This is an optimization exercise on Yosys and OpenROAD, whose aim is small area, not a production implementation.
RTL that was checked went through simulation tests only; none was proved equivalent to the original.
Not every run is shown, and edits may drop behaviour that the tests do not exercise.
No functional check of the RTL was part of runs 2 and 11.
Power figures rest on the tool's default switching activity, not on a simulated workload.

==> flow/run.sh <==
#!/bin/bash
# synth_recipe.tcl (not shown) runs the flow's synth.tcl, then flattens the netlist and writes it again
# the make line also repeats each setting of config.mk as NAME=value (left out here)
make -C /OpenROAD-flow-scripts/flow DESIGN_CONFIG=/design/flow/config.mk WORK_HOME=/design/flow/orfs CLKGATE_MAP_FILE= SYNTH_SCRIPT=/design/flow/synth_recipe.tcl finish
==> flow/config.mk <==
export PLATFORM = sky130hd
export DESIGN_NAME = pe_array
export DESIGN_NICKNAME = pe_array
export VERILOG_FILES = /design/flow/design.v
export SDC_FILE = /design/flow/constraint.sdc
export NUM_CORES = 4
export LEC_CHECK = 0
export CAP_MARGIN = 20
export CORE_MARGIN = 2
export CORE_UTILIZATION = 40
export SLEW_MARGIN = 20
==> flow/constraint.sdc <==
create_clock -name core_clock -period 6.0 [get_ports {clk_i}]
set_input_delay 1.2000 -clock core_clock [delete_from_list [all_inputs] [get_ports {clk_i}]]
set_output_delay 1.2000 -clock core_clock [all_outputs]
set_load 0.01 [all_outputs]
==> flow/design.v <==
module pe (
  input  clk_i,
  input  rst_ni,
  input  clr_i,   
  output clr_o,   
  input  [1:0] mode_i,  
  input  signed [8-1:0] srca_i,
  input  signed [8-1:0] srcb_i,
  output signed [8-1:0] srca_o,
  output signed [8-1:0] srcb_o,
  output signed [8-1:0] psum_o
);
  localparam STATE_IDLE    = 2'b00;
  localparam STATE_COMPUTE = 2'b01;
  localparam STATE_ACCUM   = 2'b10;
  reg [1:0] state_q, state_d;
  reg                     clr_q;
  reg [8-1:0]   srca_q, srcb_q;
  reg [8*2-1:0] ab_q;
  reg [8*2-1:0] psum_q;
  wire                     clr_d  = clr_i;
  wire [8-1:0]   srca_d = srca_i;
  wire [8-1:0]   srcb_d = srcb_i;
  wire [8*2-1:0] mult_result = srca_i * srcb_i;
  wire [8*2-1:0] srca_ext    = {{8{srca_i[8-1]}}, srca_i};  
  wire [8*2-1:0] max_result  = ($signed(psum_q) > $signed(srca_ext)) ? psum_q : srca_ext;
  reg [8*2-1:0] ab_d;
  reg [8*2-1:0] psum_d;
  always @(*) begin
    state_d = state_q;
    case (state_q)
      STATE_IDLE: begin
        state_d = STATE_COMPUTE;
      end
      STATE_COMPUTE: begin
        state_d = STATE_ACCUM;
      end
      STATE_ACCUM: begin
        state_d = STATE_COMPUTE;
      end
      default: state_d = STATE_IDLE;
    endcase
  end
  always @(*) begin
    ab_d   = 'd0;
    psum_d = psum_q;
    case (state_q)
      STATE_IDLE: begin
        ab_d   = 'd0;
        psum_d = 'd0;
      end
      STATE_COMPUTE: begin
        case (mode_i)
          2'b00: begin
            ab_d = mult_result;
          end
          2'b01: begin
            ab_d = max_result;
          end
          default: begin
            ab_d = mult_result;
          end
        endcase
        psum_d = clr_q ? 'd0 : psum_q;
      end
      STATE_ACCUM: begin
        case (mode_i)
          2'b00: begin
            ab_d   = ab_q;
            psum_d = ab_q + (clr_q ? 'd0 : psum_q);
          end
          2'b01: begin
            ab_d   = ab_q;
            psum_d = ab_q;  
          end
          default: begin
            ab_d   = ab_q;
            psum_d = ab_q + (clr_q ? 'd0 : psum_q);
          end
        endcase
      end
      default: begin
        ab_d   = 'd0;
        psum_d = 'd0;
      end
    endcase
  end
  assign clr_o  = clr_q;
  assign srca_o = srca_q;
  assign srcb_o = srcb_q;
  assign psum_o = psum_q[8+8-1:8];   
  always @(posedge clk_i or negedge rst_ni) begin
    if (!rst_ni) begin
      state_q <= STATE_IDLE;
    end else begin
      state_q <= state_d;
    end
  end
  always @(posedge clk_i or negedge rst_ni) begin
    if (!rst_ni) begin
      srca_q <= 'd0;
      srcb_q <= 'd0;
    end else begin
      srca_q <= srca_d;
      srcb_q <= srcb_d;
    end
  end
  always @(posedge clk_i or negedge rst_ni) begin
    if (!rst_ni) begin
      clr_q <= 1'b0;
    end else begin
      clr_q <= clr_d;
    end
  end
  always @(posedge clk_i or negedge rst_ni) begin
    if (!rst_ni) begin
      ab_q   <= 'd0;
      psum_q <= 'd0;
    end else begin
      ab_q   <= ab_d;
      psum_q <= psum_d;
    end
  end
endmodule
module pe_array(
  input  clk_i,
  input  rst_ni,
  input  clr_i,
  output clr_o,
  input  we_i,
  output we_o,
  input  [1:0] mode_i,
  input  [64-1:0] srca_word_i,
  output [64-1:0] srca_word_o,
  input  [8-1:0] srcb_i,
  output [64-1:0] wordp_o
);
  wire clr_q1, clr_q2, clr_q3, clr_q4, clr_q5, clr_q6, clr_q7;
  wire [8-1:0] srcb_q1, srcb_q2, srcb_q3, srcb_q4,
                         srcb_q5, srcb_q6, srcb_q7;
  reg  [64-1:0] wordp_q;
  wire [64-1:0] wordp_d;
  reg  [8+2-1:0] we_shift_reg_q;
  wire we0 = we_shift_reg_q[2+0];
  wire we1 = we_shift_reg_q[2+1];
  wire we2 = we_shift_reg_q[2+2];
  wire we3 = we_shift_reg_q[2+3];
  wire we4 = we_shift_reg_q[2+4];
  wire we5 = we_shift_reg_q[2+5];
  wire we6 = we_shift_reg_q[2+6];
  wire we7 = we_shift_reg_q[2+7];
  assign clr_o   = clr_q1;              
  assign we_o    = we_shift_reg_q[0];   
  assign wordp_o = wordp_q;             
  always @(posedge clk_i or negedge rst_ni) begin
    if (!rst_ni) begin
      we_shift_reg_q <= 'd0;
    end else begin
      we_shift_reg_q <= { we_shift_reg_q[8+2-2:0], we_i };   
    end
  end
  always @(posedge clk_i or negedge rst_ni) begin
    if (!rst_ni) begin
      wordp_q <= 'd0;
    end else begin
      if (we0) wordp_q[7:0] <= wordp_d[7:0];
      if (we1) wordp_q[15:8] <= wordp_d[15:8];
      if (we2) wordp_q[23:16] <= wordp_d[23:16];
      if (we3) wordp_q[31:24] <= wordp_d[31:24];
      if (we4) wordp_q[39:32] <= wordp_d[39:32];
      if (we5) wordp_q[47:40] <= wordp_d[47:40];
      if (we6) wordp_q[55:48] <= wordp_d[55:48];
      if (we7) wordp_q[63:56] <= wordp_d[63:56];
    end
  end
  pe pe0 (
    .clk_i (clk_i),
    .rst_ni(rst_ni),
    .clr_i (clr_i),
    .clr_o (clr_q1),
    .mode_i(mode_i),
    .srca_i(srca_word_i[7:0]),
    .srca_o(srca_word_o[7:0]),
    .srcb_i(srcb_i),
    .srcb_o(srcb_q1),
    .psum_o(wordp_d[7:0])
  );
  pe pe1 (
    .clk_i (clk_i),
    .rst_ni(rst_ni),
    .clr_i (clr_q1),
    .clr_o (clr_q2),
    .mode_i(mode_i),
    .srca_i(srca_word_i[15:8]),
    .srca_o(srca_word_o[15:8]),
    .srcb_i(srcb_q1),
    .srcb_o(srcb_q2),
    .psum_o(wordp_d[15:8])
  );
  pe pe2 (
    .clk_i (clk_i),
    .rst_ni(rst_ni),
    .clr_i (clr_q2),
    .clr_o (clr_q3),
    .mode_i(mode_i),
    .srca_i(srca_word_i[23:16]),
    .srca_o(srca_word_o[23:16]),
    .srcb_i(srcb_q2),
    .srcb_o(srcb_q3),
    .psum_o(wordp_d[23:16])
  );
  pe pe3 (
    .clk_i (clk_i),
    .rst_ni(rst_ni),
    .clr_i (clr_q3),
    .clr_o (clr_q4),
    .mode_i(mode_i),
    .srca_i(srca_word_i[31:24]),
    .srca_o(srca_word_o[31:24]),
    .srcb_i(srcb_q3),
    .srcb_o(srcb_q4),
    .psum_o(wordp_d[31:24])
  );
  pe pe4 (
    .clk_i (clk_i),
    .rst_ni(rst_ni),
    .clr_i (clr_q4),
    .clr_o (clr_q5),
    .mode_i(mode_i),
    .srca_i(srca_word_i[39:32]),
    .srca_o(srca_word_o[39:32]),
    .srcb_i(srcb_q4),
    .srcb_o(srcb_q5),
    .psum_o(wordp_d[39:32])
  );
  pe pe5 (
    .clk_i (clk_i),
    .rst_ni(rst_ni),
    .clr_i (clr_q5),
    .clr_o (clr_q6),
    .mode_i(mode_i),
    .srca_i(srca_word_i[47:40]),
    .srca_o(srca_word_o[47:40]),
    .srcb_i(srcb_q5),
    .srcb_o(srcb_q6),
    .psum_o(wordp_d[47:40])
  );
  pe pe6 (
    .clk_i (clk_i),
    .rst_ni(rst_ni),
    .clr_i (clr_q6),
    .clr_o (clr_q7),
    .mode_i(mode_i),
    .srca_i(srca_word_i[55:48]),
    .srca_o(srca_word_o[55:48]),
    .srcb_i(srcb_q6),
    .srcb_o(srcb_q7),
    .psum_o(wordp_d[55:48])
  );
  pe pe7 (
    .clk_i (clk_i),
    .rst_ni(rst_ni),
    .clr_i (clr_q7),
    .clr_o (),
    .mode_i(mode_i),
    .srca_i(srca_word_i[63:56]),
    .srca_o(srca_word_o[63:56]),
    .srcb_i(srcb_q7),
    .srcb_o(),
    .psum_o(wordp_d[63:56])
  );
endmodule
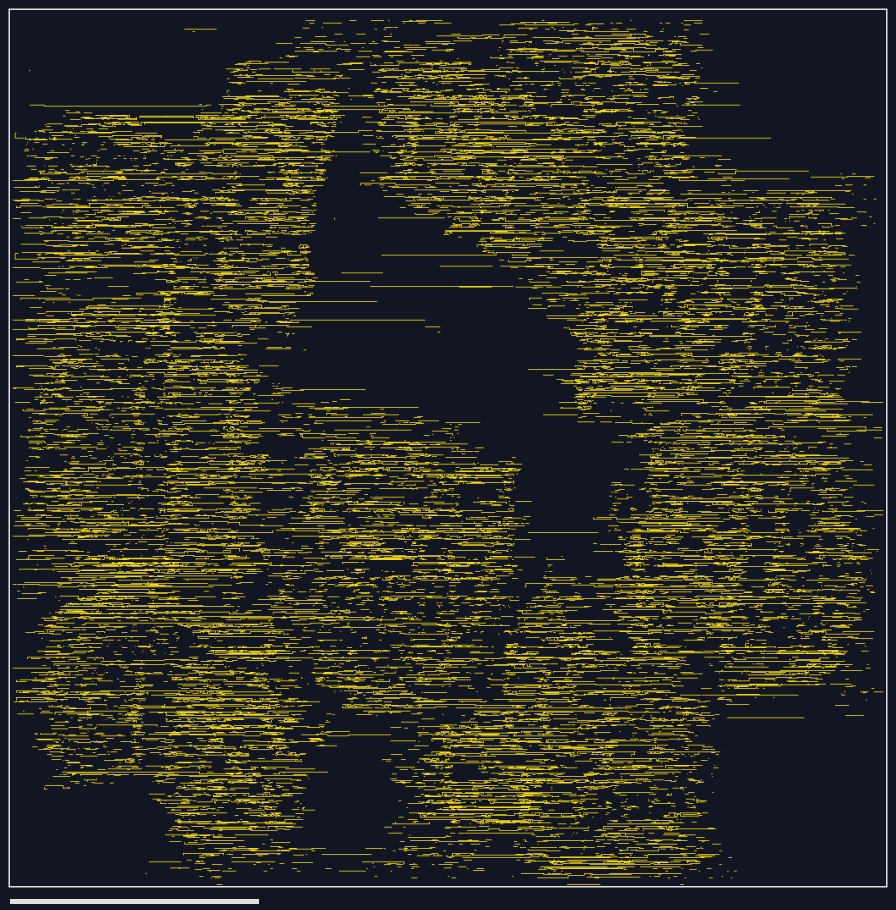
Fig. 1. Metal 1 (run 1).
The bar under the picture is 100 µm long.
share of all routed wire = 46%
nets with wire on the layer = 6121
wire length on this layer = 55.7 mm
longest straight run = 65.1 µm
main direction = horizontal
total wire length: 121000 µm
M1 GR Usage: 27.1%
total number of vias: 36700

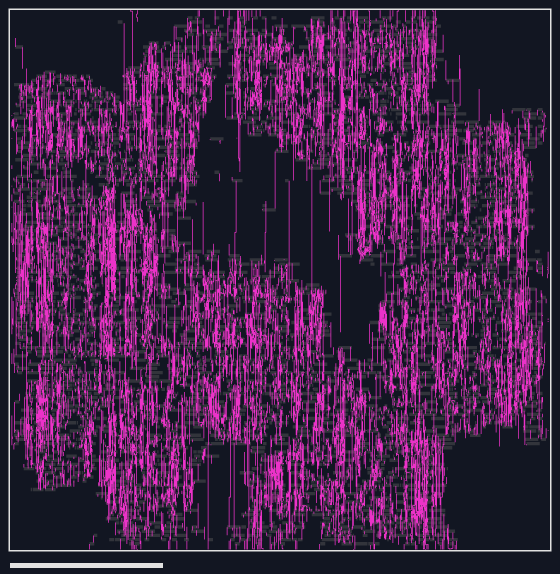
Fig. 2. Met2 routing (run 1).
The bar under the picture is 100 µm long. Cells faint in the background.
longest straight run = 92.8 µm
share of all routed wire = 47%
nets with wire on the layer = 5286
main direction = vertical
wire length on this layer = 56.8 mm
met2 Usage GRT: 33.7%

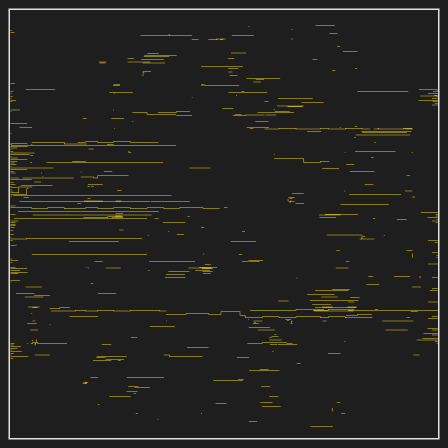
Fig. 3. M3 wires (run 1).
share of all routed wire = 4.6%
longest straight run = 135 µm
main direction = horizontal
GR Layer Usage met3: 3.38%

==> impl_metrics.ini, run 1 <==
[status]
status = complete, no violations

[critical_path]
crit_path_end_kind = flip-flop
worstReg2RegEnd = pe6.ab_q[14]
critPathBufInv = 6
critical_path_required_ns = 6.55

[floorplan]
tap-cell-count = 1612
top_level_ports = 208

[timing]
finalHoldViolCount = 0
fin_skew_ns = 0.0360
finalCritPeriodShare_pct = 91.5
period_needed_ns = 5.49
slew_headroom_pct = 35.8

[routing]
wl_met3_um = 5580
via_per_inst = 5.11
route.detailed.drc = 0
top_layer_used = met4
met1_length_um = 55700

[logic_synthesis]
ys_warn_count = 2
synth_fp_nets = 6242
synth_fa_ha_area_share_pct = 31.7
ys.flop_type = dfrtp_1
synth_most_common_cell = inv_1
synthMuxAreaShare_pct = 2.34

[clock_tree]
clk_path_buf_depth = 3
cts_resized = 0

[placed_design]
dp_cells = 7054

[finish]
inv_count = 763
multi_input_area_um2 = 33000

[power]
p_leak_nw = 26.9
fin_total_pwr_mw = 24.9

[global_route]
grt-ovfl-total = 0
grt_pass1_wl_um = 202000

[hold_path]
hold-path-endpoint = we_shift_reg_q[2]
--- run 2 (changed files replaced; the others as in run 1) ---
==> flow/design.v <==
module fa (input a, input b, input c, output s, output co);
  assign s  = a ^ b ^ c;
  assign co = (a & b) | (c & (a ^ b));
endmodule
module ha (input a, input b, output s, output co);
  assign s  = a ^ b;
  assign co = a & b;
endmodule
module pe (
  input         clk_i,
  input         comp_i,    
  input         acc_i,     
  input         accm_i,    
  input         accc_i,    
  input         add_i,     
  input         f_i,       
  input  [7:0]  a_i,       
  input  [7:0]  b_i,       
  output [7:0]  psum_o
);
  reg  [15:0] p_q;
  wire hi0 = ~|p_q[15:7];
  wire hi1 = &p_q[15:7];
  wire [7:0] x = {~p_q[7], p_q[6:0]};
  wire [7:0] y = {~a_i[7], a_i[6:0]};
  wire [8:0] lgt;
  assign lgt[0] = 1'b0;
  genvar i;
  generate for (i = 0; i < 8; i = i + 1) begin : g_cmp
    assign lgt[i+1] = (x[i] & ~y[i]) | (~(x[i] ^ y[i]) & lgt[i]);
  end endgenerate
  wire gt = (~p_q[15] & ~hi0) | ((hi0 | hi1) & lgt[8]);
  wire mgt = accm_i & gt;
  wire [7:0] bb = {{7{accc_i}} & b_i[7:1], (accc_i & b_i[0]) | (accm_i & ~gt)};
  wire z2 = mgt & add_i;
  wire z1 = comp_i | (acc_i & (add_i ^ mgt));
  wire [15:0] z = ({16{z1}} & p_q) | ({16{z2}} & {p_q[14:0], 1'b0});
  wire [15:0] sum;
  wire pp1;
  wire pp2;
  wire pp3;
  wire pp4;
  wire pp5;
  wire pp6;
  wire pp7;
  wire pp8;
  wire pp9;
  wire pp10;
  wire pp11;
  wire pp12;
  wire pp13;
  wire pp14;
  wire pp15;
  wire pp16;
  wire pp17;
  wire pp18;
  wire pp19;
  wire pp20;
  wire pp21;
  wire pp22;
  wire pp23;
  wire pp24;
  wire pp25;
  wire pp26;
  wire pp27;
  wire pp28;
  wire pp29;
  wire pp30;
  wire pp31;
  wire pp32;
  wire pp33;
  wire pp34;
  wire pp35;
  wire pp36;
  wire pp37;
  wire pp38;
  wire pp39;
  wire pp40;
  wire pp41;
  wire pp42;
  wire pp43;
  wire pp44;
  wire pp45;
  wire pp46;
  wire pp47;
  wire pp48;
  wire pp49;
  wire pp50;
  wire pp51;
  wire pp52;
  wire pp53;
  wire pp54;
  wire pp55;
  wire pp56;
  wire pp57;
  wire pp58;
  wire pp59;
  wire pp60;
  wire pp61;
  wire pp62;
  wire pp63;
  wire pp64;
  wire s65;
  wire c66;
  wire s67;
  wire c68;
  wire s69;
  wire c70;
  wire s71;
  wire c72;
  wire s73;
  wire c74;
  wire s75;
  wire c76;
  wire s77;
  wire c78;
  wire s79;
  wire c80;
  wire s81;
  wire c82;
  wire s83;
  wire c84;
  wire s85;
  wire c86;
  wire s87;
  wire c88;
  wire s89;
  wire c90;
  wire s91;
  wire c92;
  wire s93;
  wire c94;
  wire s95;
  wire c96;
  wire s97;
  wire c98;
  wire s99;
  wire c100;
  wire s101;
  wire c102;
  wire s103;
  wire c104;
  wire s105;
  wire c106;
  wire s107;
  wire c108;
  wire s109;
  wire c110;
  wire s111;
  wire c112;
  wire s113;
  wire c114;
  wire s115;
  wire c116;
  wire s117;
  wire c118;
  wire s119;
  wire c120;
  wire s121;
  wire c122;
  wire s123;
  wire c124;
  wire s125;
  wire c126;
  wire s127;
  wire c128;
  wire s129;
  wire c130;
  wire s131;
  wire c132;
  wire s133;
  wire c134;
  wire s135;
  wire c136;
  wire s137;
  wire c138;
  wire s139;
  wire c140;
  wire s141;
  wire c142;
  wire s143;
  wire c144;
  wire s145;
  wire c146;
  wire s147;
  wire c148;
  wire s149;
  wire c150;
  wire s151;
  wire c152;
  wire s153;
  wire c154;
  wire s155;
  wire c156;
  wire s157;
  wire c158;
  wire s159;
  wire c160;
  wire s161;
  wire c162;
  wire s163;
  wire c164;
  wire s165;
  wire c166;
  wire s167;
  wire c168;
  wire s169;
  wire c170;
  wire s171;
  wire c172;
  wire s173;
  wire c174;
  wire s175;
  wire c176;
  wire s177;
  wire c178;
  wire s179;
  wire c180;
  wire s181;
  wire c182;
  wire s183;
  wire c184;
  wire s185;
  wire c186;
  wire s187;
  wire c188;
  wire s189;
  wire c190;
  wire s191;
  wire c192;
  wire s193;
  wire c194;
  wire s195;
  wire c196;
  wire s197;
  wire c198;
  wire s199;
  wire c200;
  wire s201;
  wire c202;
  wire s203;
  wire c204;
  wire s205;
  wire c206;
  wire s207;
  wire c208;
  wire s209;
  wire c210;
  assign pp1 = (a_i[0] & bb[0]);
  assign pp2 = (a_i[0] & bb[1]);
  assign pp3 = (a_i[0] & bb[2]);
  assign pp4 = (a_i[0] & bb[3]);
  assign pp5 = (a_i[0] & bb[4]);
  assign pp6 = (a_i[0] & bb[5]);
  assign pp7 = (a_i[0] & bb[6]);
  assign pp8 = ~(a_i[0] & bb[7]);
  assign pp9 = (a_i[1] & bb[0]);
  assign pp10 = (a_i[1] & bb[1]);
  assign pp11 = (a_i[1] & bb[2]);
  assign pp12 = (a_i[1] & bb[3]);
  assign pp13 = (a_i[1] & bb[4]);
  assign pp14 = (a_i[1] & bb[5]);
  assign pp15 = (a_i[1] & bb[6]);
  assign pp16 = ~(a_i[1] & bb[7]);
  assign pp17 = (a_i[2] & bb[0]);
  assign pp18 = (a_i[2] & bb[1]);
  assign pp19 = (a_i[2] & bb[2]);
  assign pp20 = (a_i[2] & bb[3]);
  assign pp21 = (a_i[2] & bb[4]);
  assign pp22 = (a_i[2] & bb[5]);
  assign pp23 = (a_i[2] & bb[6]);
  assign pp24 = ~(a_i[2] & bb[7]);
  assign pp25 = (a_i[3] & bb[0]);
  assign pp26 = (a_i[3] & bb[1]);
  assign pp27 = (a_i[3] & bb[2]);
  assign pp28 = (a_i[3] & bb[3]);
  assign pp29 = (a_i[3] & bb[4]);
  assign pp30 = (a_i[3] & bb[5]);
  assign pp31 = (a_i[3] & bb[6]);
  assign pp32 = ~(a_i[3] & bb[7]);
  assign pp33 = (a_i[4] & bb[0]);
  assign pp34 = (a_i[4] & bb[1]);
  assign pp35 = (a_i[4] & bb[2]);
  assign pp36 = (a_i[4] & bb[3]);
  assign pp37 = (a_i[4] & bb[4]);
  assign pp38 = (a_i[4] & bb[5]);
  assign pp39 = (a_i[4] & bb[6]);
  assign pp40 = ~(a_i[4] & bb[7]);
  assign pp41 = (a_i[5] & bb[0]);
  assign pp42 = (a_i[5] & bb[1]);
  assign pp43 = (a_i[5] & bb[2]);
  assign pp44 = (a_i[5] & bb[3]);
  assign pp45 = (a_i[5] & bb[4]);
  assign pp46 = (a_i[5] & bb[5]);
  assign pp47 = (a_i[5] & bb[6]);
  assign pp48 = ~(a_i[5] & bb[7]);
  assign pp49 = (a_i[6] & bb[0]);
  assign pp50 = (a_i[6] & bb[1]);
  assign pp51 = (a_i[6] & bb[2]);
  assign pp52 = (a_i[6] & bb[3]);
  assign pp53 = (a_i[6] & bb[4]);
  assign pp54 = (a_i[6] & bb[5]);
  assign pp55 = (a_i[6] & bb[6]);
  assign pp56 = ~(a_i[6] & bb[7]);
  assign pp57 = ~(a_i[7] & bb[0]);
  assign pp58 = ~(a_i[7] & bb[1]);
  assign pp59 = ~(a_i[7] & bb[2]);
  assign pp60 = ~(a_i[7] & bb[3]);
  assign pp61 = ~(a_i[7] & bb[4]);
  assign pp62 = ~(a_i[7] & bb[5]);
  assign pp63 = ~(a_i[7] & bb[6]);
  assign pp64 = (a_i[7] & bb[7]);
  ha u_s65 (.a(pp6), .b(pp13), .s(s65), .co(c66));
  fa u_s67 (.a(pp7), .b(pp14), .c(pp21), .s(s67), .co(c68));
  ha u_s69 (.a(pp28), .b(pp35), .s(s69), .co(c70));
  fa u_s71 (.a(pp8), .b(pp15), .c(pp22), .s(s71), .co(c72));
  fa u_s73 (.a(pp29), .b(pp36), .c(pp43), .s(s73), .co(c74));
  ha u_s75 (.a(pp50), .b(pp57), .s(s75), .co(c76));
  fa u_s77 (.a(pp16), .b(pp23), .c(pp30), .s(s77), .co(c78));
  fa u_s79 (.a(pp37), .b(pp44), .c(pp51), .s(s79), .co(c80));
  fa u_s81 (.a(pp58), .b(1'b1), .c(z[8]), .s(s81), .co(c82));
  fa u_s83 (.a(pp24), .b(pp31), .c(pp38), .s(s83), .co(c84));
  fa u_s85 (.a(pp45), .b(pp52), .c(pp59), .s(s85), .co(c86));
  fa u_s87 (.a(pp32), .b(pp39), .c(pp46), .s(s87), .co(c88));
  ha u_s89 (.a(pp4), .b(pp11), .s(s89), .co(c90));
  fa u_s91 (.a(pp5), .b(pp12), .c(pp19), .s(s91), .co(c92));
  ha u_s93 (.a(pp26), .b(pp33), .s(s93), .co(c94));
  fa u_s95 (.a(s65), .b(pp20), .c(pp27), .s(s95), .co(c96));
  fa u_s97 (.a(pp34), .b(pp41), .c(z[5]), .s(s97), .co(c98));
  fa u_s99 (.a(s67), .b(s69), .c(pp42), .s(s99), .co(c100));
  fa u_s101 (.a(pp49), .b(z[6]), .c(c66), .s(s101), .co(c102));
  fa u_s103 (.a(s71), .b(s73), .c(s75), .s(s103), .co(c104));
  fa u_s105 (.a(z[7]), .b(c68), .c(c70), .s(s105), .co(c106));
  fa u_s107 (.a(s77), .b(s79), .c(s81), .s(s107), .co(c108));
  fa u_s109 (.a(c72), .b(c74), .c(c76), .s(s109), .co(c110));
  fa u_s111 (.a(s83), .b(s85), .c(z[9]), .s(s111), .co(c112));
  fa u_s113 (.a(c78), .b(c80), .c(c82), .s(s113), .co(c114));
  fa u_s115 (.a(s87), .b(pp53), .c(pp60), .s(s115), .co(c116));
  fa u_s117 (.a(z[10]), .b(c84), .c(c86), .s(s117), .co(c118));
  fa u_s119 (.a(pp40), .b(pp47), .c(pp54), .s(s119), .co(c120));
  fa u_s121 (.a(pp61), .b(z[11]), .c(c88), .s(s121), .co(c122));
  fa u_s123 (.a(pp48), .b(pp55), .c(pp62), .s(s123), .co(c124));
  ha u_s125 (.a(pp3), .b(pp10), .s(s125), .co(c126));
  fa u_s127 (.a(s89), .b(pp18), .c(pp25), .s(s127), .co(c128));
  fa u_s129 (.a(s91), .b(s93), .c(z[4]), .s(s129), .co(c130));
  fa u_s131 (.a(s95), .b(s97), .c(c92), .s(s131), .co(c132));
  fa u_s133 (.a(s99), .b(s101), .c(c96), .s(s133), .co(c134));
  fa u_s135 (.a(s103), .b(s105), .c(c100), .s(s135), .co(c136));
  fa u_s137 (.a(s107), .b(s109), .c(c104), .s(s137), .co(c138));
  fa u_s139 (.a(s111), .b(s113), .c(c108), .s(s139), .co(c140));
  fa u_s141 (.a(s115), .b(s117), .c(c112), .s(s141), .co(c142));
  fa u_s143 (.a(s119), .b(s121), .c(c116), .s(s143), .co(c144));
  fa u_s145 (.a(s123), .b(z[12]), .c(c120), .s(s145), .co(c146));
  fa u_s147 (.a(pp56), .b(pp63), .c(z[13]), .s(s147), .co(c148));
  ha u_s149 (.a(pp2), .b(pp9), .s(s149), .co(c150));
  fa u_s151 (.a(s125), .b(pp17), .c(z[2]), .s(s151), .co(c152));
  fa u_s153 (.a(s127), .b(z[3]), .c(c126), .s(s153), .co(c154));
  fa u_s155 (.a(s129), .b(c90), .c(c128), .s(s155), .co(c156));
  fa u_s157 (.a(s131), .b(c94), .c(c130), .s(s157), .co(c158));
  fa u_s159 (.a(s133), .b(c98), .c(c132), .s(s159), .co(c160));
  fa u_s161 (.a(s135), .b(c102), .c(c134), .s(s161), .co(c162));
  fa u_s163 (.a(s137), .b(c106), .c(c136), .s(s163), .co(c164));
  fa u_s165 (.a(s139), .b(c110), .c(c138), .s(s165), .co(c166));
  fa u_s167 (.a(s141), .b(c114), .c(c140), .s(s167), .co(c168));
  fa u_s169 (.a(s143), .b(c118), .c(c142), .s(s169), .co(c170));
  fa u_s171 (.a(s145), .b(c122), .c(c144), .s(s171), .co(c172));
  fa u_s173 (.a(s147), .b(c124), .c(c146), .s(s173), .co(c174));
  fa u_s175 (.a(pp64), .b(z[14]), .c(c148), .s(s175), .co(c176));
  assign s177 = 1'b1 ^ z[15];
  ha u_s179 (.a(pp1), .b(z[0]), .s(s179), .co(c180));
  fa u_s181 (.a(s149), .b(z[1]), .c(c180), .s(s181), .co(c182));
  fa u_s183 (.a(s151), .b(c150), .c(c182), .s(s183), .co(c184));
  fa u_s185 (.a(s153), .b(c152), .c(c184), .s(s185), .co(c186));
  fa u_s187 (.a(s155), .b(c154), .c(c186), .s(s187), .co(c188));
  fa u_s189 (.a(s157), .b(c156), .c(c188), .s(s189), .co(c190));
  fa u_s191 (.a(s159), .b(c158), .c(c190), .s(s191), .co(c192));
  fa u_s193 (.a(s161), .b(c160), .c(c192), .s(s193), .co(c194));
  fa u_s195 (.a(s163), .b(c162), .c(c194), .s(s195), .co(c196));
  fa u_s197 (.a(s165), .b(c164), .c(c196), .s(s197), .co(c198));
  fa u_s199 (.a(s167), .b(c166), .c(c198), .s(s199), .co(c200));
  fa u_s201 (.a(s169), .b(c168), .c(c200), .s(s201), .co(c202));
  fa u_s203 (.a(s171), .b(c170), .c(c202), .s(s203), .co(c204));
  fa u_s205 (.a(s173), .b(c172), .c(c204), .s(s205), .co(c206));
  fa u_s207 (.a(s175), .b(c174), .c(c206), .s(s207), .co(c208));
  assign s209 = s177 ^ c176 ^ c208;
  assign sum = {s209, s207, s205, s203, s201, s199, s197, s195, s193, s191, s189, s187, s185, s183, s181, s179};
  always @(posedge clk_i) p_q <= sum;
  assign psum_o = p_q[15:8] & {8{~(acc_i & f_i)}};
endmodule
module pe_array(
  input  clk_i,
  input  rst_ni,
  input  clr_i,
  output clr_o,
  input  we_i,
  output we_o,
  input  [1:0] mode_i,
  input  [64-1:0] srca_word_i,
  output [64-1:0] srca_word_o,
  input  [8-1:0] srcb_i,
  output [64-1:0] wordp_o
);
  reg         run_q, acc_q, m_q;
  reg  [63:0] srca_q;
  reg  [55:0] b_q;       
  reg  [7:0]  b8_q;
  reg  [8:1]  c_q;       
  reg         c9_q;
  reg  [9:0]  we_q;
  reg  [63:0] wordp_q;
  always @(posedge clk_i or negedge rst_ni) begin
    if (!rst_ni) begin
      run_q <= 1'b0; acc_q <= 1'b0; m_q <= 1'b0;
      srca_q <= 64'd0; b_q <= 56'd0; c_q <= 8'd0; we_q <= 10'd0;
    end else begin
      run_q  <= 1'b1;
      acc_q  <= run_q & ~acc_q;
      m_q    <= (mode_i == 2'b01);
      srca_q <= srca_word_i;
      b_q    <= {b_q[47:0], srcb_i};
      c_q    <= {c_q[7:1], clr_i};
      we_q   <= {we_q[8:0], we_i};
    end
  end
  always @(posedge clk_i) begin
    b8_q <= b_q[55:48];
    c9_q <= c_q[8];
  end
  wire [71:0] bop = {b8_q, b_q};
  wire [9:1]  cc  = {c9_q, c_q};
  wire [63:0] psum;
  wire comp = run_q & ~acc_q;
  wire accm = acc_q & m_q;
  wire accc = acc_q & ~m_q;
  wire accmax = (mode_i == 2'b01);
  genvar k;
  generate for (k = 0; k < 8; k = k + 1) begin : g_pe
    pe u_pe (
      .clk_i   (clk_i),
      .comp_i  (comp),
      .acc_i   (acc_q),
      .accm_i  (accm),
      .accc_i  (accc),
      .add_i   (~accmax & ~(cc[k+1] | cc[k+2])),
      .f_i     (cc[k+2]),
      .a_i     (srca_q[8*k+7:8*k]),
      .b_i     (bop[8*k+7:8*k]),
      .psum_o  (psum[8*k+7:8*k])
    );
    always @(posedge clk_i or negedge rst_ni) begin
      if (!rst_ni) wordp_q[8*k+7:8*k] <= 8'd0;
      else if (we_q[2+k]) wordp_q[8*k+7:8*k] <= psum[8*k+7:8*k];
    end
  end endgenerate
  assign clr_o       = c_q[1];
  assign we_o        = we_q[0];
  assign srca_word_o = srca_q;
  assign wordp_o     = wordp_q;
endmodule
==> flow/config.mk <==
export PLATFORM = sky130hd
export DESIGN_NAME = pe_array
export DESIGN_NICKNAME = pe_array
export VERILOG_FILES = /design/flow/design.v
export SDC_FILE = /design/flow/constraint.sdc
export NUM_CORES = 4
export LEC_CHECK = 0
export ABC_AREA = 1
export CAP_MARGIN = 20
export CORE_MARGIN = 2
export CORE_UTILIZATION = 40
export SLEW_MARGIN = 20
export SYNTH_HIERARCHICAL = 1
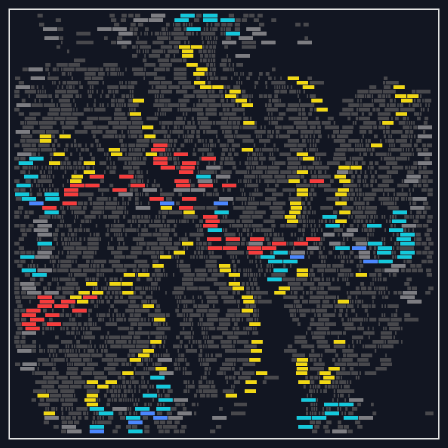
Fig. 4. Register map, names as in the netlist (run 2).
yellow -> g_pe.u_pe.p_q  # flops 128
cyan -> wordp_q  # flops 64, where spread over the die
blue -> we_q  # flops 10
red -> b_q  # flops 56
not colored = 84
fin util: 53.8%
Seq power: 3.43 mW
FF/Latch Area: 7880 µm²
Seq area share: 22.4%

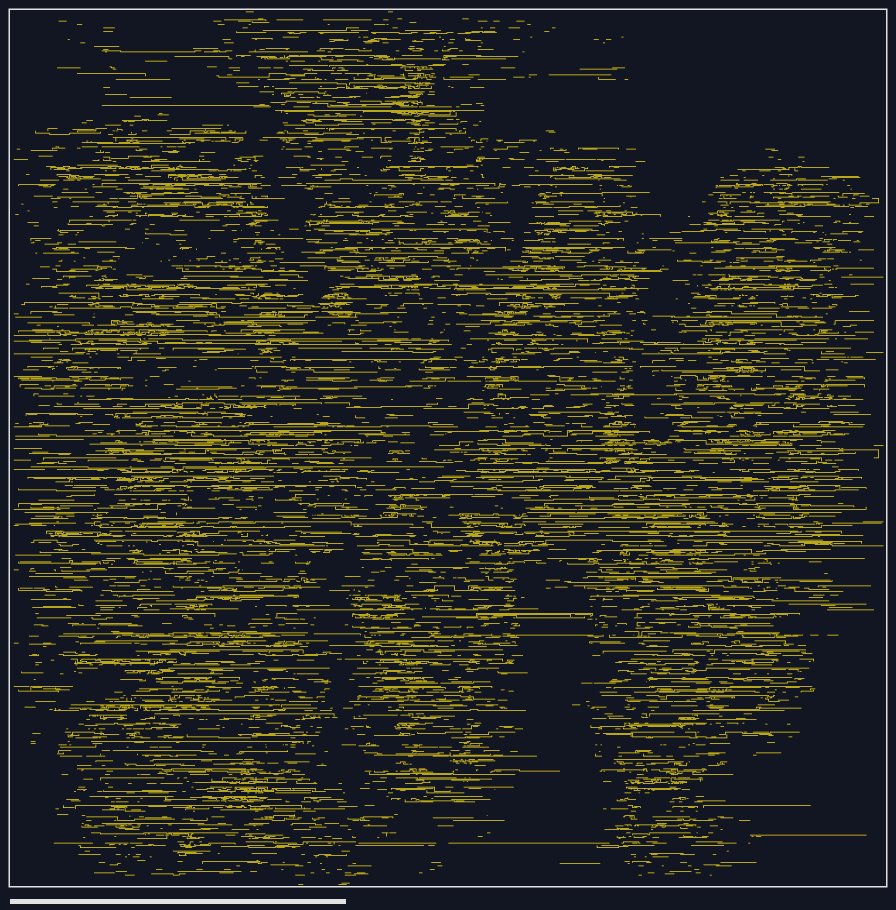
Fig. 5. Metal 1 (run 2).
The bar under the picture is 100 µm long.
wire length on this layer = 31.5 mm
nets with wire on the layer = 3539
share of all routed wire = 42%
total number of vias: 19900
total wire length: 74300 µm

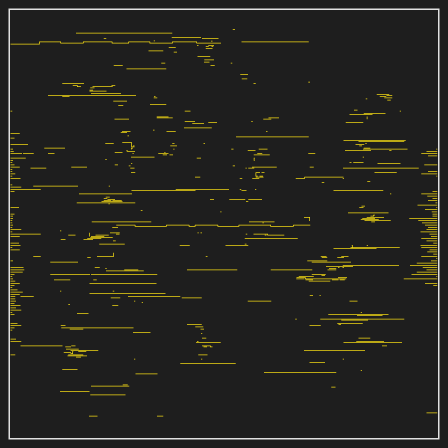
Fig. 6. M3 wires (run 2).
share of all routed wire = 4.8%
wire length on this layer = 3590 µm
nets with wire on the layer = 320
GR Layer Usage met3: 2.79%

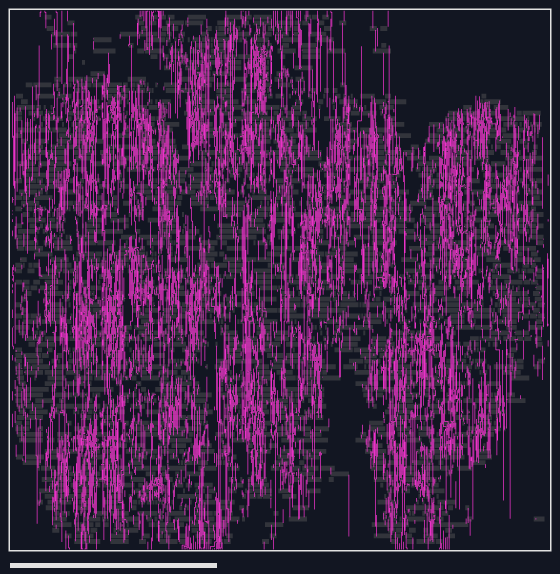
Fig. 7. Met2 routing (run 2).
The bar under the picture is 100 µm long. Cells faint in the background.
nets with wire on the layer = 3381
longest straight run = 90.1 µm
wire length on this layer = 36.3 mm
share of all routed wire = 49%
main direction = vertical
met2 Usage GRT: 38.4%

==> impl_metrics.ini, run 2 <==
[floorplan]
tap-cell-count = 864
top_level_ports = 208

[timing]
fin_ws_ns = -1.74
period_needed_ns = 7.74
fin_skew_ns = 0.0124
finalHoldViolCount = 0
setup_violations = 48

[logic_synthesis]
synth_most_common_cell = fa_1
synth_fp_nets = 3230
synth_fa_ha_area_share_pct = 44.4

[critical_path]
critical_path_required_ns = 6.46
crit_path_end_kind = flip-flop
worstReg2RegEnd = g_pe[2].u_pe.p_q[15]
critPathBufInv = 2

[global_route]
grt_pass1_wl_um = 119000

[routing]
top_layer_used = met4
via_per_inst = 4.88
route.detailed.drc = 0

[power]
fin_total_pwr_mw = 12.3

[status]
failed_checks = setup timing
status = finished with violations

[finish]
multi_input_area_um2 = 17700
inv_count = 349

[placed_design]
dp_cells = 3980

[hold_path]
hold-path-endpoint = we_q[2]
--- run 3 (changed files replaced; the others as in run 2) ---
==> flow/design.v <==
module fa (input a, input b, input c, output s, output co);
  assign s  = a ^ b ^ c;
  assign co = (a & b) | (c & (a ^ b));
endmodule
module ha (input a, input b, output s, output co);
  assign s  = a ^ b;
  assign co = a & b;
endmodule
module pe (
  input         clk_i,
  input         comp_i,    
  input         acc_i,     
  input         accm_i,    
  input         accc_i,    
  input         max_i,     
  input         add_i,     
  input         f_i,       
  input  [7:0]  an_i,      
  input  [7:0]  a_i,       
  input  [7:0]  b_i,       
  output [7:0]  psum_o
);
  reg  [15:0] p_q;
  reg         gtm_q;       
  wire hi0 = ~|p_q[15:7];
  wire hi1 = &p_q[15:7];
  wire [7:0] x = {~p_q[7], p_q[6:0]};
  wire [7:0] y = {~an_i[7], an_i[6:0]};
  wire [8:0] lgt;
  assign lgt[0] = 1'b0;
  genvar i;
  generate for (i = 0; i < 8; i = i + 1) begin : g_cmp
    assign lgt[i+1] = (x[i] & ~y[i]) | (~(x[i] ^ y[i]) & lgt[i]);
  end endgenerate
  wire gt = (~p_q[15] & ~hi0) | ((hi0 | hi1) & lgt[8]);
  always @(posedge clk_i) gtm_q <= max_i & gt;
  wire [7:0] bb = {{7{accc_i}} & b_i[7:1], (accc_i & b_i[0]) | (accm_i & ~gtm_q)};
  wire z2 = acc_i & gtm_q & add_i;
  wire z1 = comp_i | (acc_i & (add_i ^ gtm_q));
  wire [15:0] z = ({16{z1}} & p_q) | ({16{z2}} & {p_q[14:0], 1'b0});
  wire [15:0] sum;
  wire pp1;
  wire pp2;
  wire pp3;
  wire pp4;
  wire pp5;
  wire pp6;
  wire pp7;
  wire pp8;
  wire pp9;
  wire pp10;
  wire pp11;
  wire pp12;
  wire pp13;
  wire pp14;
  wire pp15;
  wire pp16;
  wire pp17;
  wire pp18;
  wire pp19;
  wire pp20;
  wire pp21;
  wire pp22;
  wire pp23;
  wire pp24;
  wire pp25;
  wire pp26;
  wire pp27;
  wire pp28;
  wire pp29;
  wire pp30;
  wire pp31;
  wire pp32;
  wire pp33;
  wire pp34;
  wire pp35;
  wire pp36;
  wire pp37;
  wire pp38;
  wire pp39;
  wire pp40;
  wire pp41;
  wire pp42;
  wire pp43;
  wire pp44;
  wire pp45;
  wire pp46;
  wire pp47;
  wire pp48;
  wire pp49;
  wire pp50;
  wire pp51;
  wire pp52;
  wire pp53;
  wire pp54;
  wire pp55;
  wire pp56;
  wire pp57;
  wire pp58;
  wire pp59;
  wire pp60;
  wire pp61;
  wire pp62;
  wire pp63;
  wire pp64;
  wire s65;
  wire c66;
  wire s67;
  wire c68;
  wire s69;
  wire c70;
  wire s71;
  wire c72;
  wire s73;
  wire c74;
  wire s75;
  wire c76;
  wire s77;
  wire c78;
  wire s79;
  wire c80;
  wire s81;
  wire c82;
  wire s83;
  wire c84;
  wire s85;
  wire c86;
  wire s87;
  wire c88;
  wire s89;
  wire c90;
  wire s91;
  wire c92;
  wire s93;
  wire c94;
  wire s95;
  wire c96;
  wire s97;
  wire c98;
  wire s99;
  wire c100;
  wire s101;
  wire c102;
  wire s103;
  wire c104;
  wire s105;
  wire c106;
  wire s107;
  wire c108;
  wire s109;
  wire c110;
  wire s111;
  wire c112;
  wire s113;
  wire c114;
  wire s115;
  wire c116;
  wire s117;
  wire c118;
  wire s119;
  wire c120;
  wire s121;
  wire c122;
  wire s123;
  wire c124;
  wire s125;
  wire c126;
  wire s127;
  wire c128;
  wire s129;
  wire c130;
  wire s131;
  wire c132;
  wire s133;
  wire c134;
  wire s135;
  wire c136;
  wire s137;
  wire c138;
  wire s139;
  wire c140;
  wire s141;
  wire c142;
  wire s143;
  wire c144;
  wire s145;
  wire c146;
  wire s147;
  wire c148;
  wire s149;
  wire c150;
  wire s151;
  wire c152;
  wire s153;
  wire c154;
  wire s155;
  wire c156;
  wire s157;
  wire c158;
  wire s159;
  wire c160;
  wire s161;
  wire c162;
  wire s163;
  wire c164;
  wire s165;
  wire c166;
  wire s167;
  wire c168;
  wire s169;
  wire c170;
  wire s171;
  wire c172;
  wire s173;
  wire c174;
  wire s175;
  wire c176;
  wire s177;
  wire c178;
  wire s179;
  wire c180;
  wire s181;
  wire c182;
  wire s183;
  wire c184;
  wire s185;
  wire c186;
  wire s187;
  wire c188;
  wire s189;
  wire c190;
  wire s191;
  wire c192;
  wire o193;
  wire o194;
  wire p195;
  wire o196;
  wire p197;
  wire o198;
  wire p199;
  wire k200;
  wire s201;
  wire c202;
  wire s203;
  wire c204;
  wire s205;
  wire c206;
  wire s207;
  wire c208;
  wire o209;
  wire o210;
  wire p211;
  wire o212;
  wire p213;
  wire o214;
  wire p215;
  wire k216;
  wire s217;
  wire c218;
  wire s219;
  wire c220;
  wire s221;
  wire c222;
  wire s223;
  wire o224;
  wire o225;
  wire p226;
  wire o227;
  wire p228;
  wire o229;
  wire p230;
  wire o231;
  assign pp1 = a_i[0] & bb[0];
  assign pp2 = a_i[0] & bb[1];
  assign pp3 = a_i[0] & bb[2];
  assign pp4 = a_i[0] & bb[3];
  assign pp5 = a_i[0] & bb[4];
  assign pp6 = a_i[0] & bb[5];
  assign pp7 = a_i[0] & bb[6];
  assign pp8 = ~(a_i[0] & bb[7]);
  assign pp9 = a_i[1] & bb[0];
  assign pp10 = a_i[1] & bb[1];
  assign pp11 = a_i[1] & bb[2];
  assign pp12 = a_i[1] & bb[3];
  assign pp13 = a_i[1] & bb[4];
  assign pp14 = a_i[1] & bb[5];
  assign pp15 = a_i[1] & bb[6];
  assign pp16 = ~(a_i[1] & bb[7]);
  assign pp17 = a_i[2] & bb[0];
  assign pp18 = a_i[2] & bb[1];
  assign pp19 = a_i[2] & bb[2];
  assign pp20 = a_i[2] & bb[3];
  assign pp21 = a_i[2] & bb[4];
  assign pp22 = a_i[2] & bb[5];
  assign pp23 = a_i[2] & bb[6];
  assign pp24 = ~(a_i[2] & bb[7]);
  assign pp25 = a_i[3] & bb[0];
  assign pp26 = a_i[3] & bb[1];
  assign pp27 = a_i[3] & bb[2];
  assign pp28 = a_i[3] & bb[3];
  assign pp29 = a_i[3] & bb[4];
  assign pp30 = a_i[3] & bb[5];
  assign pp31 = a_i[3] & bb[6];
  assign pp32 = ~(a_i[3] & bb[7]);
  assign pp33 = a_i[4] & bb[0];
  assign pp34 = a_i[4] & bb[1];
  assign pp35 = a_i[4] & bb[2];
  assign pp36 = a_i[4] & bb[3];
  assign pp37 = a_i[4] & bb[4];
  assign pp38 = a_i[4] & bb[5];
  assign pp39 = a_i[4] & bb[6];
  assign pp40 = ~(a_i[4] & bb[7]);
  assign pp41 = a_i[5] & bb[0];
  assign pp42 = a_i[5] & bb[1];
  assign pp43 = a_i[5] & bb[2];
  assign pp44 = a_i[5] & bb[3];
  assign pp45 = a_i[5] & bb[4];
  assign pp46 = a_i[5] & bb[5];
  assign pp47 = a_i[5] & bb[6];
  assign pp48 = ~(a_i[5] & bb[7]);
  assign pp49 = a_i[6] & bb[0];
  assign pp50 = a_i[6] & bb[1];
  assign pp51 = a_i[6] & bb[2];
  assign pp52 = a_i[6] & bb[3];
  assign pp53 = a_i[6] & bb[4];
  assign pp54 = a_i[6] & bb[5];
  assign pp55 = a_i[6] & bb[6];
  assign pp56 = ~(a_i[6] & bb[7]);
  assign pp57 = ~(a_i[7] & bb[0]);
  assign pp58 = ~(a_i[7] & bb[1]);
  assign pp59 = ~(a_i[7] & bb[2]);
  assign pp60 = ~(a_i[7] & bb[3]);
  assign pp61 = ~(a_i[7] & bb[4]);
  assign pp62 = ~(a_i[7] & bb[5]);
  assign pp63 = ~(a_i[7] & bb[6]);
  assign pp64 = a_i[7] & bb[7];
  ha u_s65 (.a(pp14), .b(pp21), .s(s65), .co(c66));
  fa u_s67 (.a(pp15), .b(pp22), .c(pp29), .s(s67), .co(c68));
  ha u_s69 (.a(pp36), .b(pp43), .s(s69), .co(c70));
  fa u_s71 (.a(1'b1), .b(pp16), .c(pp23), .s(s71), .co(c72));
  fa u_s73 (.a(pp30), .b(pp37), .c(pp44), .s(s73), .co(c74));
  fa u_s75 (.a(pp24), .b(pp31), .c(pp38), .s(s75), .co(c76));
  ha u_s77 (.a(pp12), .b(pp19), .s(s77), .co(c78));
  fa u_s79 (.a(pp13), .b(pp20), .c(pp27), .s(s79), .co(c80));
  ha u_s81 (.a(pp34), .b(pp41), .s(s81), .co(c82));
  fa u_s83 (.a(pp28), .b(pp35), .c(pp42), .s(s83), .co(c84));
  fa u_s85 (.a(pp49), .b(pp7), .c(s65), .s(s85), .co(c86));
  fa u_s87 (.a(pp50), .b(pp57), .c(pp8), .s(s87), .co(c88));
  fa u_s89 (.a(c66), .b(s69), .c(s67), .s(s89), .co(c90));
  fa u_s91 (.a(pp51), .b(pp58), .c(c70), .s(s91), .co(c92));
  fa u_s93 (.a(c68), .b(s71), .c(s73), .s(s93), .co(c94));
  fa u_s95 (.a(pp45), .b(pp52), .c(pp59), .s(s95), .co(c96));
  fa u_s97 (.a(c72), .b(c74), .c(s75), .s(s97), .co(c98));
  fa u_s99 (.a(pp32), .b(pp39), .c(pp46), .s(s99), .co(c100));
  fa u_s101 (.a(pp53), .b(pp60), .c(c76), .s(s101), .co(c102));
  fa u_s103 (.a(pp40), .b(pp47), .c(pp54), .s(s103), .co(c104));
  ha u_s105 (.a(pp11), .b(pp18), .s(s105), .co(c106));
  fa u_s107 (.a(pp26), .b(pp33), .c(pp5), .s(s107), .co(c108));
  fa u_s109 (.a(pp6), .b(c78), .c(s81), .s(s109), .co(c110));
  fa u_s111 (.a(c82), .b(c80), .c(s83), .s(s111), .co(c112));
  fa u_s113 (.a(c84), .b(s87), .c(c86), .s(s113), .co(c114));
  fa u_s115 (.a(c88), .b(s91), .c(c90), .s(s115), .co(c116));
  fa u_s117 (.a(s95), .b(c92), .c(c94), .s(s117), .co(c118));
  fa u_s119 (.a(c96), .b(s99), .c(s101), .s(s119), .co(c120));
  fa u_s121 (.a(pp61), .b(c100), .c(s103), .s(s121), .co(c122));
  fa u_s123 (.a(pp48), .b(pp55), .c(pp62), .s(s123), .co(c124));
  ha u_s125 (.a(pp10), .b(pp17), .s(s125), .co(c126));
  fa u_s127 (.a(pp25), .b(pp4), .c(s105), .s(s127), .co(c128));
  fa u_s129 (.a(c106), .b(s77), .c(s107), .s(s129), .co(c130));
  fa u_s131 (.a(c108), .b(s79), .c(s109), .s(s131), .co(c132));
  fa u_s133 (.a(c110), .b(s85), .c(s111), .s(s133), .co(c134));
  fa u_s135 (.a(c112), .b(s89), .c(s113), .s(s135), .co(c136));
  fa u_s137 (.a(s93), .b(c114), .c(s115), .s(s137), .co(c138));
  fa u_s139 (.a(s97), .b(c116), .c(s117), .s(s139), .co(c140));
  fa u_s141 (.a(c98), .b(c118), .c(s119), .s(s141), .co(c142));
  fa u_s143 (.a(c102), .b(s121), .c(c120), .s(s143), .co(c144));
  fa u_s145 (.a(c104), .b(s123), .c(c122), .s(s145), .co(c146));
  fa u_s147 (.a(pp56), .b(pp63), .c(c124), .s(s147), .co(c148));
  fa u_s149 (.a(pp2), .b(pp9), .c(z[1]), .s(s149), .co(c150));
  fa u_s151 (.a(pp3), .b(s125), .c(z[2]), .s(s151), .co(c152));
  fa u_s153 (.a(c126), .b(s127), .c(z[3]), .s(s153), .co(c154));
  fa u_s155 (.a(c128), .b(s129), .c(z[4]), .s(s155), .co(c156));
  fa u_s157 (.a(c130), .b(s131), .c(z[5]), .s(s157), .co(c158));
  fa u_s159 (.a(c132), .b(s133), .c(z[6]), .s(s159), .co(c160));
  fa u_s161 (.a(c134), .b(s135), .c(z[7]), .s(s161), .co(c162));
  fa u_s163 (.a(c136), .b(s137), .c(z[8]), .s(s163), .co(c164));
  fa u_s165 (.a(c138), .b(s139), .c(z[9]), .s(s165), .co(c166));
  fa u_s167 (.a(c140), .b(s141), .c(z[10]), .s(s167), .co(c168));
  fa u_s169 (.a(c142), .b(s143), .c(z[11]), .s(s169), .co(c170));
  fa u_s171 (.a(s145), .b(c144), .c(z[12]), .s(s171), .co(c172));
  fa u_s173 (.a(s147), .b(c146), .c(z[13]), .s(s173), .co(c174));
  fa u_s175 (.a(pp64), .b(c148), .c(z[14]), .s(s175), .co(c176));
  ha u_s177 (.a(pp1), .b(z[0]), .s(s177), .co(c178));
  ha u_s179 (.a(s149), .b(c178), .s(s179), .co(c180));
  fa u_s181 (.a(c150), .b(s151), .c(c180), .s(s181), .co(c182));
  fa u_s183 (.a(c152), .b(s153), .c(c182), .s(s183), .co(c184));
  ha u_s185 (.a(c154), .b(s155), .s(s185), .co(c186));
  fa u_s187 (.a(c156), .b(s157), .c(c186), .s(s187), .co(c188));
  fa u_s189 (.a(c158), .b(s159), .c(c188), .s(s189), .co(c190));
  fa u_s191 (.a(c160), .b(s161), .c(c190), .s(s191), .co(c192));
  assign o193 = s185 ^ c184;
  assign o194 = s187 ^ (c184 & s185);
  assign p195 = s185 & s187;
  assign o196 = s189 ^ (c184 & p195);
  assign p197 = p195 & s189;
  assign o198 = s191 ^ (c184 & p197);
  assign p199 = p197 & s191;
  assign k200 = c192 | (c184 & p199);
  ha u_s201 (.a(c162), .b(s163), .s(s201), .co(c202));
  fa u_s203 (.a(c164), .b(s165), .c(c202), .s(s203), .co(c204));
  fa u_s205 (.a(c166), .b(s167), .c(c204), .s(s205), .co(c206));
  fa u_s207 (.a(c168), .b(s169), .c(c206), .s(s207), .co(c208));
  assign o209 = s201 ^ k200;
  assign o210 = s203 ^ (k200 & s201);
  assign p211 = s201 & s203;
  assign o212 = s205 ^ (k200 & p211);
  assign p213 = p211 & s205;
  assign o214 = s207 ^ (k200 & p213);
  assign p215 = p213 & s207;
  assign k216 = c208 | (k200 & p215);
  ha u_s217 (.a(c170), .b(s171), .s(s217), .co(c218));
  fa u_s219 (.a(c172), .b(s173), .c(c218), .s(s219), .co(c220));
  fa u_s221 (.a(c174), .b(s175), .c(c220), .s(s221), .co(c222));
  assign s223 = z[15] ^ c176 ^ c222;
  assign o224 = s217 ^ k216;
  assign o225 = s219 ^ (k216 & s217);
  assign p226 = s217 & s219;
  assign o227 = s221 ^ (k216 & p226);
  assign p228 = p226 & s221;
  assign o229 = s223 ^ (k216 & p228);
  assign p230 = p228 & s223;
  assign o231 = ~o229;
  assign sum = {o231, o227, o225, o224, o214, o212, o210, o209, o198, o196, o194, o193, s183, s181, s179, s177};
  always @(posedge clk_i) p_q <= sum;
  assign psum_o = p_q[15:8] & {8{~(acc_i & f_i)}};
endmodule
module pe_array(
  input  clk_i,
  input  rst_ni,
  input  clr_i,
  output clr_o,
  input  we_i,
  output we_o,
  input  [1:0] mode_i,
  input  [64-1:0] srca_word_i,
  output [64-1:0] srca_word_o,
  input  [8-1:0] srcb_i,
  output [64-1:0] wordp_o
);
  reg         run_q, acc_q, m_q;
  reg  [63:0] srca_q;
  reg  [55:0] b_q;       
  reg  [7:0]  b8_q;
  reg  [8:1]  c_q;       
  reg         c9_q;
  reg  [9:0]  we_q;
  reg  [63:0] wordp_q;
  always @(posedge clk_i or negedge rst_ni) begin
    if (!rst_ni) begin
      run_q <= 1'b0; acc_q <= 1'b0; m_q <= 1'b0;
      srca_q <= 64'd0; b_q <= 56'd0; c_q <= 8'd0; we_q <= 10'd0;
    end else begin
      run_q  <= 1'b1;
      acc_q  <= run_q & ~acc_q;
      m_q    <= (mode_i == 2'b01);
      srca_q <= srca_word_i;
      b_q    <= {b_q[47:0], srcb_i};
      c_q    <= {c_q[7:1], clr_i};
      we_q   <= {we_q[8:0], we_i};
    end
  end
  always @(posedge clk_i) begin
    b8_q <= b_q[55:48];
    c9_q <= c_q[8];
  end
  wire [71:0] bop = {b8_q, b_q};
  wire [9:1]  cc  = {c9_q, c_q};
  wire [63:0] psum;
  wire comp = run_q & ~acc_q;
  wire accm = acc_q & m_q;
  wire accc = acc_q & ~m_q;
  wire accmax = (mode_i == 2'b01);
  genvar k;
  generate for (k = 0; k < 8; k = k + 1) begin : g_pe
    pe u_pe (
      .clk_i   (clk_i),
      .comp_i  (comp),
      .acc_i   (acc_q),
      .accm_i  (accm),
      .accc_i  (accc),
      .max_i   (accmax),
      .add_i   (~accmax & ~(cc[k+1] | cc[k+2])),
      .f_i     (cc[k+2]),
      .an_i    (srca_word_i[8*k+7:8*k]),
      .a_i     (srca_q[8*k+7:8*k]),
      .b_i     (bop[8*k+7:8*k]),
      .psum_o  (psum[8*k+7:8*k])
    );
    always @(posedge clk_i or negedge rst_ni) begin
      if (!rst_ni) wordp_q[8*k+7:8*k] <= 8'd0;
      else if (we_q[2+k]) wordp_q[8*k+7:8*k] <= psum[8*k+7:8*k];
    end
  end endgenerate
  assign clr_o       = c_q[1];
  assign we_o        = we_q[0];
  assign srca_word_o = srca_q;
  assign wordp_o     = wordp_q;
endmodule
==> flow/config.mk <==
export PLATFORM = sky130hd
export DESIGN_NAME = pe_array
export DESIGN_NICKNAME = pe_array
export VERILOG_FILES = /design/flow/design.v
export SDC_FILE = /design/flow/constraint.sdc
export NUM_CORES = 4
export LEC_CHECK = 0
export ABC_AREA = 1
export CAP_MARGIN = 20
export CORE_MARGIN = 2
export CORE_UTILIZATION = 60
export CTS_BUF_LIST = sky130_fd_sc_hd__clkbuf_4
export SLEW_MARGIN = 20
export SYNTH_HIERARCHICAL = 1
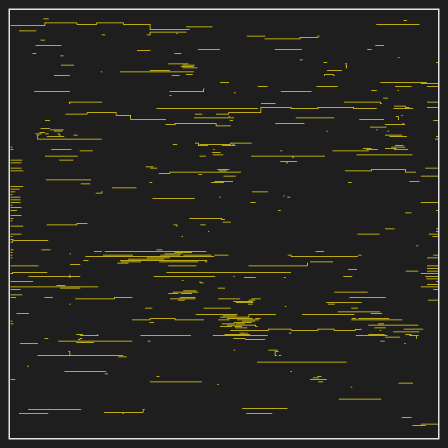
Fig. 8. M3 wires (run 3).
main direction = horizontal
wire length on this layer = 3540 µm
nets with wire on the layer = 252
total wire length: 68300 µm
total number of vias: 20300
GR Layer Usage met3: 5.61%

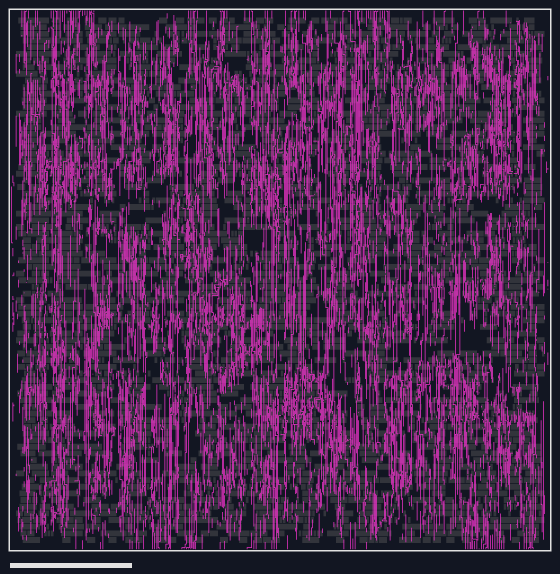
Fig. 9. Met2 routing (run 3).
The bar under the picture is 50 µm long. Cells faint in the background.
wire length on this layer = 34.9 mm
main direction = vertical
nets with wire on the layer = 3390
longest straight run = 96.7 µm
share of all routed wire = 51%
met2 Usage GRT: 51.5%

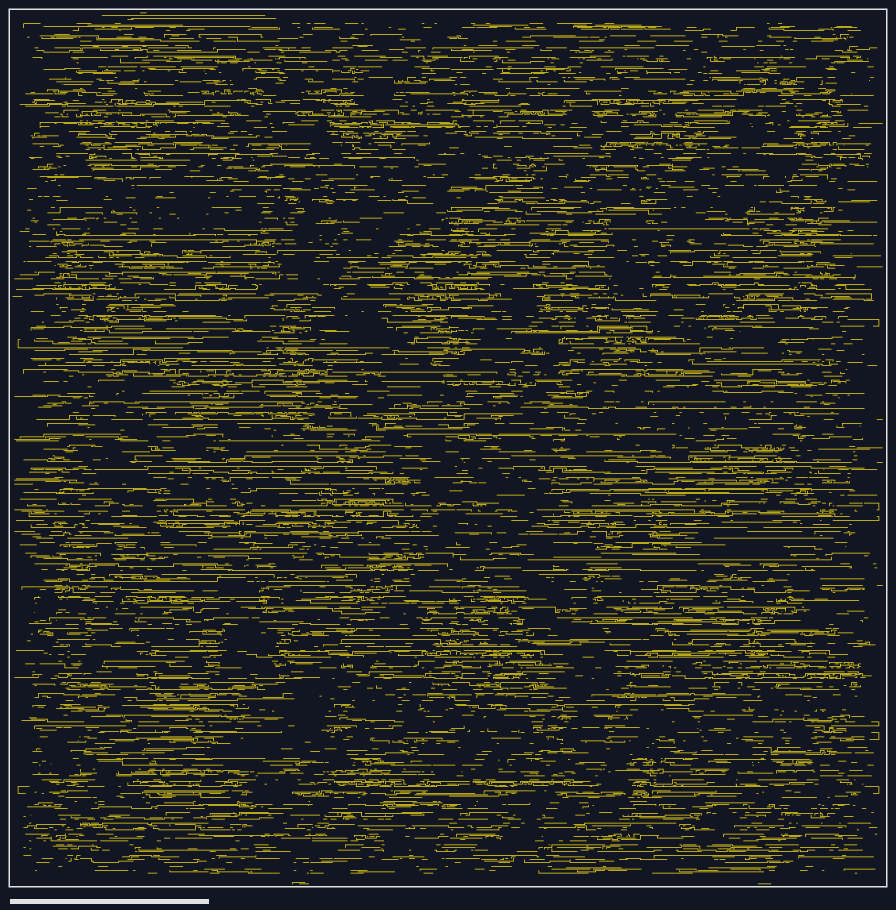
Fig. 10. Metal 1 (run 3).
The bar under the picture is 50 µm long.
wire length on this layer = 27.8 mm
longest straight run = 76.4 µm
M1 GR Usage: 39.0%

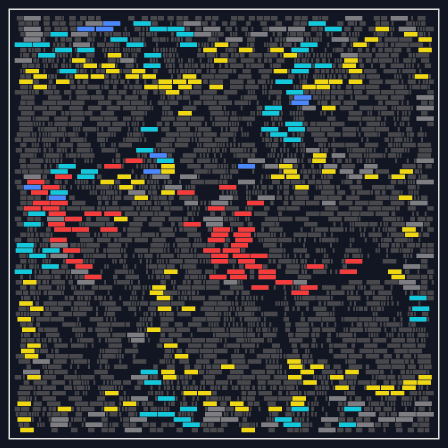
Fig. 11. Register map, names as in the netlist (run 3).
blue -> we_q  # flops 10
yellow -> g_pe.u_pe.p_q  # flops 128, where spread over the die
red -> b_q  # flops 56
cyan -> wordp_q  # flops 64, where spread over the die
not colored = 92
fin util: 69.8%
Seq area share: 24.8%
Seq power: 3.53 mW

==> impl_metrics.ini, run 3 <==
[logic_synthesis]
synth_fa_ha_area_share_pct = 41.6
synth_most_common_cell = nor2_1
synth-async-reset-ratio_pct = 58.6
synth_fp_nets = 3534
synthesis.area_um2 = 28100

[finish]
regArea_um2 = 8040
nFillCells = 3625
seq_cell_count = 350
multiInputCombCellCount = 1973
final_cell_mix = nor2_1, fa_1, inv_1
inv_count = 445

[timing]
period_needed_ns = 5.84
fin_skew_ns = 0.0559
setup_violations = 0
fin_ws_ns = 0.163

[critical_path]
cp_max_fo = 56
critical_path_required_ns = 6.72
critPathBufInv = 2
worstReg2RegEnd = g_pe[1].u_pe.p_q[13]

[power]
fin_total_pwr_mw = 11.5
powerClk_mw = 2.33

[clock_tree]
cts_root_buf = clkbuf_4
clkLatencyLatePin_ns = 0.87
htreeDepth = 3
clk_path_buf_depth = 3
clock-sinks = 350

[status]
status = complete, no violations

[routing]
post_drt_wl_per_cell_um = 18.0
via_per_inst = 5.35
top_layer_used = met4
route.detailed.drc = 0

[placed_design]
dpl.hpwl_um = 55000
dp_cells = 3619

[global_route]
grt_pass1_wl_um = 114000

[hold_path]
hold-path-endpoint = b_q[55]

[floorplan]
top_level_ports = 208
dieArea_um2 = 48600
tap-cell-count = 607
## Run 4: what changed since run 3
--- a/flow/config.mk
+++ b/flow/config.mk
@@ -10,5 +10,6 @@
 export CORE_MARGIN = 2
 export CORE_UTILIZATION = 60
-export CTS_BUF_LIST = sky130_fd_sc_hd__clkbuf_4
+export CTS_CLUSTER_DIAMETER = 100
+export CTS_CLUSTER_SIZE = 30
 export SLEW_MARGIN = 20
 export SYNTH_HIERARCHICAL = 1
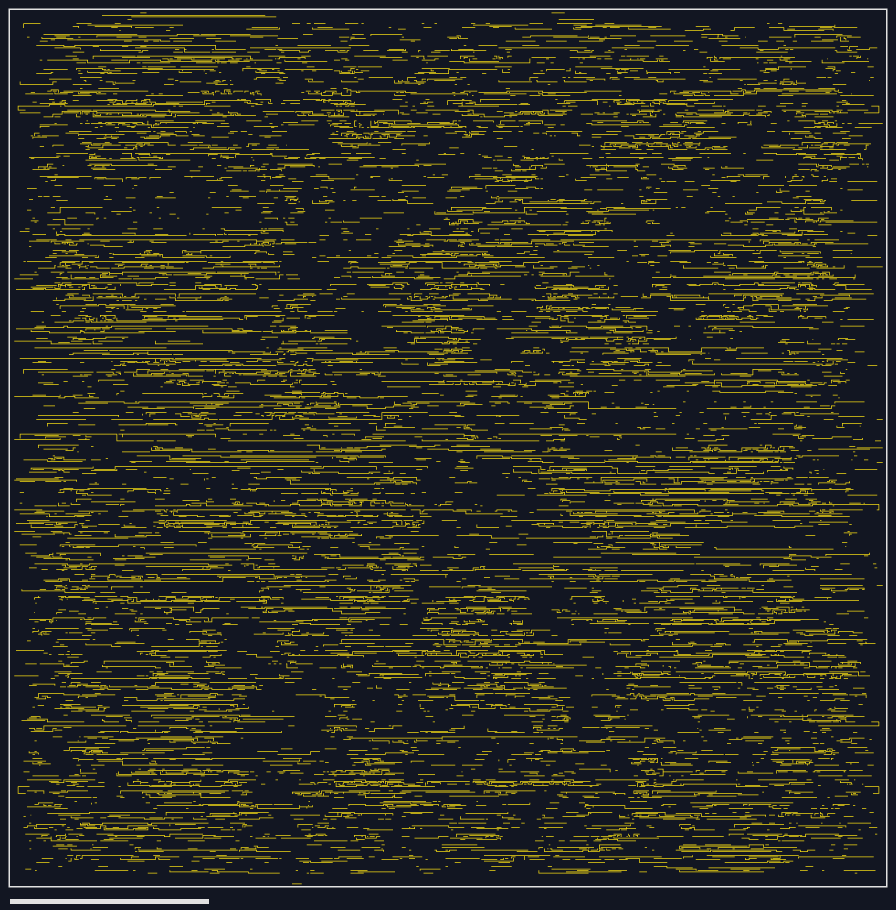
Fig. 12. Metal 1 (run 4).
The bar under the picture is 50 µm long.
wire length on this layer = 27.2 mm
longest straight run = 52.0 µm
share of all routed wire = 41%
nets with wire on the layer = 3417
main direction = horizontal
total wire length: 66900 µm
total number of vias: 19800

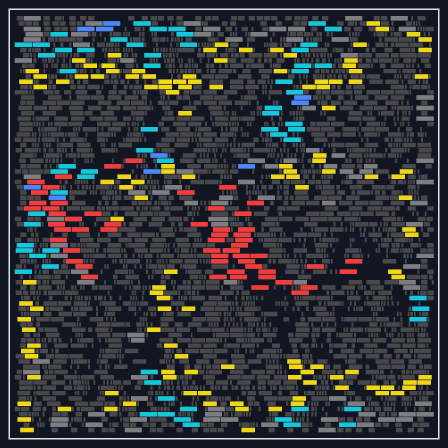
Fig. 13. Register map, names as in the netlist (run 4).
cyan -> wordp_q  # flops 64, where spread over the die
blue -> we_q  # flops 10
yellow -> g_pe.u_pe.p_q  # flops 128, where spread over the die
red -> b_q  # flops 56
Seq area share: 25.4%
fin util: 68.2%
Seq power: 3.52 mW

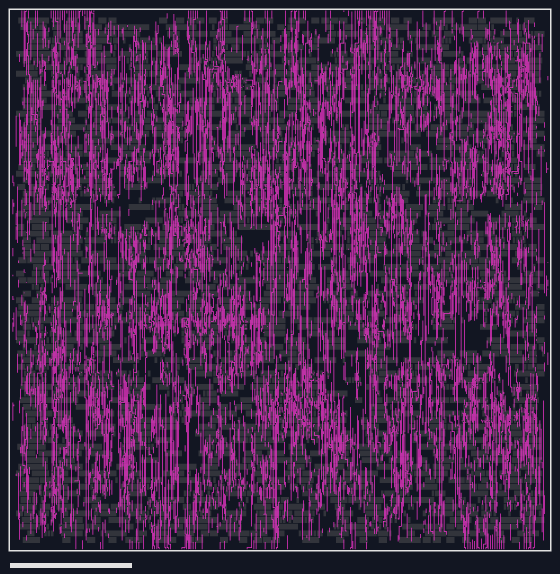
Fig. 14. Met2 routing (run 4).
The bar under the picture is 50 µm long. Cells faint in the background.
share of all routed wire = 51%
main direction = vertical
nets with wire on the layer = 3301
met2 Usage GRT: 50.2%

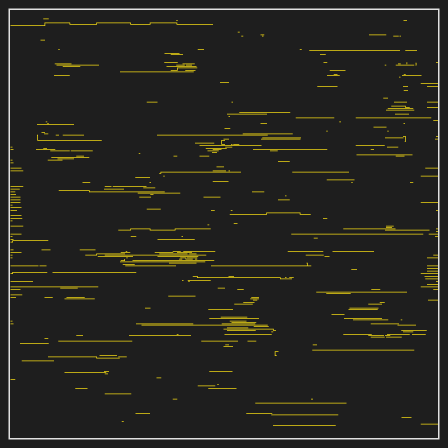
Fig. 15. M3 wires (run 4).
wire length on this layer = 3510 µm
share of all routed wire = 5.3%
nets with wire on the layer = 259
longest straight run = 67.6 µm
main direction = horizontal
GR Layer Usage met3: 4.37%

==> impl_metrics.ini, run 4 <==
[routing]
met1_length_um = 27200
drtIter0Drc = 1309
post_drt_wl_per_cell_um = 18.3
route.detailed.drc = 0
ant_nets = 0
top_layer_used = met4

[critical_path]
cp_max_fo = 56
cp.depth = 17
worstReg2RegEnd = g_pe[1].u_pe.p_q[13]
critical_path_required_ns = 6.46
critPathBufInv = 2
r2r_start = acc_q
max_stage_delay_ns = 0.57
crit_start = acc_q

[logic_synthesis]
syn_area_per_cell_um2 = 10.0
synth_most_common_cell = nor2_1
synth_fp_nets = 3534
ys.flop_type = dfrtp_1
synth_commonest_cells = nor2_1, fa_1, inv_1
synthesis.area_um2 = 28100
synth-async-reset-ratio_pct = 58.6
ys_ff_latch = 350

[global_route]
met1_usage_pct = 38.6
grtUsageTotal_pct = 29.3
grt_pass1_wl_um = 111000

[finish]
seq_cell_count = 350
largest_reg_flops = 128
multiInputCombCellCount = 1973
inv_count = 445
regArea_um2 = 8040

[timing]
hold_slack_ns = 0.355
setup_violations = 0
period_needed_ns = 5.81
fin_skew_ns = 0.0247

[clock_tree]
cts_root_buf = clkbuf_16
clkLatencyLatePin_ns = 0.56
clock-sinks = 350
clk_path_buf_depth = 3

[placed_design]
dpl.hpwl_um = 55000
dp_cells = 3619

[floorplan]
tap-cell-count = 607
core_um2 = 46500
top_level_ports = 208
dieArea_um2 = 48600

[power]
power_density_nw_per_um2 = 335
powerClk_mw = 1.51
ir_worst_vdd_mv = 0.368
fin_total_pwr_mw = 10.6

[status]
status = complete, no violations

[hold_path]
hold-path-endpoint = we_q[2]
## Run 5: what changed since run 4
--- a/flow/config.mk
+++ b/flow/config.mk
@@ -10,6 +10,6 @@
 export CORE_MARGIN = 2
 export CORE_UTILIZATION = 60
-export CTS_CLUSTER_DIAMETER = 100
-export CTS_CLUSTER_SIZE = 30
+export CTS_CLUSTER_DIAMETER = 70
+export CTS_CLUSTER_SIZE = 20
 export SLEW_MARGIN = 20
 export SYNTH_HIERARCHICAL = 1
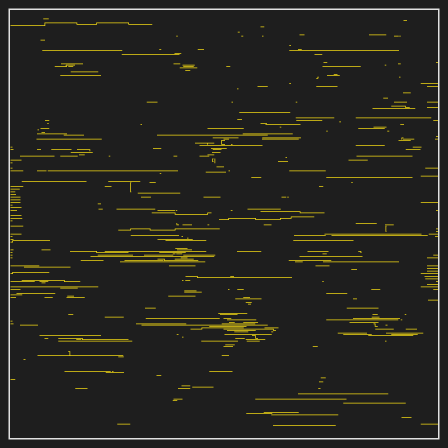
Fig. 16. M3 wires (run 5).
longest straight run = 66.9 µm
main direction = horizontal
share of all routed wire = 5.8%
total wire length: 67400 µm
total number of vias: 19900
GR Layer Usage met3: 4.88%

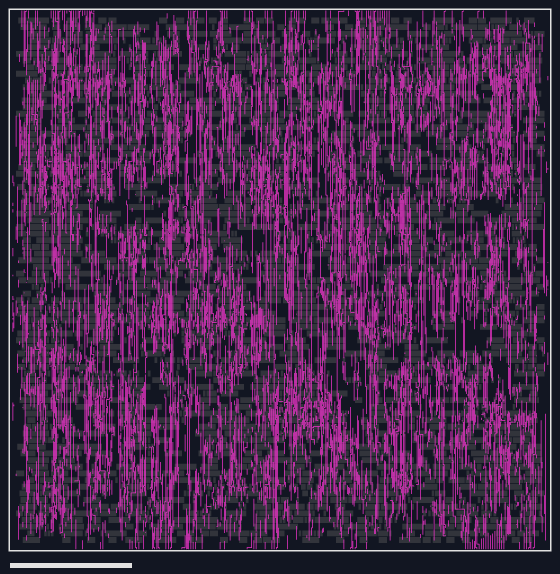
Fig. 17. Met2 routing (run 5).
The bar under the picture is 50 µm long. Cells faint in the background.
nets with wire on the layer = 3327
longest straight run = 96.7 µm
share of all routed wire = 50%
main direction = vertical
met2 Usage GRT: 50.6%

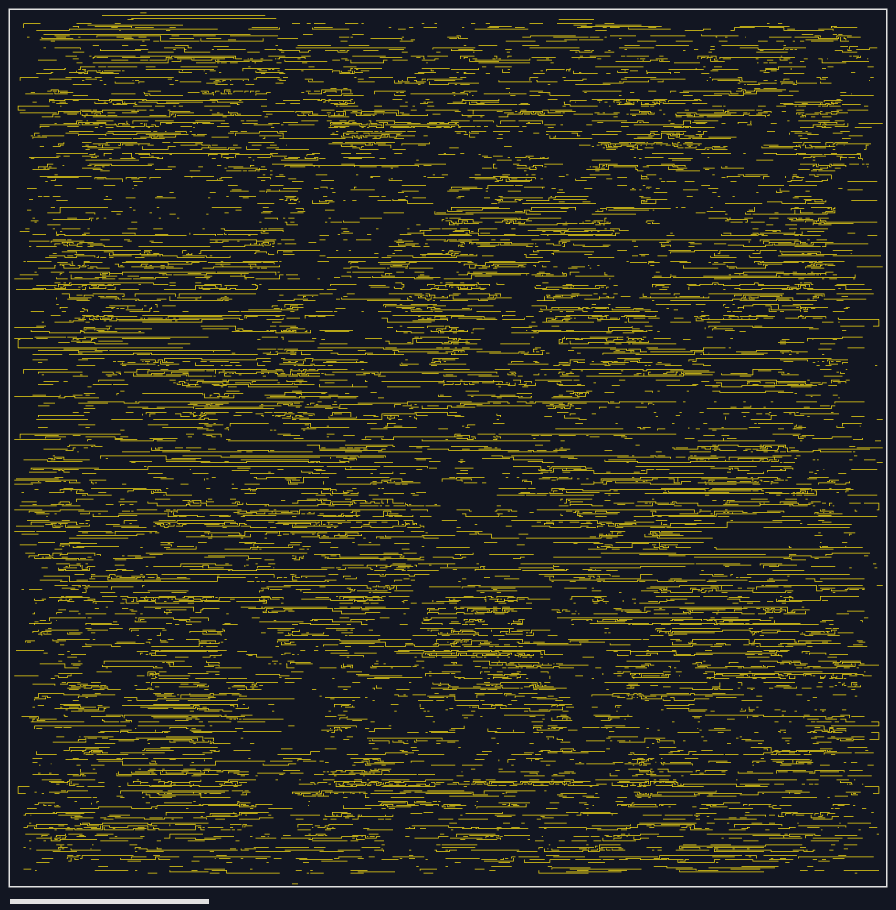
Fig. 18. Metal 1 (run 5).
The bar under the picture is 50 µm long.
wire length on this layer = 26.9 mm
nets with wire on the layer = 3436
longest straight run = 52.0 µm
main direction = horizontal
M1 GR Usage: 38.2%

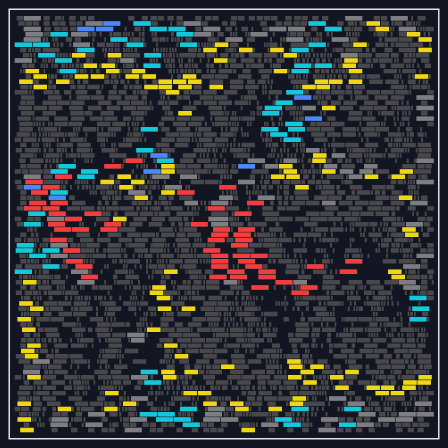
Fig. 19. Register map, names as in the netlist (run 5).
yellow -> g_pe.u_pe.p_q  # flops 128, where spread over the die
blue -> we_q  # flops 10
red -> b_q  # flops 56
cyan -> wordp_q  # flops 64, where spread over the die
not colored = 92
FF/Latch Area: 8040 µm²
fin util: 69.2%
Seq power: 3.53 mW

==> impl_metrics.ini, run 5 <==
[power]
power_density_nw_per_um2 = 350
powerClk_mw = 2.13
fin_total_pwr_mw = 11.2

[status]
status = complete, no violations

[finish]
inv_count = 445
sh_seq_area_pct = 25.0
seq_cell_count = 350
multiInputCombCellCount = 1973

[logic_synthesis]
synth-async-reset-ratio_pct = 58.6
synthesis.area_um2 = 28100
synth_commonest_cells = nor2_1, fa_1, inv_1
syn_area_per_cell_um2 = 10.0

[floorplan]
tap-cell-count = 607
core_um2 = 46500
top_level_ports = 208
dieArea_um2 = 48600

[critical_path]
max_stage_delay_ns = 0.57
cp_max_fo = 56
crit_start = acc_q
critPathBufInv = 2
cp.depth = 17

[hold_path]
hold-path-endpoint = we_q[2]

[routing]
route.detailed.drc = 0
post_drt_wl_per_cell_um = 18.3
top_layer_used = met4

[global_route]
grt_pass1_wl_um = 112000

[clock_tree]
clkLatencyLatePin_ns = 0.61

[timing]
hold_slack_ns = 0.358
period_needed_ns = 5.83
setup_violations = 0

[placed_design]
dpl.hpwl_um = 55000
## Run 6: what changed since run 5
--- a/flow/config.mk
+++ b/flow/config.mk
@@ -9,7 +9,5 @@
 export CAP_MARGIN = 20
 export CORE_MARGIN = 2
-export CORE_UTILIZATION = 60
-export CTS_CLUSTER_DIAMETER = 70
-export CTS_CLUSTER_SIZE = 20
+export CORE_UTILIZATION = 40
 export SLEW_MARGIN = 20
 export SYNTH_HIERARCHICAL = 1
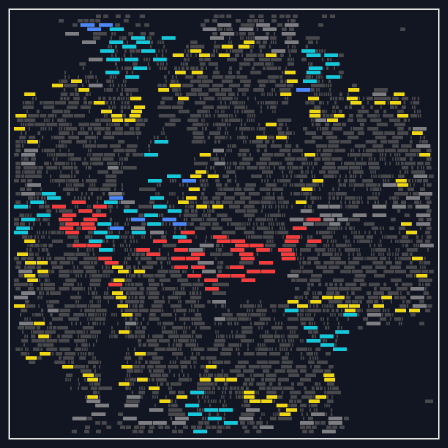
Fig. 20. Register map, names as in the netlist (run 6).
red -> b_q  # flops 56
blue -> we_q  # flops 10
cyan -> wordp_q  # flops 64, where spread over the die
yellow -> g_pe.u_pe.p_q  # flops 128, where spread over the die
Seq area share: 24.2%
Seq power: 3.52 mW
fin util: 47.5%

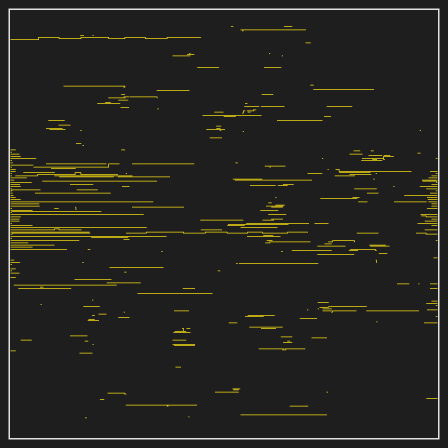
Fig. 21. M3 wires (run 6).
wire length on this layer = 4000 µm
main direction = horizontal
GR Layer Usage met3: 3.98%
total wire length: 69100 µm

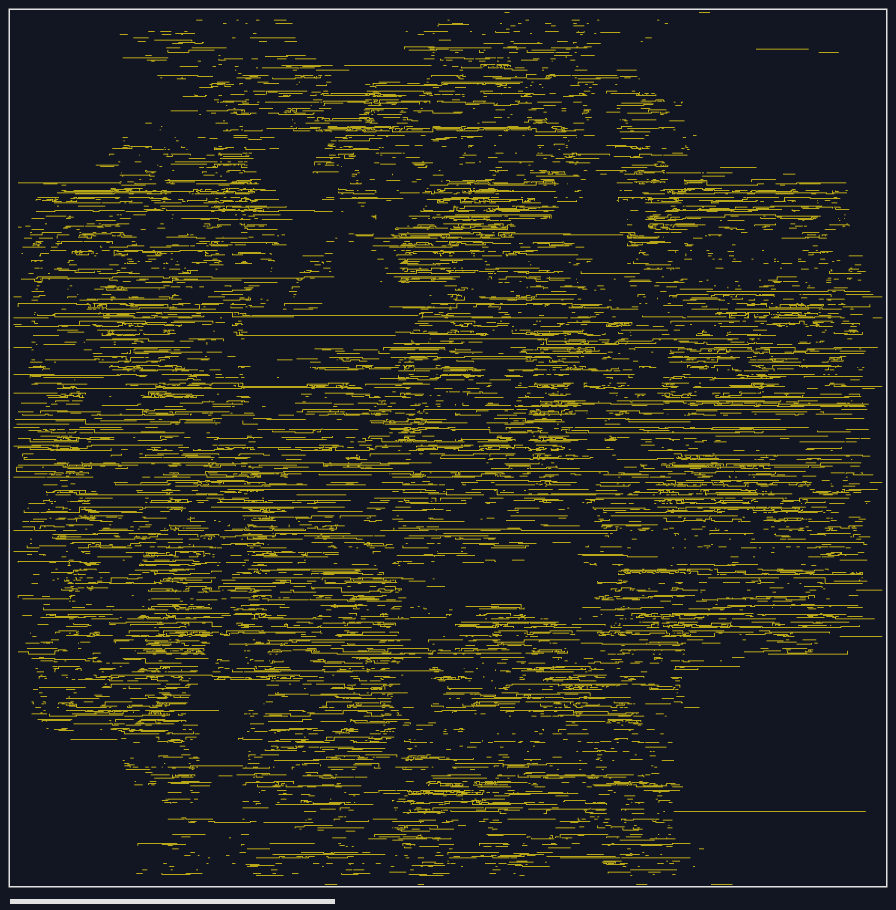
Fig. 22. Metal 1 (run 6).
The bar under the picture is 100 µm long.
share of all routed wire = 41%
nets with wire on the layer = 3419
main direction = horizontal
longest straight run = 60.7 µm
wire length on this layer = 28.5 mm
M1 GR Usage: 25.4%
total number of vias: 19600

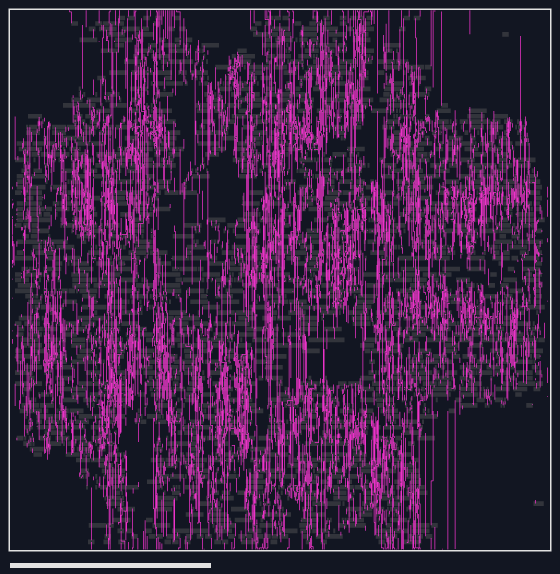
Fig. 23. Met2 routing (run 6).
The bar under the picture is 100 µm long. Cells faint in the background.
share of all routed wire = 50%
longest straight run = 79.9 µm
wire length on this layer = 34.7 mm
met2 Usage GRT: 34.6%

==> impl_metrics.ini, run 6 <==
[logic_synthesis]
synth-async-reset-ratio_pct = 58.6
synth_commonest_cells = nor2_1, fa_1, inv_1
ys_seq_area_share_pct = 28.6
synthesis.area_um2 = 28100
syn_area_per_cell_um2 = 10.0

[critical_path]
worstSetupPathType = flip-flop to flip-flop
r2r_start = acc_q
cp_max_fo = 57
crit_start = acc_q
cp.depth = 17
critPathBufInv = 2
r2r_slack_ns = 0.27
max_stage_delay_ns = 0.50

[clock_tree]
clkLatencyLatePin_ns = 0.59
hold_buffers = 0

[finish]
multiInputCombCellCount = 1973
regArea_um2 = 8040
inv_count = 445
buf_share_pct = 7.52
largest_reg_flops = 128

[floorplan]
top_level_ports = 208
tap-cell-count = 940
core_um2 = 69800

[power]
fin_total_pwr_mw = 11.9
powerClk_mw = 2.86
power_density_nw_per_um2 = 360
swShare_pct = 39.3

[timing]
hold_slack_ns = 0.346
period_needed_ns = 5.73
setup_violations = 0

[hold_path]
hold-path-endpoint = we_q[2]

[global_route]
grt_pass1_wl_um = 115000

[routing]
wl_met2_um = 34700
route.detailed.drc = 0
top_layer_used = met4

[status]
status = complete, no violations

[placed_design]
dpl.hpwl_um = 56400
## Run 7: what changed since run 6
==> flow/flow/run.sh (new file) <==
#!/bin/bash
# The standard layout (standard synthesis, floorplan, placement, CTS, routing)
# with two changes in how the layout is made: the port buffers use the
# smallest buffer cell, and after global routing the resizer recovers area
# (downsizes cells) on paths with timing slack.
set -o pipefail
bash standard.sh "BUFFER_PORTS_ARGS=-buffer_cell sky130_fd_sc_hd__buf_1" RECOVER_POWER=100 finish > standard.log 2>&1
==> flow/standard.sh (new file) <==
#!/bin/bash
# synth_recipe.tcl (not shown) runs the flow's synth.tcl, then flattens the netlist and writes it again
# the make line also repeats each setting of config.mk as NAME=value (left out here)
make -C /OpenROAD-flow-scripts/flow DESIGN_CONFIG=/design/flow/config.mk WORK_HOME=/design/flow/orfs CLKGATE_MAP_FILE= SYNTH_SCRIPT=/design/flow/synth_recipe.tcl "${@:-finish}"
--- a/flow/config.mk
+++ b/flow/config.mk
@@ -9,5 +9,5 @@
 export CAP_MARGIN = 20
 export CORE_MARGIN = 2
-export CORE_UTILIZATION = 40
+export CORE_UTILIZATION = 60
 export SLEW_MARGIN = 20
 export SYNTH_HIERARCHICAL = 1
removed: flow/run.sh
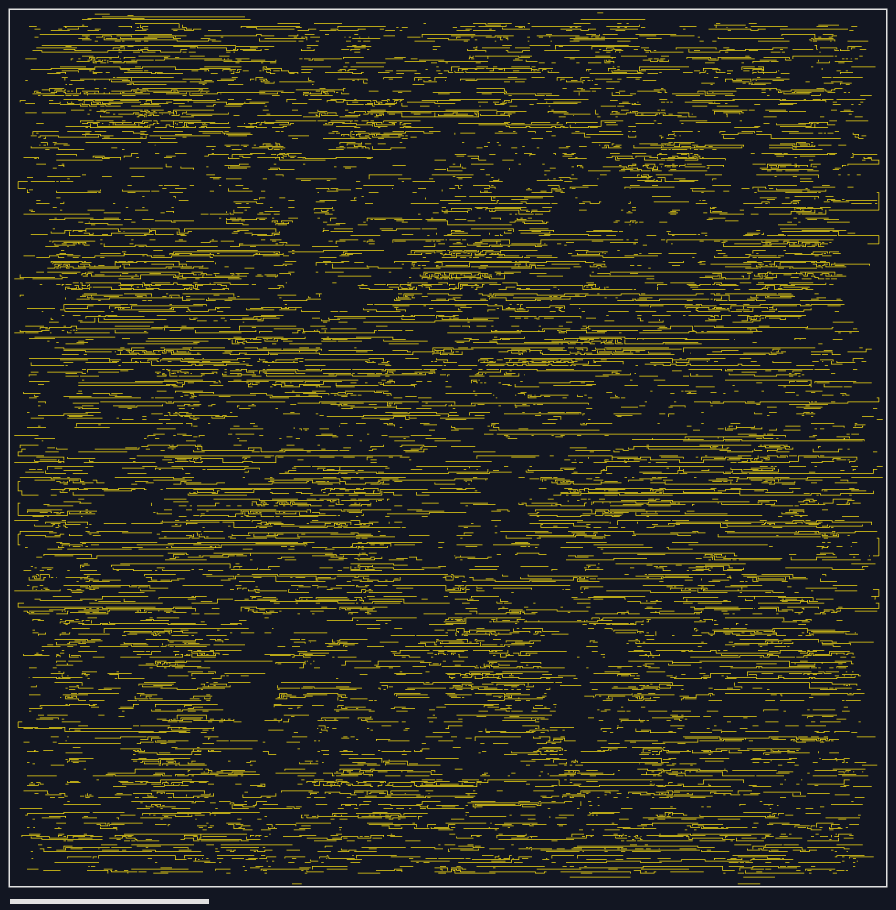
Fig. 24. Metal 1 (run 7).
The bar under the picture is 50 µm long.
main direction = horizontal
longest straight run = 48.8 µm
share of all routed wire = 41%
nets with wire on the layer = 3447
M1 GR Usage: 39.0%
total number of vias: 20000
total wire length: 67400 µm

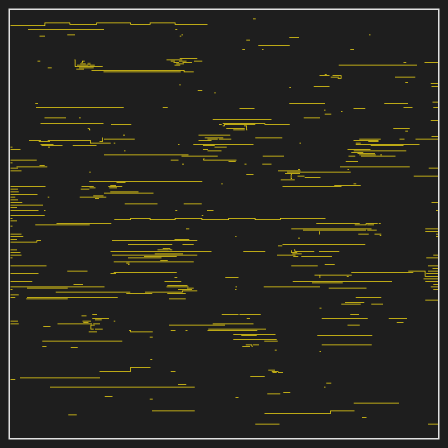
Fig. 25. M3 wires (run 7).
nets with wire on the layer = 265
share of all routed wire = 5.7%
longest straight run = 74.3 µm
GR Layer Usage met3: 4.73%

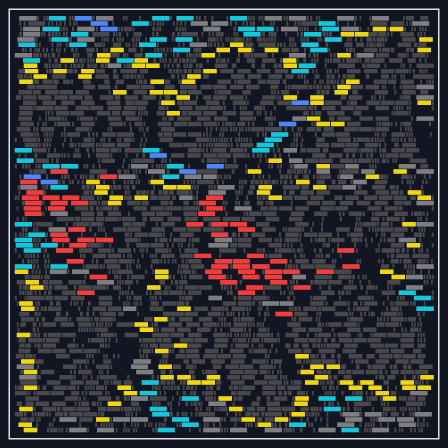
Fig. 26. Register map, names as in the netlist (run 7).
red -> b_q  # flops 56
cyan -> wordp_q  # flops 64, where spread over the die
blue -> we_q  # flops 10
yellow -> g_pe.u_pe.p_q  # flops 128, where spread over the die
fin util: 67.2%
Seq power: 3.53 mW
Seq area share: 25.7%

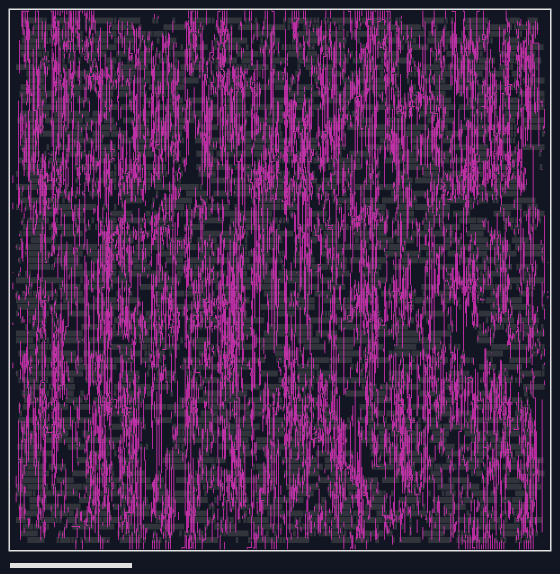
Fig. 27. Met2 routing (run 7).
The bar under the picture is 50 µm long. Cells faint in the background.
main direction = vertical
wire length on this layer = 34.0 mm
longest straight run = 75.5 µm
nets with wire on the layer = 3331
share of all routed wire = 50%
met2 Usage GRT: 49.9%

==> impl_metrics.ini, run 7 <==
[critical_path]
r2r_start = acc_q
worstSetupPathType = flip-flop to flip-flop
critPathBufInv = 2
r2r_slack_ns = 0.25
max_stage_delay_ns = 0.51

[finish]
buf_share_pct = 3.47
multiInputCombCellCount = 1973
regArea_um2 = 8040

[timing]
finalMaxSlewViolations = 192
setup_violations = 0

[floorplan]
top_level_ports = 208
tap-cell-count = 607
core_um2 = 46500

[job]
cap_violations = 2

[logic_synthesis]
ys_seq_area_share_pct = 28.6
synth-async-reset-ratio_pct = 58.6
syn_area_per_cell_um2 = 10.0
synthesis.area_um2 = 28100

[status]
failed_checks = capacitance limit, slew limit
status = finished with violations

[power]
swShare_pct = 40.2
power_density_nw_per_um2 = 372
fin_total_pwr_mw = 11.6

[routing]
route.detailed.drc = 0
wl_met2_um = 34000
top_layer_used = met5

[global_route]
grt_pass1_wl_um = 111000

[placed_design]
dpl.hpwl_um = 54400

[clock_tree]
hold_buffers = 0
clkLatencyLatePin_ns = 0.59
## Run 8: what changed since run 7
==> flow/flow/run.sh (replaced) <==
#!/bin/bash
# The standard layout (standard synthesis, floorplan, placement, CTS, routing)
# with one change in how the layout is made: the port buffers use the
# smallest buffer cell (the resizer still upsizes any that need it).
set -o pipefail
bash standard.sh "BUFFER_PORTS_ARGS=-buffer_cell sky130_fd_sc_hd__buf_1" finish > standard.log 2>&1
--- a/flow/config.mk
+++ b/flow/config.mk
@@ -10,4 +10,6 @@
 export CORE_MARGIN = 2
 export CORE_UTILIZATION = 60
+export CTS_CLUSTER_DIAMETER = 70
+export CTS_CLUSTER_SIZE = 20
 export SLEW_MARGIN = 20
 export SYNTH_HIERARCHICAL = 1
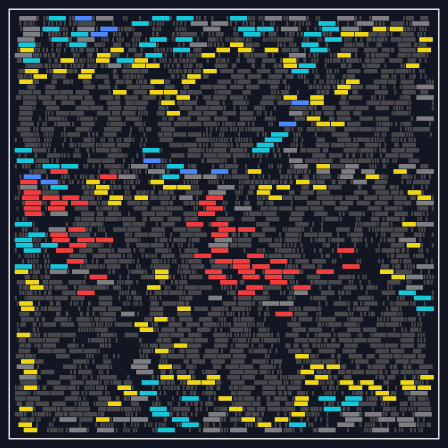
Fig. 28. Register map, names as in the netlist (run 8).
blue -> we_q  # flops 10
cyan -> wordp_q  # flops 64, where spread over the die
red -> b_q  # flops 56
yellow -> g_pe.u_pe.p_q  # flops 128, where spread over the die
Seq area share: 25.9%
fin util: 66.8%

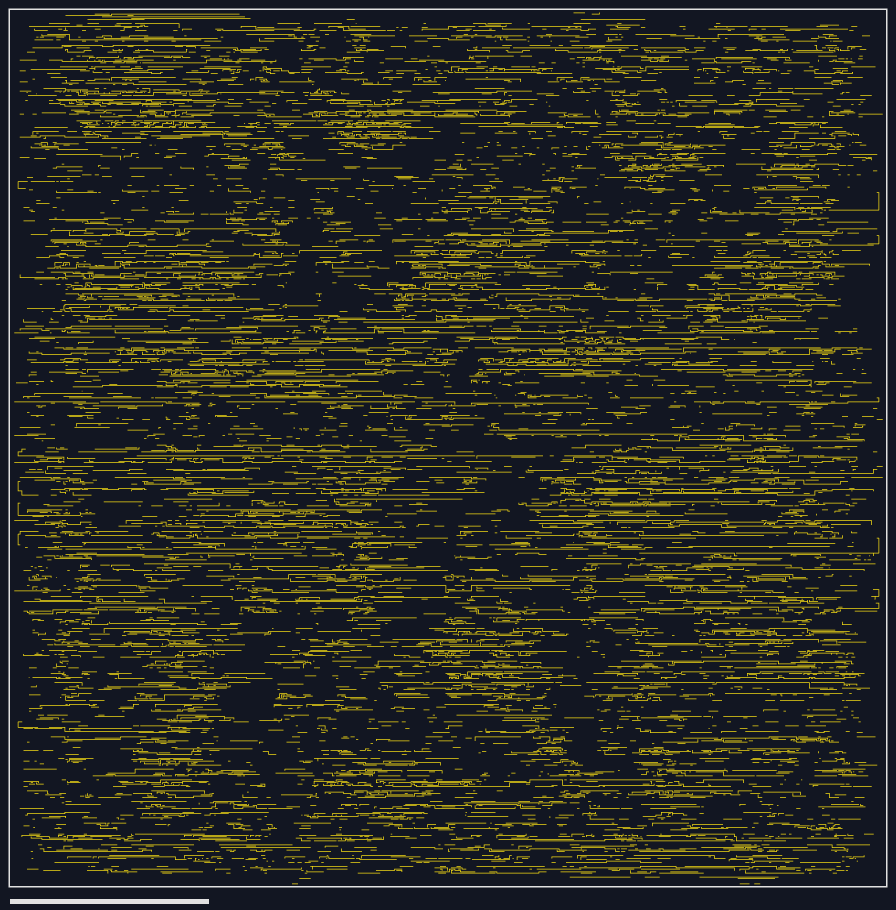
Fig. 29. Metal 1 (run 8).
The bar under the picture is 50 µm long.
main direction = horizontal
share of all routed wire = 41%
nets with wire on the layer = 3434
longest straight run = 48.8 µm
total wire length: 66800 µm
total number of vias: 20000

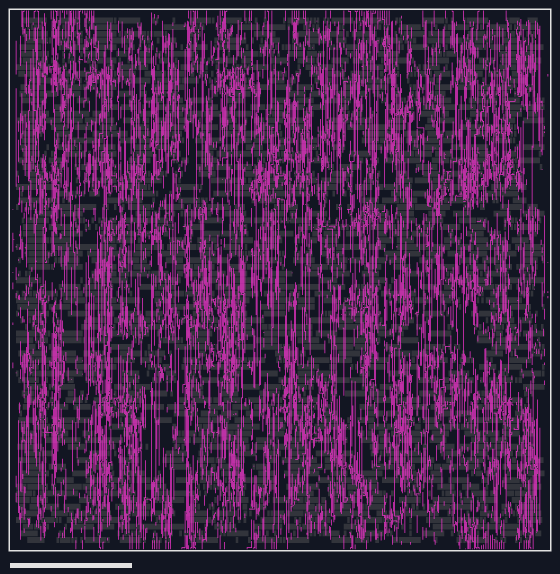
Fig. 30. Met2 routing (run 8).
The bar under the picture is 50 µm long. Cells faint in the background.
wire length on this layer = 33.7 mm
longest straight run = 73.1 µm
main direction = vertical
met2 Usage GRT: 49.6%

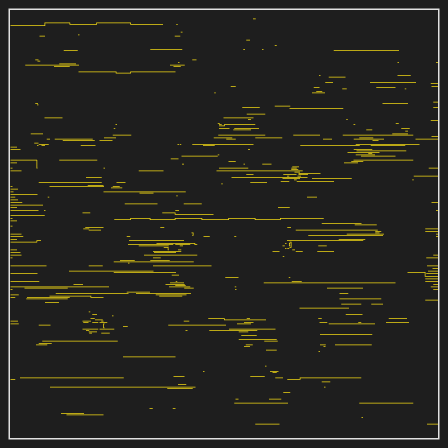
Fig. 31. M3 wires (run 8).
nets with wire on the layer = 267
main direction = horizontal
wire length on this layer = 3650 µm
longest straight run = 74.8 µm
GR Layer Usage met3: 4.54%

==> impl_metrics.ini, run 8 <==
[logic_synthesis]
ys_seq_area_share_pct = 28.6
synth_cells = 2808
synth_fp_nets = 3534
yosysTopAreaCell = fa_1
synthesis.area_um2 = 28100
syn_area_per_cell_um2 = 10.0
synth-async-reset-ratio_pct = 58.6

[finish]
diodes = 0
buf_share_pct = 3.51
area_delta_synth_final_pct = 10.4
drive_gt1_share_pct = 5.31
top_register = g_pe.u_pe.p_q
regArea_um2 = 8040
multiInputCombCellCount = 1973

[critical_path]
arrival_ns = 6.26
cp_cell_sequence = inv_1 > nor2_4 > buf_12 > nand2_1 > nor2_1 > fa_1 > fa_1 > fa_1 > fa_1 > fa_1 > ha_1 > fa_1 > fa_1 > fa_1 > a21o_4 > ha_1 > xor2_1
cp.depth = 17
worstReg2RegEnd = g_pe[1].u_pe.p_q[13]
critPathBufInv = 2
worstSetupPathType = flip-flop to flip-flop
r2r_start = acc_q
crit_path_end_kind = flip-flop
max_stage_delay_ns = 0.51
r2r_slack_ns = 0.19

[routing]
wl_met2_um = 33700
route.detailed.drc = 0
via_per_inst = 5.43
top_layer_used = met5

[floorplan]
tap-cell-count = 607
top_level_ports = 208
die_w_um = 221
core_um2 = 46500
die_y_um = 221

[clock_tree]
post-cts-setup-buffer-count = 0
cts_resized = 0
htreeDepth = 2
hold_buffers = 0
clkLatencyLatePin_ns = 0.57
cts_root_buf = clkbuf_16

[global_route]
grt_pass1_wl_um = 110000
antenna_found_initial = 1
met1_usage_pct = 39.0
grtUsageTotal_pct = 29.3
grt-ovfl-total = 0

[power]
swShare_pct = 42.2
seq-power_mw = 3.53
fin_total_pwr_mw = 11.2
power_density_nw_per_um2 = 362

[timing]
setup_violations = 0
period_needed_ns = 5.81
finalMaxSlewViolations = 0

[placed_design]
dpl.hpwl_um = 54400

[hold_path]
hold_path_depth = 0

[status]
status = complete, no violations

[job]
cap_violations = 0
## Run 9: large edit since run 8, in outline
flow/design.v: 508 -> 632 lines; modules unchanged: 2
  pgt: new, 13 lines
  pe_pair: new, 529 lines
  pe_array: edited, 72 -> 82 lines
  removed: pe
==> module pe_array as of run 9 <==
module pe_array(
  input  clk_i,
  input  rst_ni,
  input  clr_i,
  output clr_o,
  input  we_i,
  output we_o,
  input  [1:0] mode_i,
  input  [64-1:0] srca_word_i,
  output [64-1:0] srca_word_o,
  input  [8-1:0] srcb_i,
  output [64-1:0] wordp_o
);
  reg         run_q, acc_q, m_q;
  reg  [63:0] srca_q;
  reg  [55:0] b_q;       
  reg  [7:0]  b8_q;      
  reg  [8:1]  c_q;       
  reg         c9_q;
  reg  [9:0]  we_q;
  reg  [63:0] wordp_q;
  always @(posedge clk_i or negedge rst_ni) begin
    if (!rst_ni) begin
      run_q <= 1'b0; acc_q <= 1'b0; m_q <= 1'b0;
      srca_q <= 64'd0; b_q <= 56'd0; c_q <= 8'd0; we_q <= 10'd0;
    end else begin
      run_q  <= 1'b1;
      acc_q  <= run_q & ~acc_q;
      m_q    <= (mode_i == 2'b01);
      srca_q <= srca_word_i;
      b_q    <= {b_q[47:0], srcb_i};
      c_q    <= {c_q[7:1], clr_i};
      we_q   <= {we_q[8:0], we_i};
    end
  end
  always @(posedge clk_i) begin
    b8_q <= b_q[55:48];
    c9_q <= c_q[8];
  end
  wire [79:0] bop = {b8_q, b_q, srcb_i};   
  wire [9:1]  cc  = {c9_q, c_q};
  wire [63:0] psum;
  wire comp   = run_q & ~acc_q;
  wire accm   = acc_q & m_q;
  wire accc   = acc_q & ~m_q;
  wire accmax = (mode_i == 2'b01);
  genvar j, k;
  generate for (j = 0; j < 4; j = j + 1) begin : g_pair
    localparam E = 2 * j;
    localparam L = 2 * j + 1;
    pe_pair u_pair (
      .clk_i  (clk_i),
      .comp_i (comp),
      .acc_i  (acc_q),
      .accm_i (accm),
      .accc_i (accc),
      .max_i  (accmax),
      .adde_i (~accmax & ~(cc[E+1] | cc[E+2])),
      .addl_i (~accmax & ~(cc[L+1] | cc[L+2])),
      .fe_i   (cc[E+2]),
      .fl_i   (cc[L+2]),
      .ane_i  (srca_word_i[8*E+7:8*E]),
      .anl_i  (srca_word_i[8*L+7:8*L]),
      .ae_i   (srca_q[8*E+7:8*E]),
      .al_i   (srca_q[8*L+7:8*L]),
      .be_i   (bop[8*E+7:8*E]),
      .bl_i   (bop[8*L+15:8*L+8]),
      .psume_o(psum[8*E+7:8*E]),
      .psuml_o(psum[8*L+7:8*L])
    );
  end endgenerate
  generate for (k = 0; k < 8; k = k + 1) begin : g_out
    always @(posedge clk_i or negedge rst_ni) begin
      if (!rst_ni) wordp_q[8*k+7:8*k] <= 8'd0;
      else if (we_q[2+k]) wordp_q[8*k+7:8*k] <= psum[8*k+7:8*k];
    end
  end endgenerate
  assign clr_o       = c_q[1];
  assign we_o        = we_q[0];
  assign srca_word_o = srca_q;
  assign wordp_o     = wordp_q;
endmodule
==> module pgt as of run 9 <==
module pgt (input [15:0] p, input [7:0] a, output gt);
  wire hi0 = ~|p[15:7];
  wire hi1 = &p[15:7];
  wire [7:0] x = {~p[7], p[6:0]};
  wire [7:0] y = {~a[7], a[6:0]};
  wire [8:0] lgt;
  assign lgt[0] = 1'b0;
  genvar i;
  generate for (i = 0; i < 8; i = i + 1) begin : g_cmp
    assign lgt[i+1] = (x[i] & ~y[i]) | (x[i] & lgt[i]) | (~y[i] & lgt[i]);
  end endgenerate
  assign gt = (~p[15] & ~hi0) | ((hi0 | hi1) & lgt[8]);
endmodule
==> flow/run.sh (new file) <==
#!/bin/bash
# synth_recipe.tcl (not shown) runs the flow's synth.tcl, then flattens the netlist and writes it again
# the make line also repeats each setting of config.mk as NAME=value (left out here)
make -C /OpenROAD-flow-scripts/flow DESIGN_CONFIG=/design/flow/config.mk WORK_HOME=/design/flow/orfs CLKGATE_MAP_FILE= SYNTH_SCRIPT=/design/flow/synth_recipe.tcl finish
removed: flow/flow/run.sh
removed: flow/standard.sh
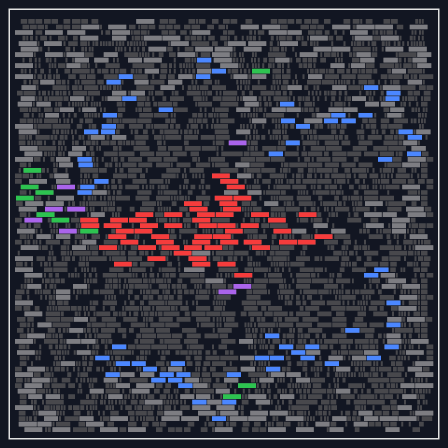
Fig. 32. Register map, names as in the netlist (run 9).
green -> we_q  # flops 10
purple -> c_q  # flops 8
blue -> g_pair.u_pair.r1_q  # flops 64, where spread over the die
red -> b_q  # flops 56, where middle
Seq area share: 30.2%
FF/Latch Area: 9320 µm²
fin util: 73.3%
Seq power: 4.28 mW

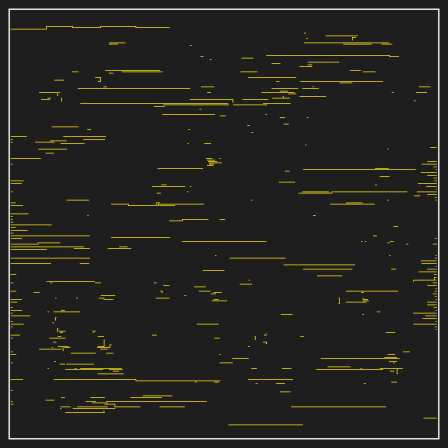
Fig. 33. M3 wires (run 9).
main direction = horizontal
nets with wire on the layer = 262
wire length on this layer = 2800 µm
longest straight run = 72.7 µm
total wire length: 65300 µm
total number of vias: 19800
GR Layer Usage met3: 2.87%

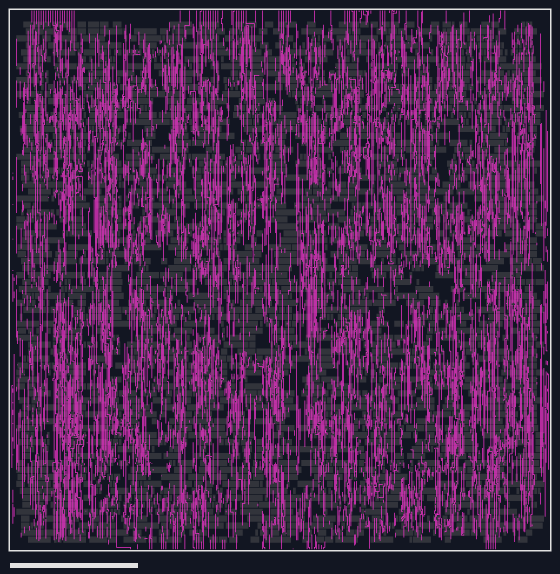
Fig. 34. Met2 routing (run 9).
The bar under the picture is 50 µm long. Cells faint in the background.
nets with wire on the layer = 3114
share of all routed wire = 49%
longest straight run = 70.4 µm
wire length on this layer = 32.3 mm
met2 Usage GRT: 51.3%

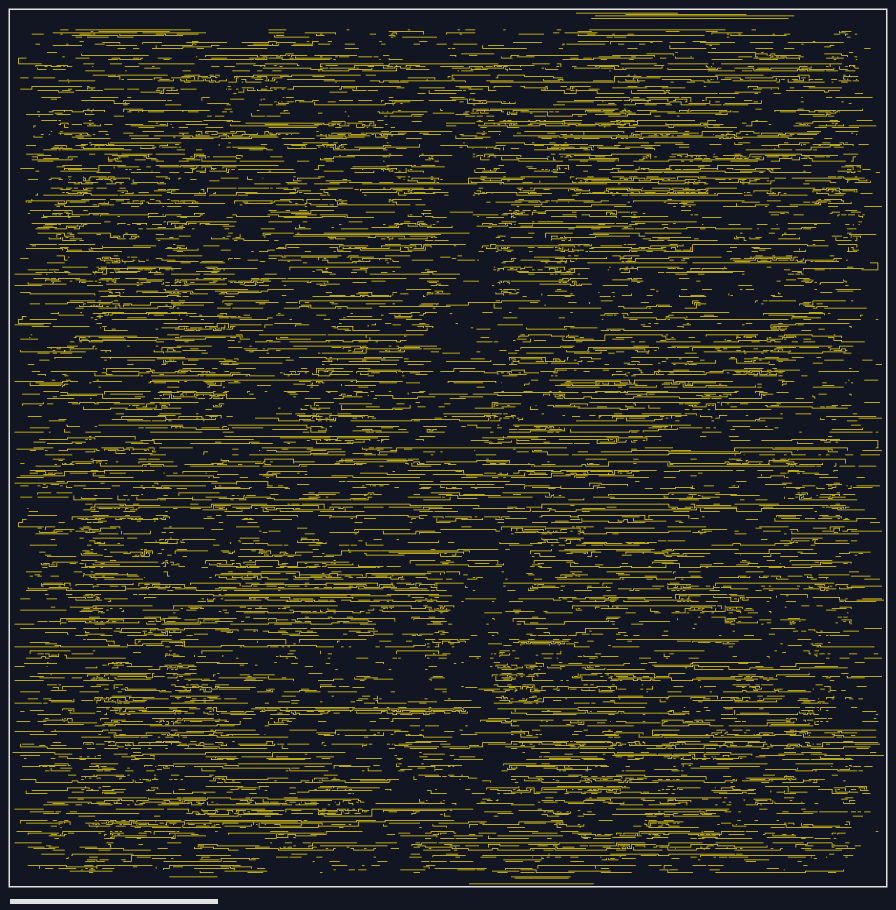
Fig. 35. Metal 1 (run 9).
The bar under the picture is 50 µm long.
longest straight run = 49.2 µm
share of all routed wire = 43%
wire length on this layer = 27.9 mm
nets with wire on the layer = 3327
M1 GR Usage: 41.0%

==> impl_metrics.ini, run 9 <==
[clock_tree]
cts_root_buf = clkbuf_16
htreeDepth = 1
post-cts-setup-buffer-count = 1
clkLatencyLatePin_ns = 0.60

[logic_synthesis]
synth_cells = 2780
synth-async-reset-ratio_pct = 49.5
ys_seq_area_share_pct = 36.2

[routing]
via_per_inst = 5.33
route.detailed.drc = 0
wl_met2_um = 32300

[power]
power_density_nw_per_um2 = 400

[finish]
area_delta_synth_final_pct = 20.1
multiInputCombCellCount = 1725
buf_share_pct = 11.6

[hold_path]
hold_path_depth = 0

[critical_path]
r2r_start = acc_q
cp_cell_sequence = inv_2 > nor2_4 > buf_12 > inv_2 > o22ai_2 > inv_1 > buf_4 > nor2_2 > fa_1 > fa_2 > fa_1 > fa_1 > fa_1 > fa_2 > fa_2 > fa_1 > inv_1 > nor2_2 > nand2_2 > nand2_4 > ha_4 > xor2_1
crit_path_end_kind = flip-flop
arrival_ns = 6.36
r2r_slack_ns = 0.17
worstSetupPathType = flip-flop to flip-flop
cp.depth = 22

[floorplan]
die_w_um = 211
die_y_um = 211

[global_route]
antenna_found_initial = 3

[timing]
setup_violations = 0

[status]
status = complete, no violations
## Run 10: what changed since run 9
==> flow/flow/run.sh (new file) <==
#!/bin/bash
# The standard layout (standard synthesis, floorplan, placement, CTS, routing)
# with one change in how the layout is made: the port buffers use the
# smallest buffer cell (the resizer still upsizes any that need it).
set -o pipefail
bash standard.sh "BUFFER_PORTS_ARGS=-buffer_cell sky130_fd_sc_hd__buf_1" finish > standard.log 2>&1
==> flow/standard.sh (new file) <==
#!/bin/bash
# synth_recipe.tcl (not shown) runs the flow's synth.tcl, then flattens the netlist and writes it again
# the make line also repeats each setting of config.mk as NAME=value (left out here)
make -C /OpenROAD-flow-scripts/flow DESIGN_CONFIG=/design/flow/config.mk WORK_HOME=/design/flow/orfs CLKGATE_MAP_FILE= SYNTH_SCRIPT=/design/flow/synth_recipe.tcl "${@:-finish}"
removed: flow/run.sh
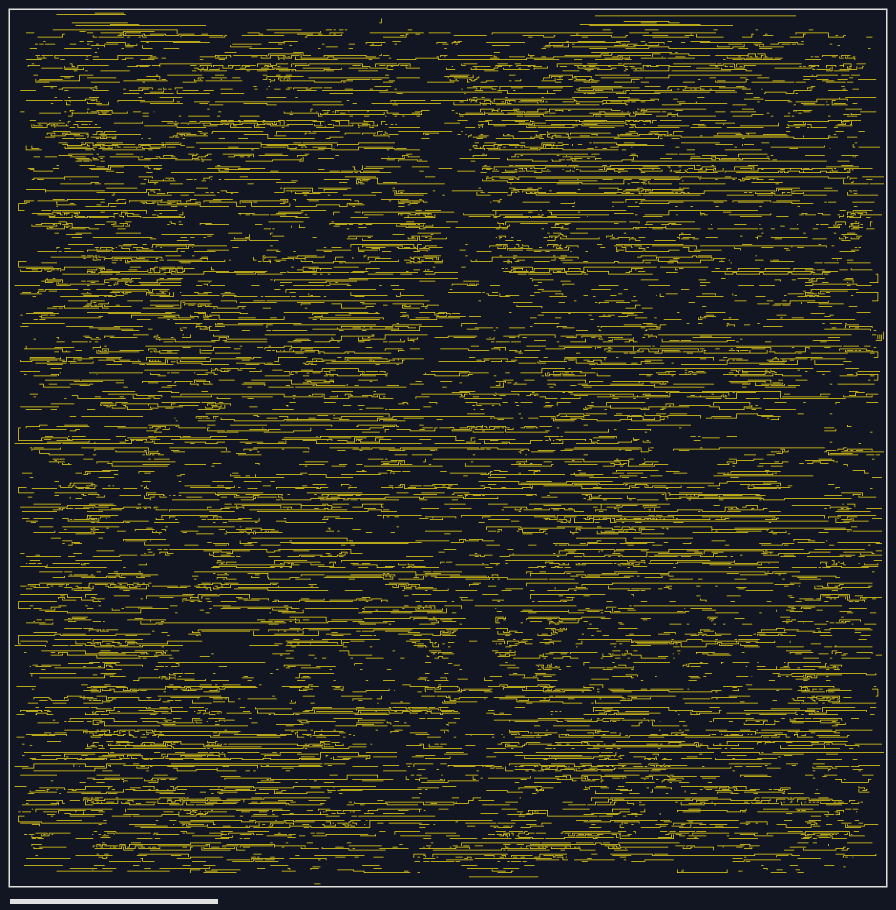
Fig. 36. Metal 1 (run 10).
The bar under the picture is 50 µm long.
nets with wire on the layer = 3265
longest straight run = 53.4 µm
share of all routed wire = 43%
wire length on this layer = 27.5 mm
total wire length: 64500 µm
M1 GR Usage: 39.4%

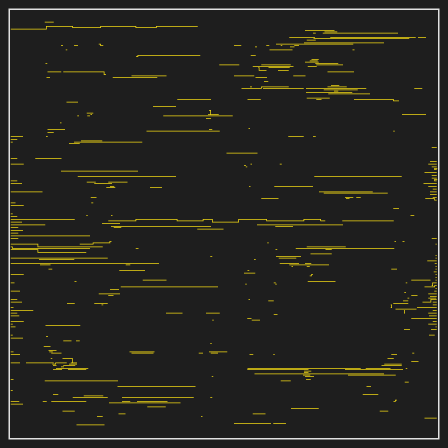
Fig. 37. M3 wires (run 10).
wire length on this layer = 3260 µm
longest straight run = 72.9 µm
share of all routed wire = 5.1%
total number of vias: 19600
GR Layer Usage met3: 4.52%

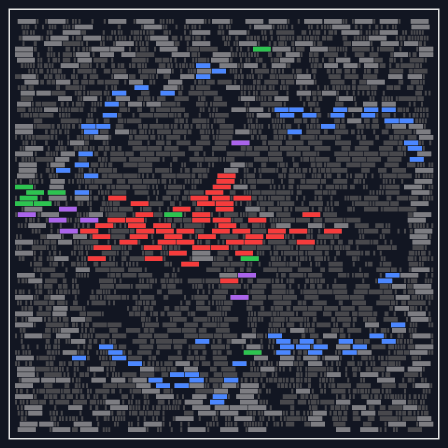
Fig. 38. Register map, names as in the netlist (run 10).
blue -> g_pair.u_pair.r1_q  # flops 64, where spread over the die
purple -> c_q  # flops 8, where left middle
green -> we_q  # flops 10
red -> b_q  # flops 56, where middle
Seq power: 4.29 mW
Seq area share: 31.7%

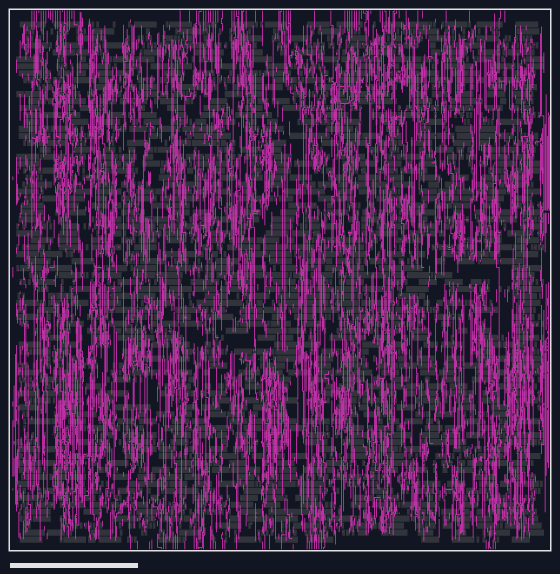
Fig. 39. Met2 routing (run 10).
The bar under the picture is 50 µm long. Cells faint in the background.
nets with wire on the layer = 3075
longest straight run = 81.3 µm
met2 Usage GRT: 49.7%

==> impl_metrics.ini, run 10 <==
[status]
status = complete, no violations

[timing]
setup_violations = 0

[clock_tree]
cts_root_buf = clkbuf_16
clkLatencyLatePin_ns = 0.61

[finish]
multiInputCombCellCount = 1725
post-route-util_pct = 69.7
buffers = 363
buf_share_pct = 7.09
area_delta_synth_final_pct = 14.1
regArea_um2 = 9320

[routing]
route.detailed.drc = 0
wl_met2_um = 31400
via_per_inst = 5.32

[critical_path]
r2r_slack_ns = 0.17
cp.depth = 22
cp_cell_sequence = inv_1 > nor2_4 > buf_12 > inv_2 > o22ai_4 > inv_2 > buf_4 > nor2_1 > fa_1 > fa_1 > fa_1 > fa_1 > fa_1 > fa_2 > fa_1 > fa_1 > inv_1 > nor2_2 > nand2_2 > nand2_4 > ha_1 > xor2_1
arrival_ns = 6.37
r2r_start = acc_q
crit_path_end_kind = flip-flop
crit_start = acc_q
worstSetupPathType = flip-flop to flip-flop

[placed_design]
dp_cells = 3616

[global_route]
antenna_found_initial = 4
grt-ovfl-total = 0
grt_pass1_wl_um = 103000

[logic_synthesis]
synth-async-reset-ratio_pct = 49.5
ys_seq_area_share_pct = 36.2
synth_cells = 2780

[hold_path]
hold_path_depth = 0

[power]
power_density_nw_per_um2 = 404
clkPwrFrac_pct = 18.2

[floorplan]
die_w_um = 211
die_y_um = 211
## Run 11: what changed since run 10
--- a/flow/design.v
+++ b/flow/design.v
@@ -22,8 +22,7 @@
 module pe_pair (
   input         clk_i,
-  input         comp_i,    
+  input         rst_ni,
+  input         run_i,     
   input         acc_i,     
-  input         accm_i,    
-  input         accc_i,    
   input         max_i,     
   input         adde_i,    
@@ -41,4 +40,17 @@
 );
   reg  [15:0] pe_q, r1_q, r2_q;
+  reg         acc_q, comp_q, accc_q;
+  always @(posedge clk_i or negedge rst_ni) begin
+    if (!rst_ni) begin
+      acc_q <= 1'b0; comp_q <= 1'b0; accc_q <= 1'b0;
+    end else begin
+      acc_q  <= run_i & ~acc_i;
+      comp_q <= ~run_i | acc_i;
+      accc_q <= run_i & ~acc_i & ~max_i;
+    end
+  end
+  wire        comp = comp_q;
+  wire        accc = accc_q;
+  wire        accm = acc_q & ~accc_q;
   reg         gtme_q, gtml_q;  
   wire gte, gtl;
@@ -49,9 +61,9 @@
     gtml_q <= max_i & gtl;
   end
-  wire [7:0]  at = acc_i ? al_i : ane_i;
-  wire [7:0]  bt = {({7{accc_i}} & bl_i[7:1]) | ({7{comp_i}} & be_i[7:1]),
-                    (accc_i & bl_i[0]) | (accm_i & ~gtml_q) | (comp_i & be_i[0])};
-  wire        z2l = acc_i & gtml_q & addl_i;
-  wire        z1l = acc_i & (addl_i ^ gtml_q);
+  wire [7:0]  at = acc_q ? al_i : ane_i;
+  wire [7:0]  bt = {({7{accc}} & bl_i[7:1]) | ({7{comp}} & be_i[7:1]),
+                    (accc & bl_i[0]) | (accm & ~gtml_q) | (comp & be_i[0])};
+  wire        z2l = acc_q & gtml_q & addl_i;
+  wire        z1l = acc_q & (addl_i ^ gtml_q);
   wire [15:0] zt = ({16{z1l}} & r2_q) | ({16{z2l}} & {r2_q[14:0], 1'b0});
   wire [15:0] t;
@@ -448,9 +460,9 @@
   assign m_o231 = ~m_o229;
   assign t = {m_o231, m_o227, m_o225, m_o224, m_o214, m_o212, m_o210, m_o209, m_o198, m_o196, m_o194, m_o193, m_s183, m_s181, m_s179, m_s177};
-  wire        z2e = acc_i & gtme_q & adde_i;
-  wire        z1e = comp_i | (acc_i & (adde_i ^ gtme_q));
+  wire        z2e = acc_q & gtme_q & adde_i;
+  wire        z1e = comp | (acc_q & (adde_i ^ gtme_q));
   wire [15:0] ze = ({16{z1e}} & pe_q) | ({16{z2e}} & {pe_q[14:0], 1'b0});
-  wire        mxe = accm_i & ~gtme_q;
-  wire [15:0] xe = ({16{accc_i}} & r1_q) | ({16{mxe}} & {{8{ae_i[7]}}, ae_i});
+  wire        mxe = accm & ~gtme_q;
+  wire [15:0] xe = ({16{accc}} & r1_q) | ({16{mxe}} & {{8{ae_i[7]}}, ae_i});
   wire [15:0] pe_d;
   wire a_s1;
@@ -545,7 +557,7 @@
     r2_q <= r1_q;
   end
-  wire [7:0] pl = acc_i ? r2_q[15:8] : r1_q[15:8];
-  assign psume_o = pe_q[15:8] & {8{~(acc_i & fe_i)}};
-  assign psuml_o = pl & {8{~(acc_i & fl_i)}};
+  wire [7:0] pl = acc_q ? r2_q[15:8] : r1_q[15:8];
+  assign psume_o = pe_q[15:8] & {8{~(acc_q & fe_i)}};
+  assign psuml_o = pl & {8{~(acc_q & fl_i)}};
 endmodule
 module pe_array(
@@ -562,5 +574,5 @@
   output [64-1:0] wordp_o
 );
-  reg         run_q, acc_q, m_q;
+  reg         run_q, acc_q;
   reg  [63:0] srca_q;
   reg  [55:0] b_q;       
@@ -572,10 +584,9 @@
   always @(posedge clk_i or negedge rst_ni) begin
     if (!rst_ni) begin
-      run_q <= 1'b0; acc_q <= 1'b0; m_q <= 1'b0;
+      run_q <= 1'b0; acc_q <= 1'b0;
       srca_q <= 64'd0; b_q <= 56'd0; c_q <= 8'd0; we_q <= 10'd0;
     end else begin
       run_q  <= 1'b1;
       acc_q  <= run_q & ~acc_q;
-      m_q    <= (mode_i == 2'b01);
       srca_q <= srca_word_i;
       b_q    <= {b_q[47:0], srcb_i};
@@ -591,7 +602,4 @@
   wire [9:1]  cc  = {c9_q, c_q};
   wire [63:0] psum;
-  wire comp   = run_q & ~acc_q;
-  wire accm   = acc_q & m_q;
-  wire accc   = acc_q & ~m_q;
   wire accmax = (mode_i == 2'b01);
   genvar j, k;
@@ -601,8 +609,7 @@
     pe_pair u_pair (
       .clk_i  (clk_i),
-      .comp_i (comp),
+      .rst_ni (rst_ni),
+      .run_i  (run_q),
       .acc_i  (acc_q),
-      .accm_i (accm),
-      .accc_i (accc),
       .max_i  (accmax),
       .adde_i (~accmax & ~(cc[E+1] | cc[E+2])),
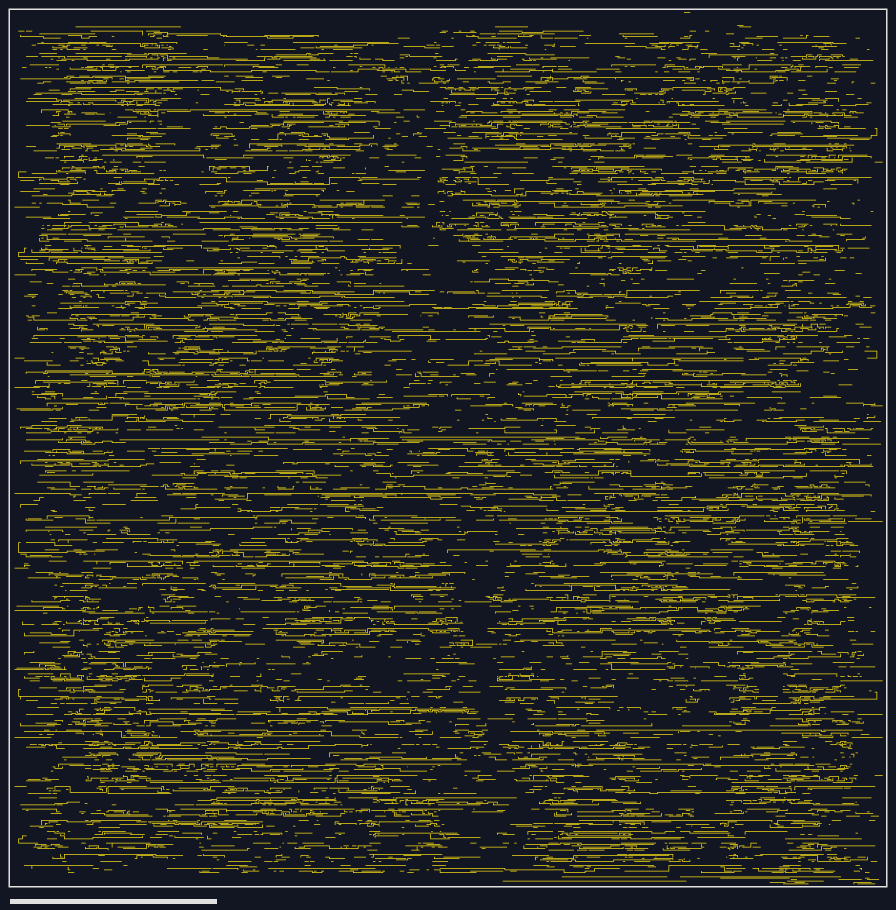
Fig. 40. Metal 1 (run 11).
The bar under the picture is 50 µm long.
main direction = horizontal
wire length on this layer = 27.3 mm
longest straight run = 54.3 µm
share of all routed wire = 44%
nets with wire on the layer = 3352
M1 GR Usage: 40.1%
total wire length: 62100 µm
total number of vias: 19700

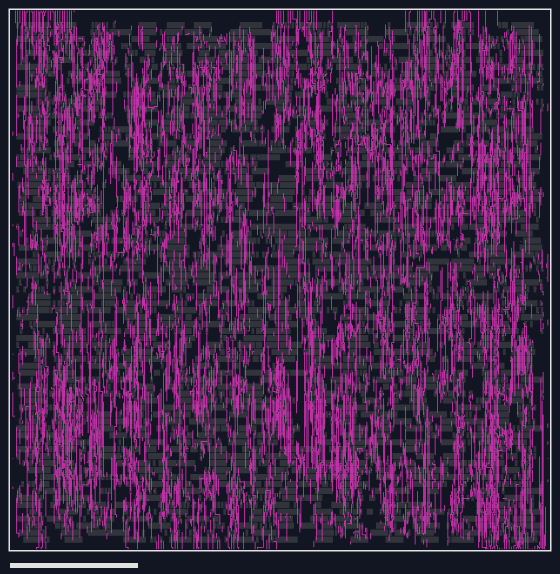
Fig. 41. Met2 routing (run 11).
The bar under the picture is 50 µm long. Cells faint in the background.
share of all routed wire = 48%
wire length on this layer = 29.7 mm
nets with wire on the layer = 3065
met2 Usage GRT: 48.1%

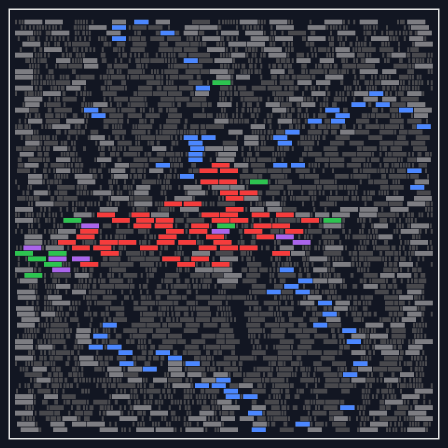
Fig. 42. Register map, names as in the netlist (run 11).
purple -> c_q  # flops 8
blue -> g_pair.u_pair.r1_q  # flops 64
red -> b_q  # flops 56, where middle
green -> we_q  # flops 10
fin util: 69.1%
Seq power: 4.52 mW
FF/Latch Area: 9600 µm²
Seq area share: 33.0%

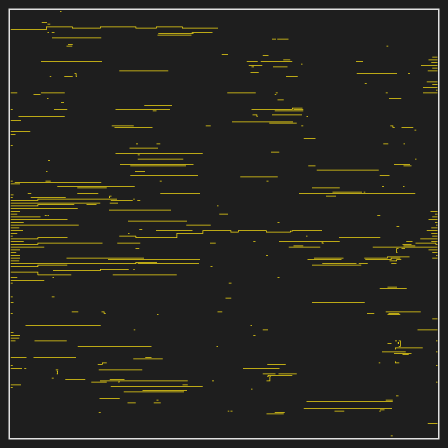
Fig. 43. M3 wires (run 11).
wire length on this layer = 3110 µm
main direction = horizontal
share of all routed wire = 5.0%
longest straight run = 61.6 µm
nets with wire on the layer = 235
GR Layer Usage met3: 3.60%

==> impl_metrics.ini, run 11 <==
[routing]
wl_met2_um = 29700
route.detailed.drc = 0
drt-pass1-iter-count = 5

[global_route]
grt_pass1_vias = 20500
grt-ovfl-total = 0
antenna_found_initial = 3
grt_pass1_wl_um = 102000

[floorplan]
die_y_um = 211
die_w_um = 211

[logic_synthesis]
synth-edff-count = 0
synth-simple-area-share_pct = 15.0
synth-async-reset-ratio_pct = 50.8
ys_ff_latch = 425
synth_cells = 2847
synthMuxAreaShare_pct = 0.155

[clock_tree]
clkLatencyLatePin_ns = 0.61
cts_root_buf = clkbuf_16

[hold_path]
hold_path_depth = 0

[power]
clkPwrFrac_pct = 16.2
p_leak_nw = 14.8
ir_worst_vdd_mv = 0.334
power_density_nw_per_um2 = 462

[placed_design]
dp_cells = 3682

[critical_path]
crit_path_end_kind = flip-flop
worstReg2RegEnd = g_pair[3].u_pair.r1_q[13]
r2r_slack_ns = 0.29
crit_start = srca_word_i[50]
cp.depth = 20
r2r_start = g_pair[3].u_pair.accc_q
worstSetupPathType = primary input to flip-flop
cp_cell_sequence = buf_1 > inv_1 > o21ai_1 > inv_1 > nor2_1 > fa_1 > fa_1 > fa_1 > fa_1 > fa_1 > ha_1 > fa_1 > fa_1 > fa_1 > inv_1 > nor2_1 > nand2_1 > nand2_2 > ha_1 > xor2_1
arrival_ns = 6.29

[finish]
multiInputCombCellCount = 1763
buffers = 348
inv_count = 607

[timing]
finalCritPeriodShare_pct = 96.2
setup_violations = 0

[status]
status = complete, no violations

-- separate check: timing with driven ports --
No port has a modelled driver above. Below, the same layouts with a new extraction and two added sets of constraints.
Step 1 assumes that a clkbuf_16 drives the clock port and a buf_2 every other input.
Step 2 also shifts input and output timing later by t, the mid clock arrival at the registers, as if the neighbouring blocks saw the same clock.
a / b / c = ideal / step 1 / step 2; a / b = the first two.
| run | t, ns | setup WS [ns] | clock arrival spread, ns |
|---|---|---|---|
| run 1 | 0.708 | 0.512 / 0.448 / -0.260 | 0.043 / 0.043 |
| run 2 | 0.639 | -1.737 / -1.737 / -2.224 | 0.015 / 0.015 |
| run 3 | 0.903 | 0.163 / 0.163 / 0.163 | 0.068 / 0.068 |
| run 4 | 0.611 | 0.186 / 0.186 / 0.186 | 0.037 / 0.037 |
| run 5 | 0.652 | 0.170 / 0.170 / 0.170 | 0.029 / 0.028 |
| run 6 | 0.638 | 0.271 / 0.271 / 0.243 | 0.027 / 0.026 |
| run 7 | 0.631 | 0.249 / 0.249 / 0.119 | 0.035 / 0.034 |
| run 8 | 0.615 | 0.189 / 0.189 / 0.189 | 0.027 / 0.027 |
| run 9 | 0.643 | 0.166 / 0.166 / -0.432 | 0.026 / 0.026 |
| run 10 | 0.657 | 0.168 / 0.168 / -0.257 | 0.025 / 0.025 |
| run 11 | 0.651 | 0.227 / 0.257 / -0.394 | 0.027 / 0.027 |
Met with ideal ports but missed after step 2: setup timing in run 1, run 9, run 10 and run 11. The setup slack of run 1, which loses most, moves by -0.064 ns with the drivers and by -0.772 ns with both steps.
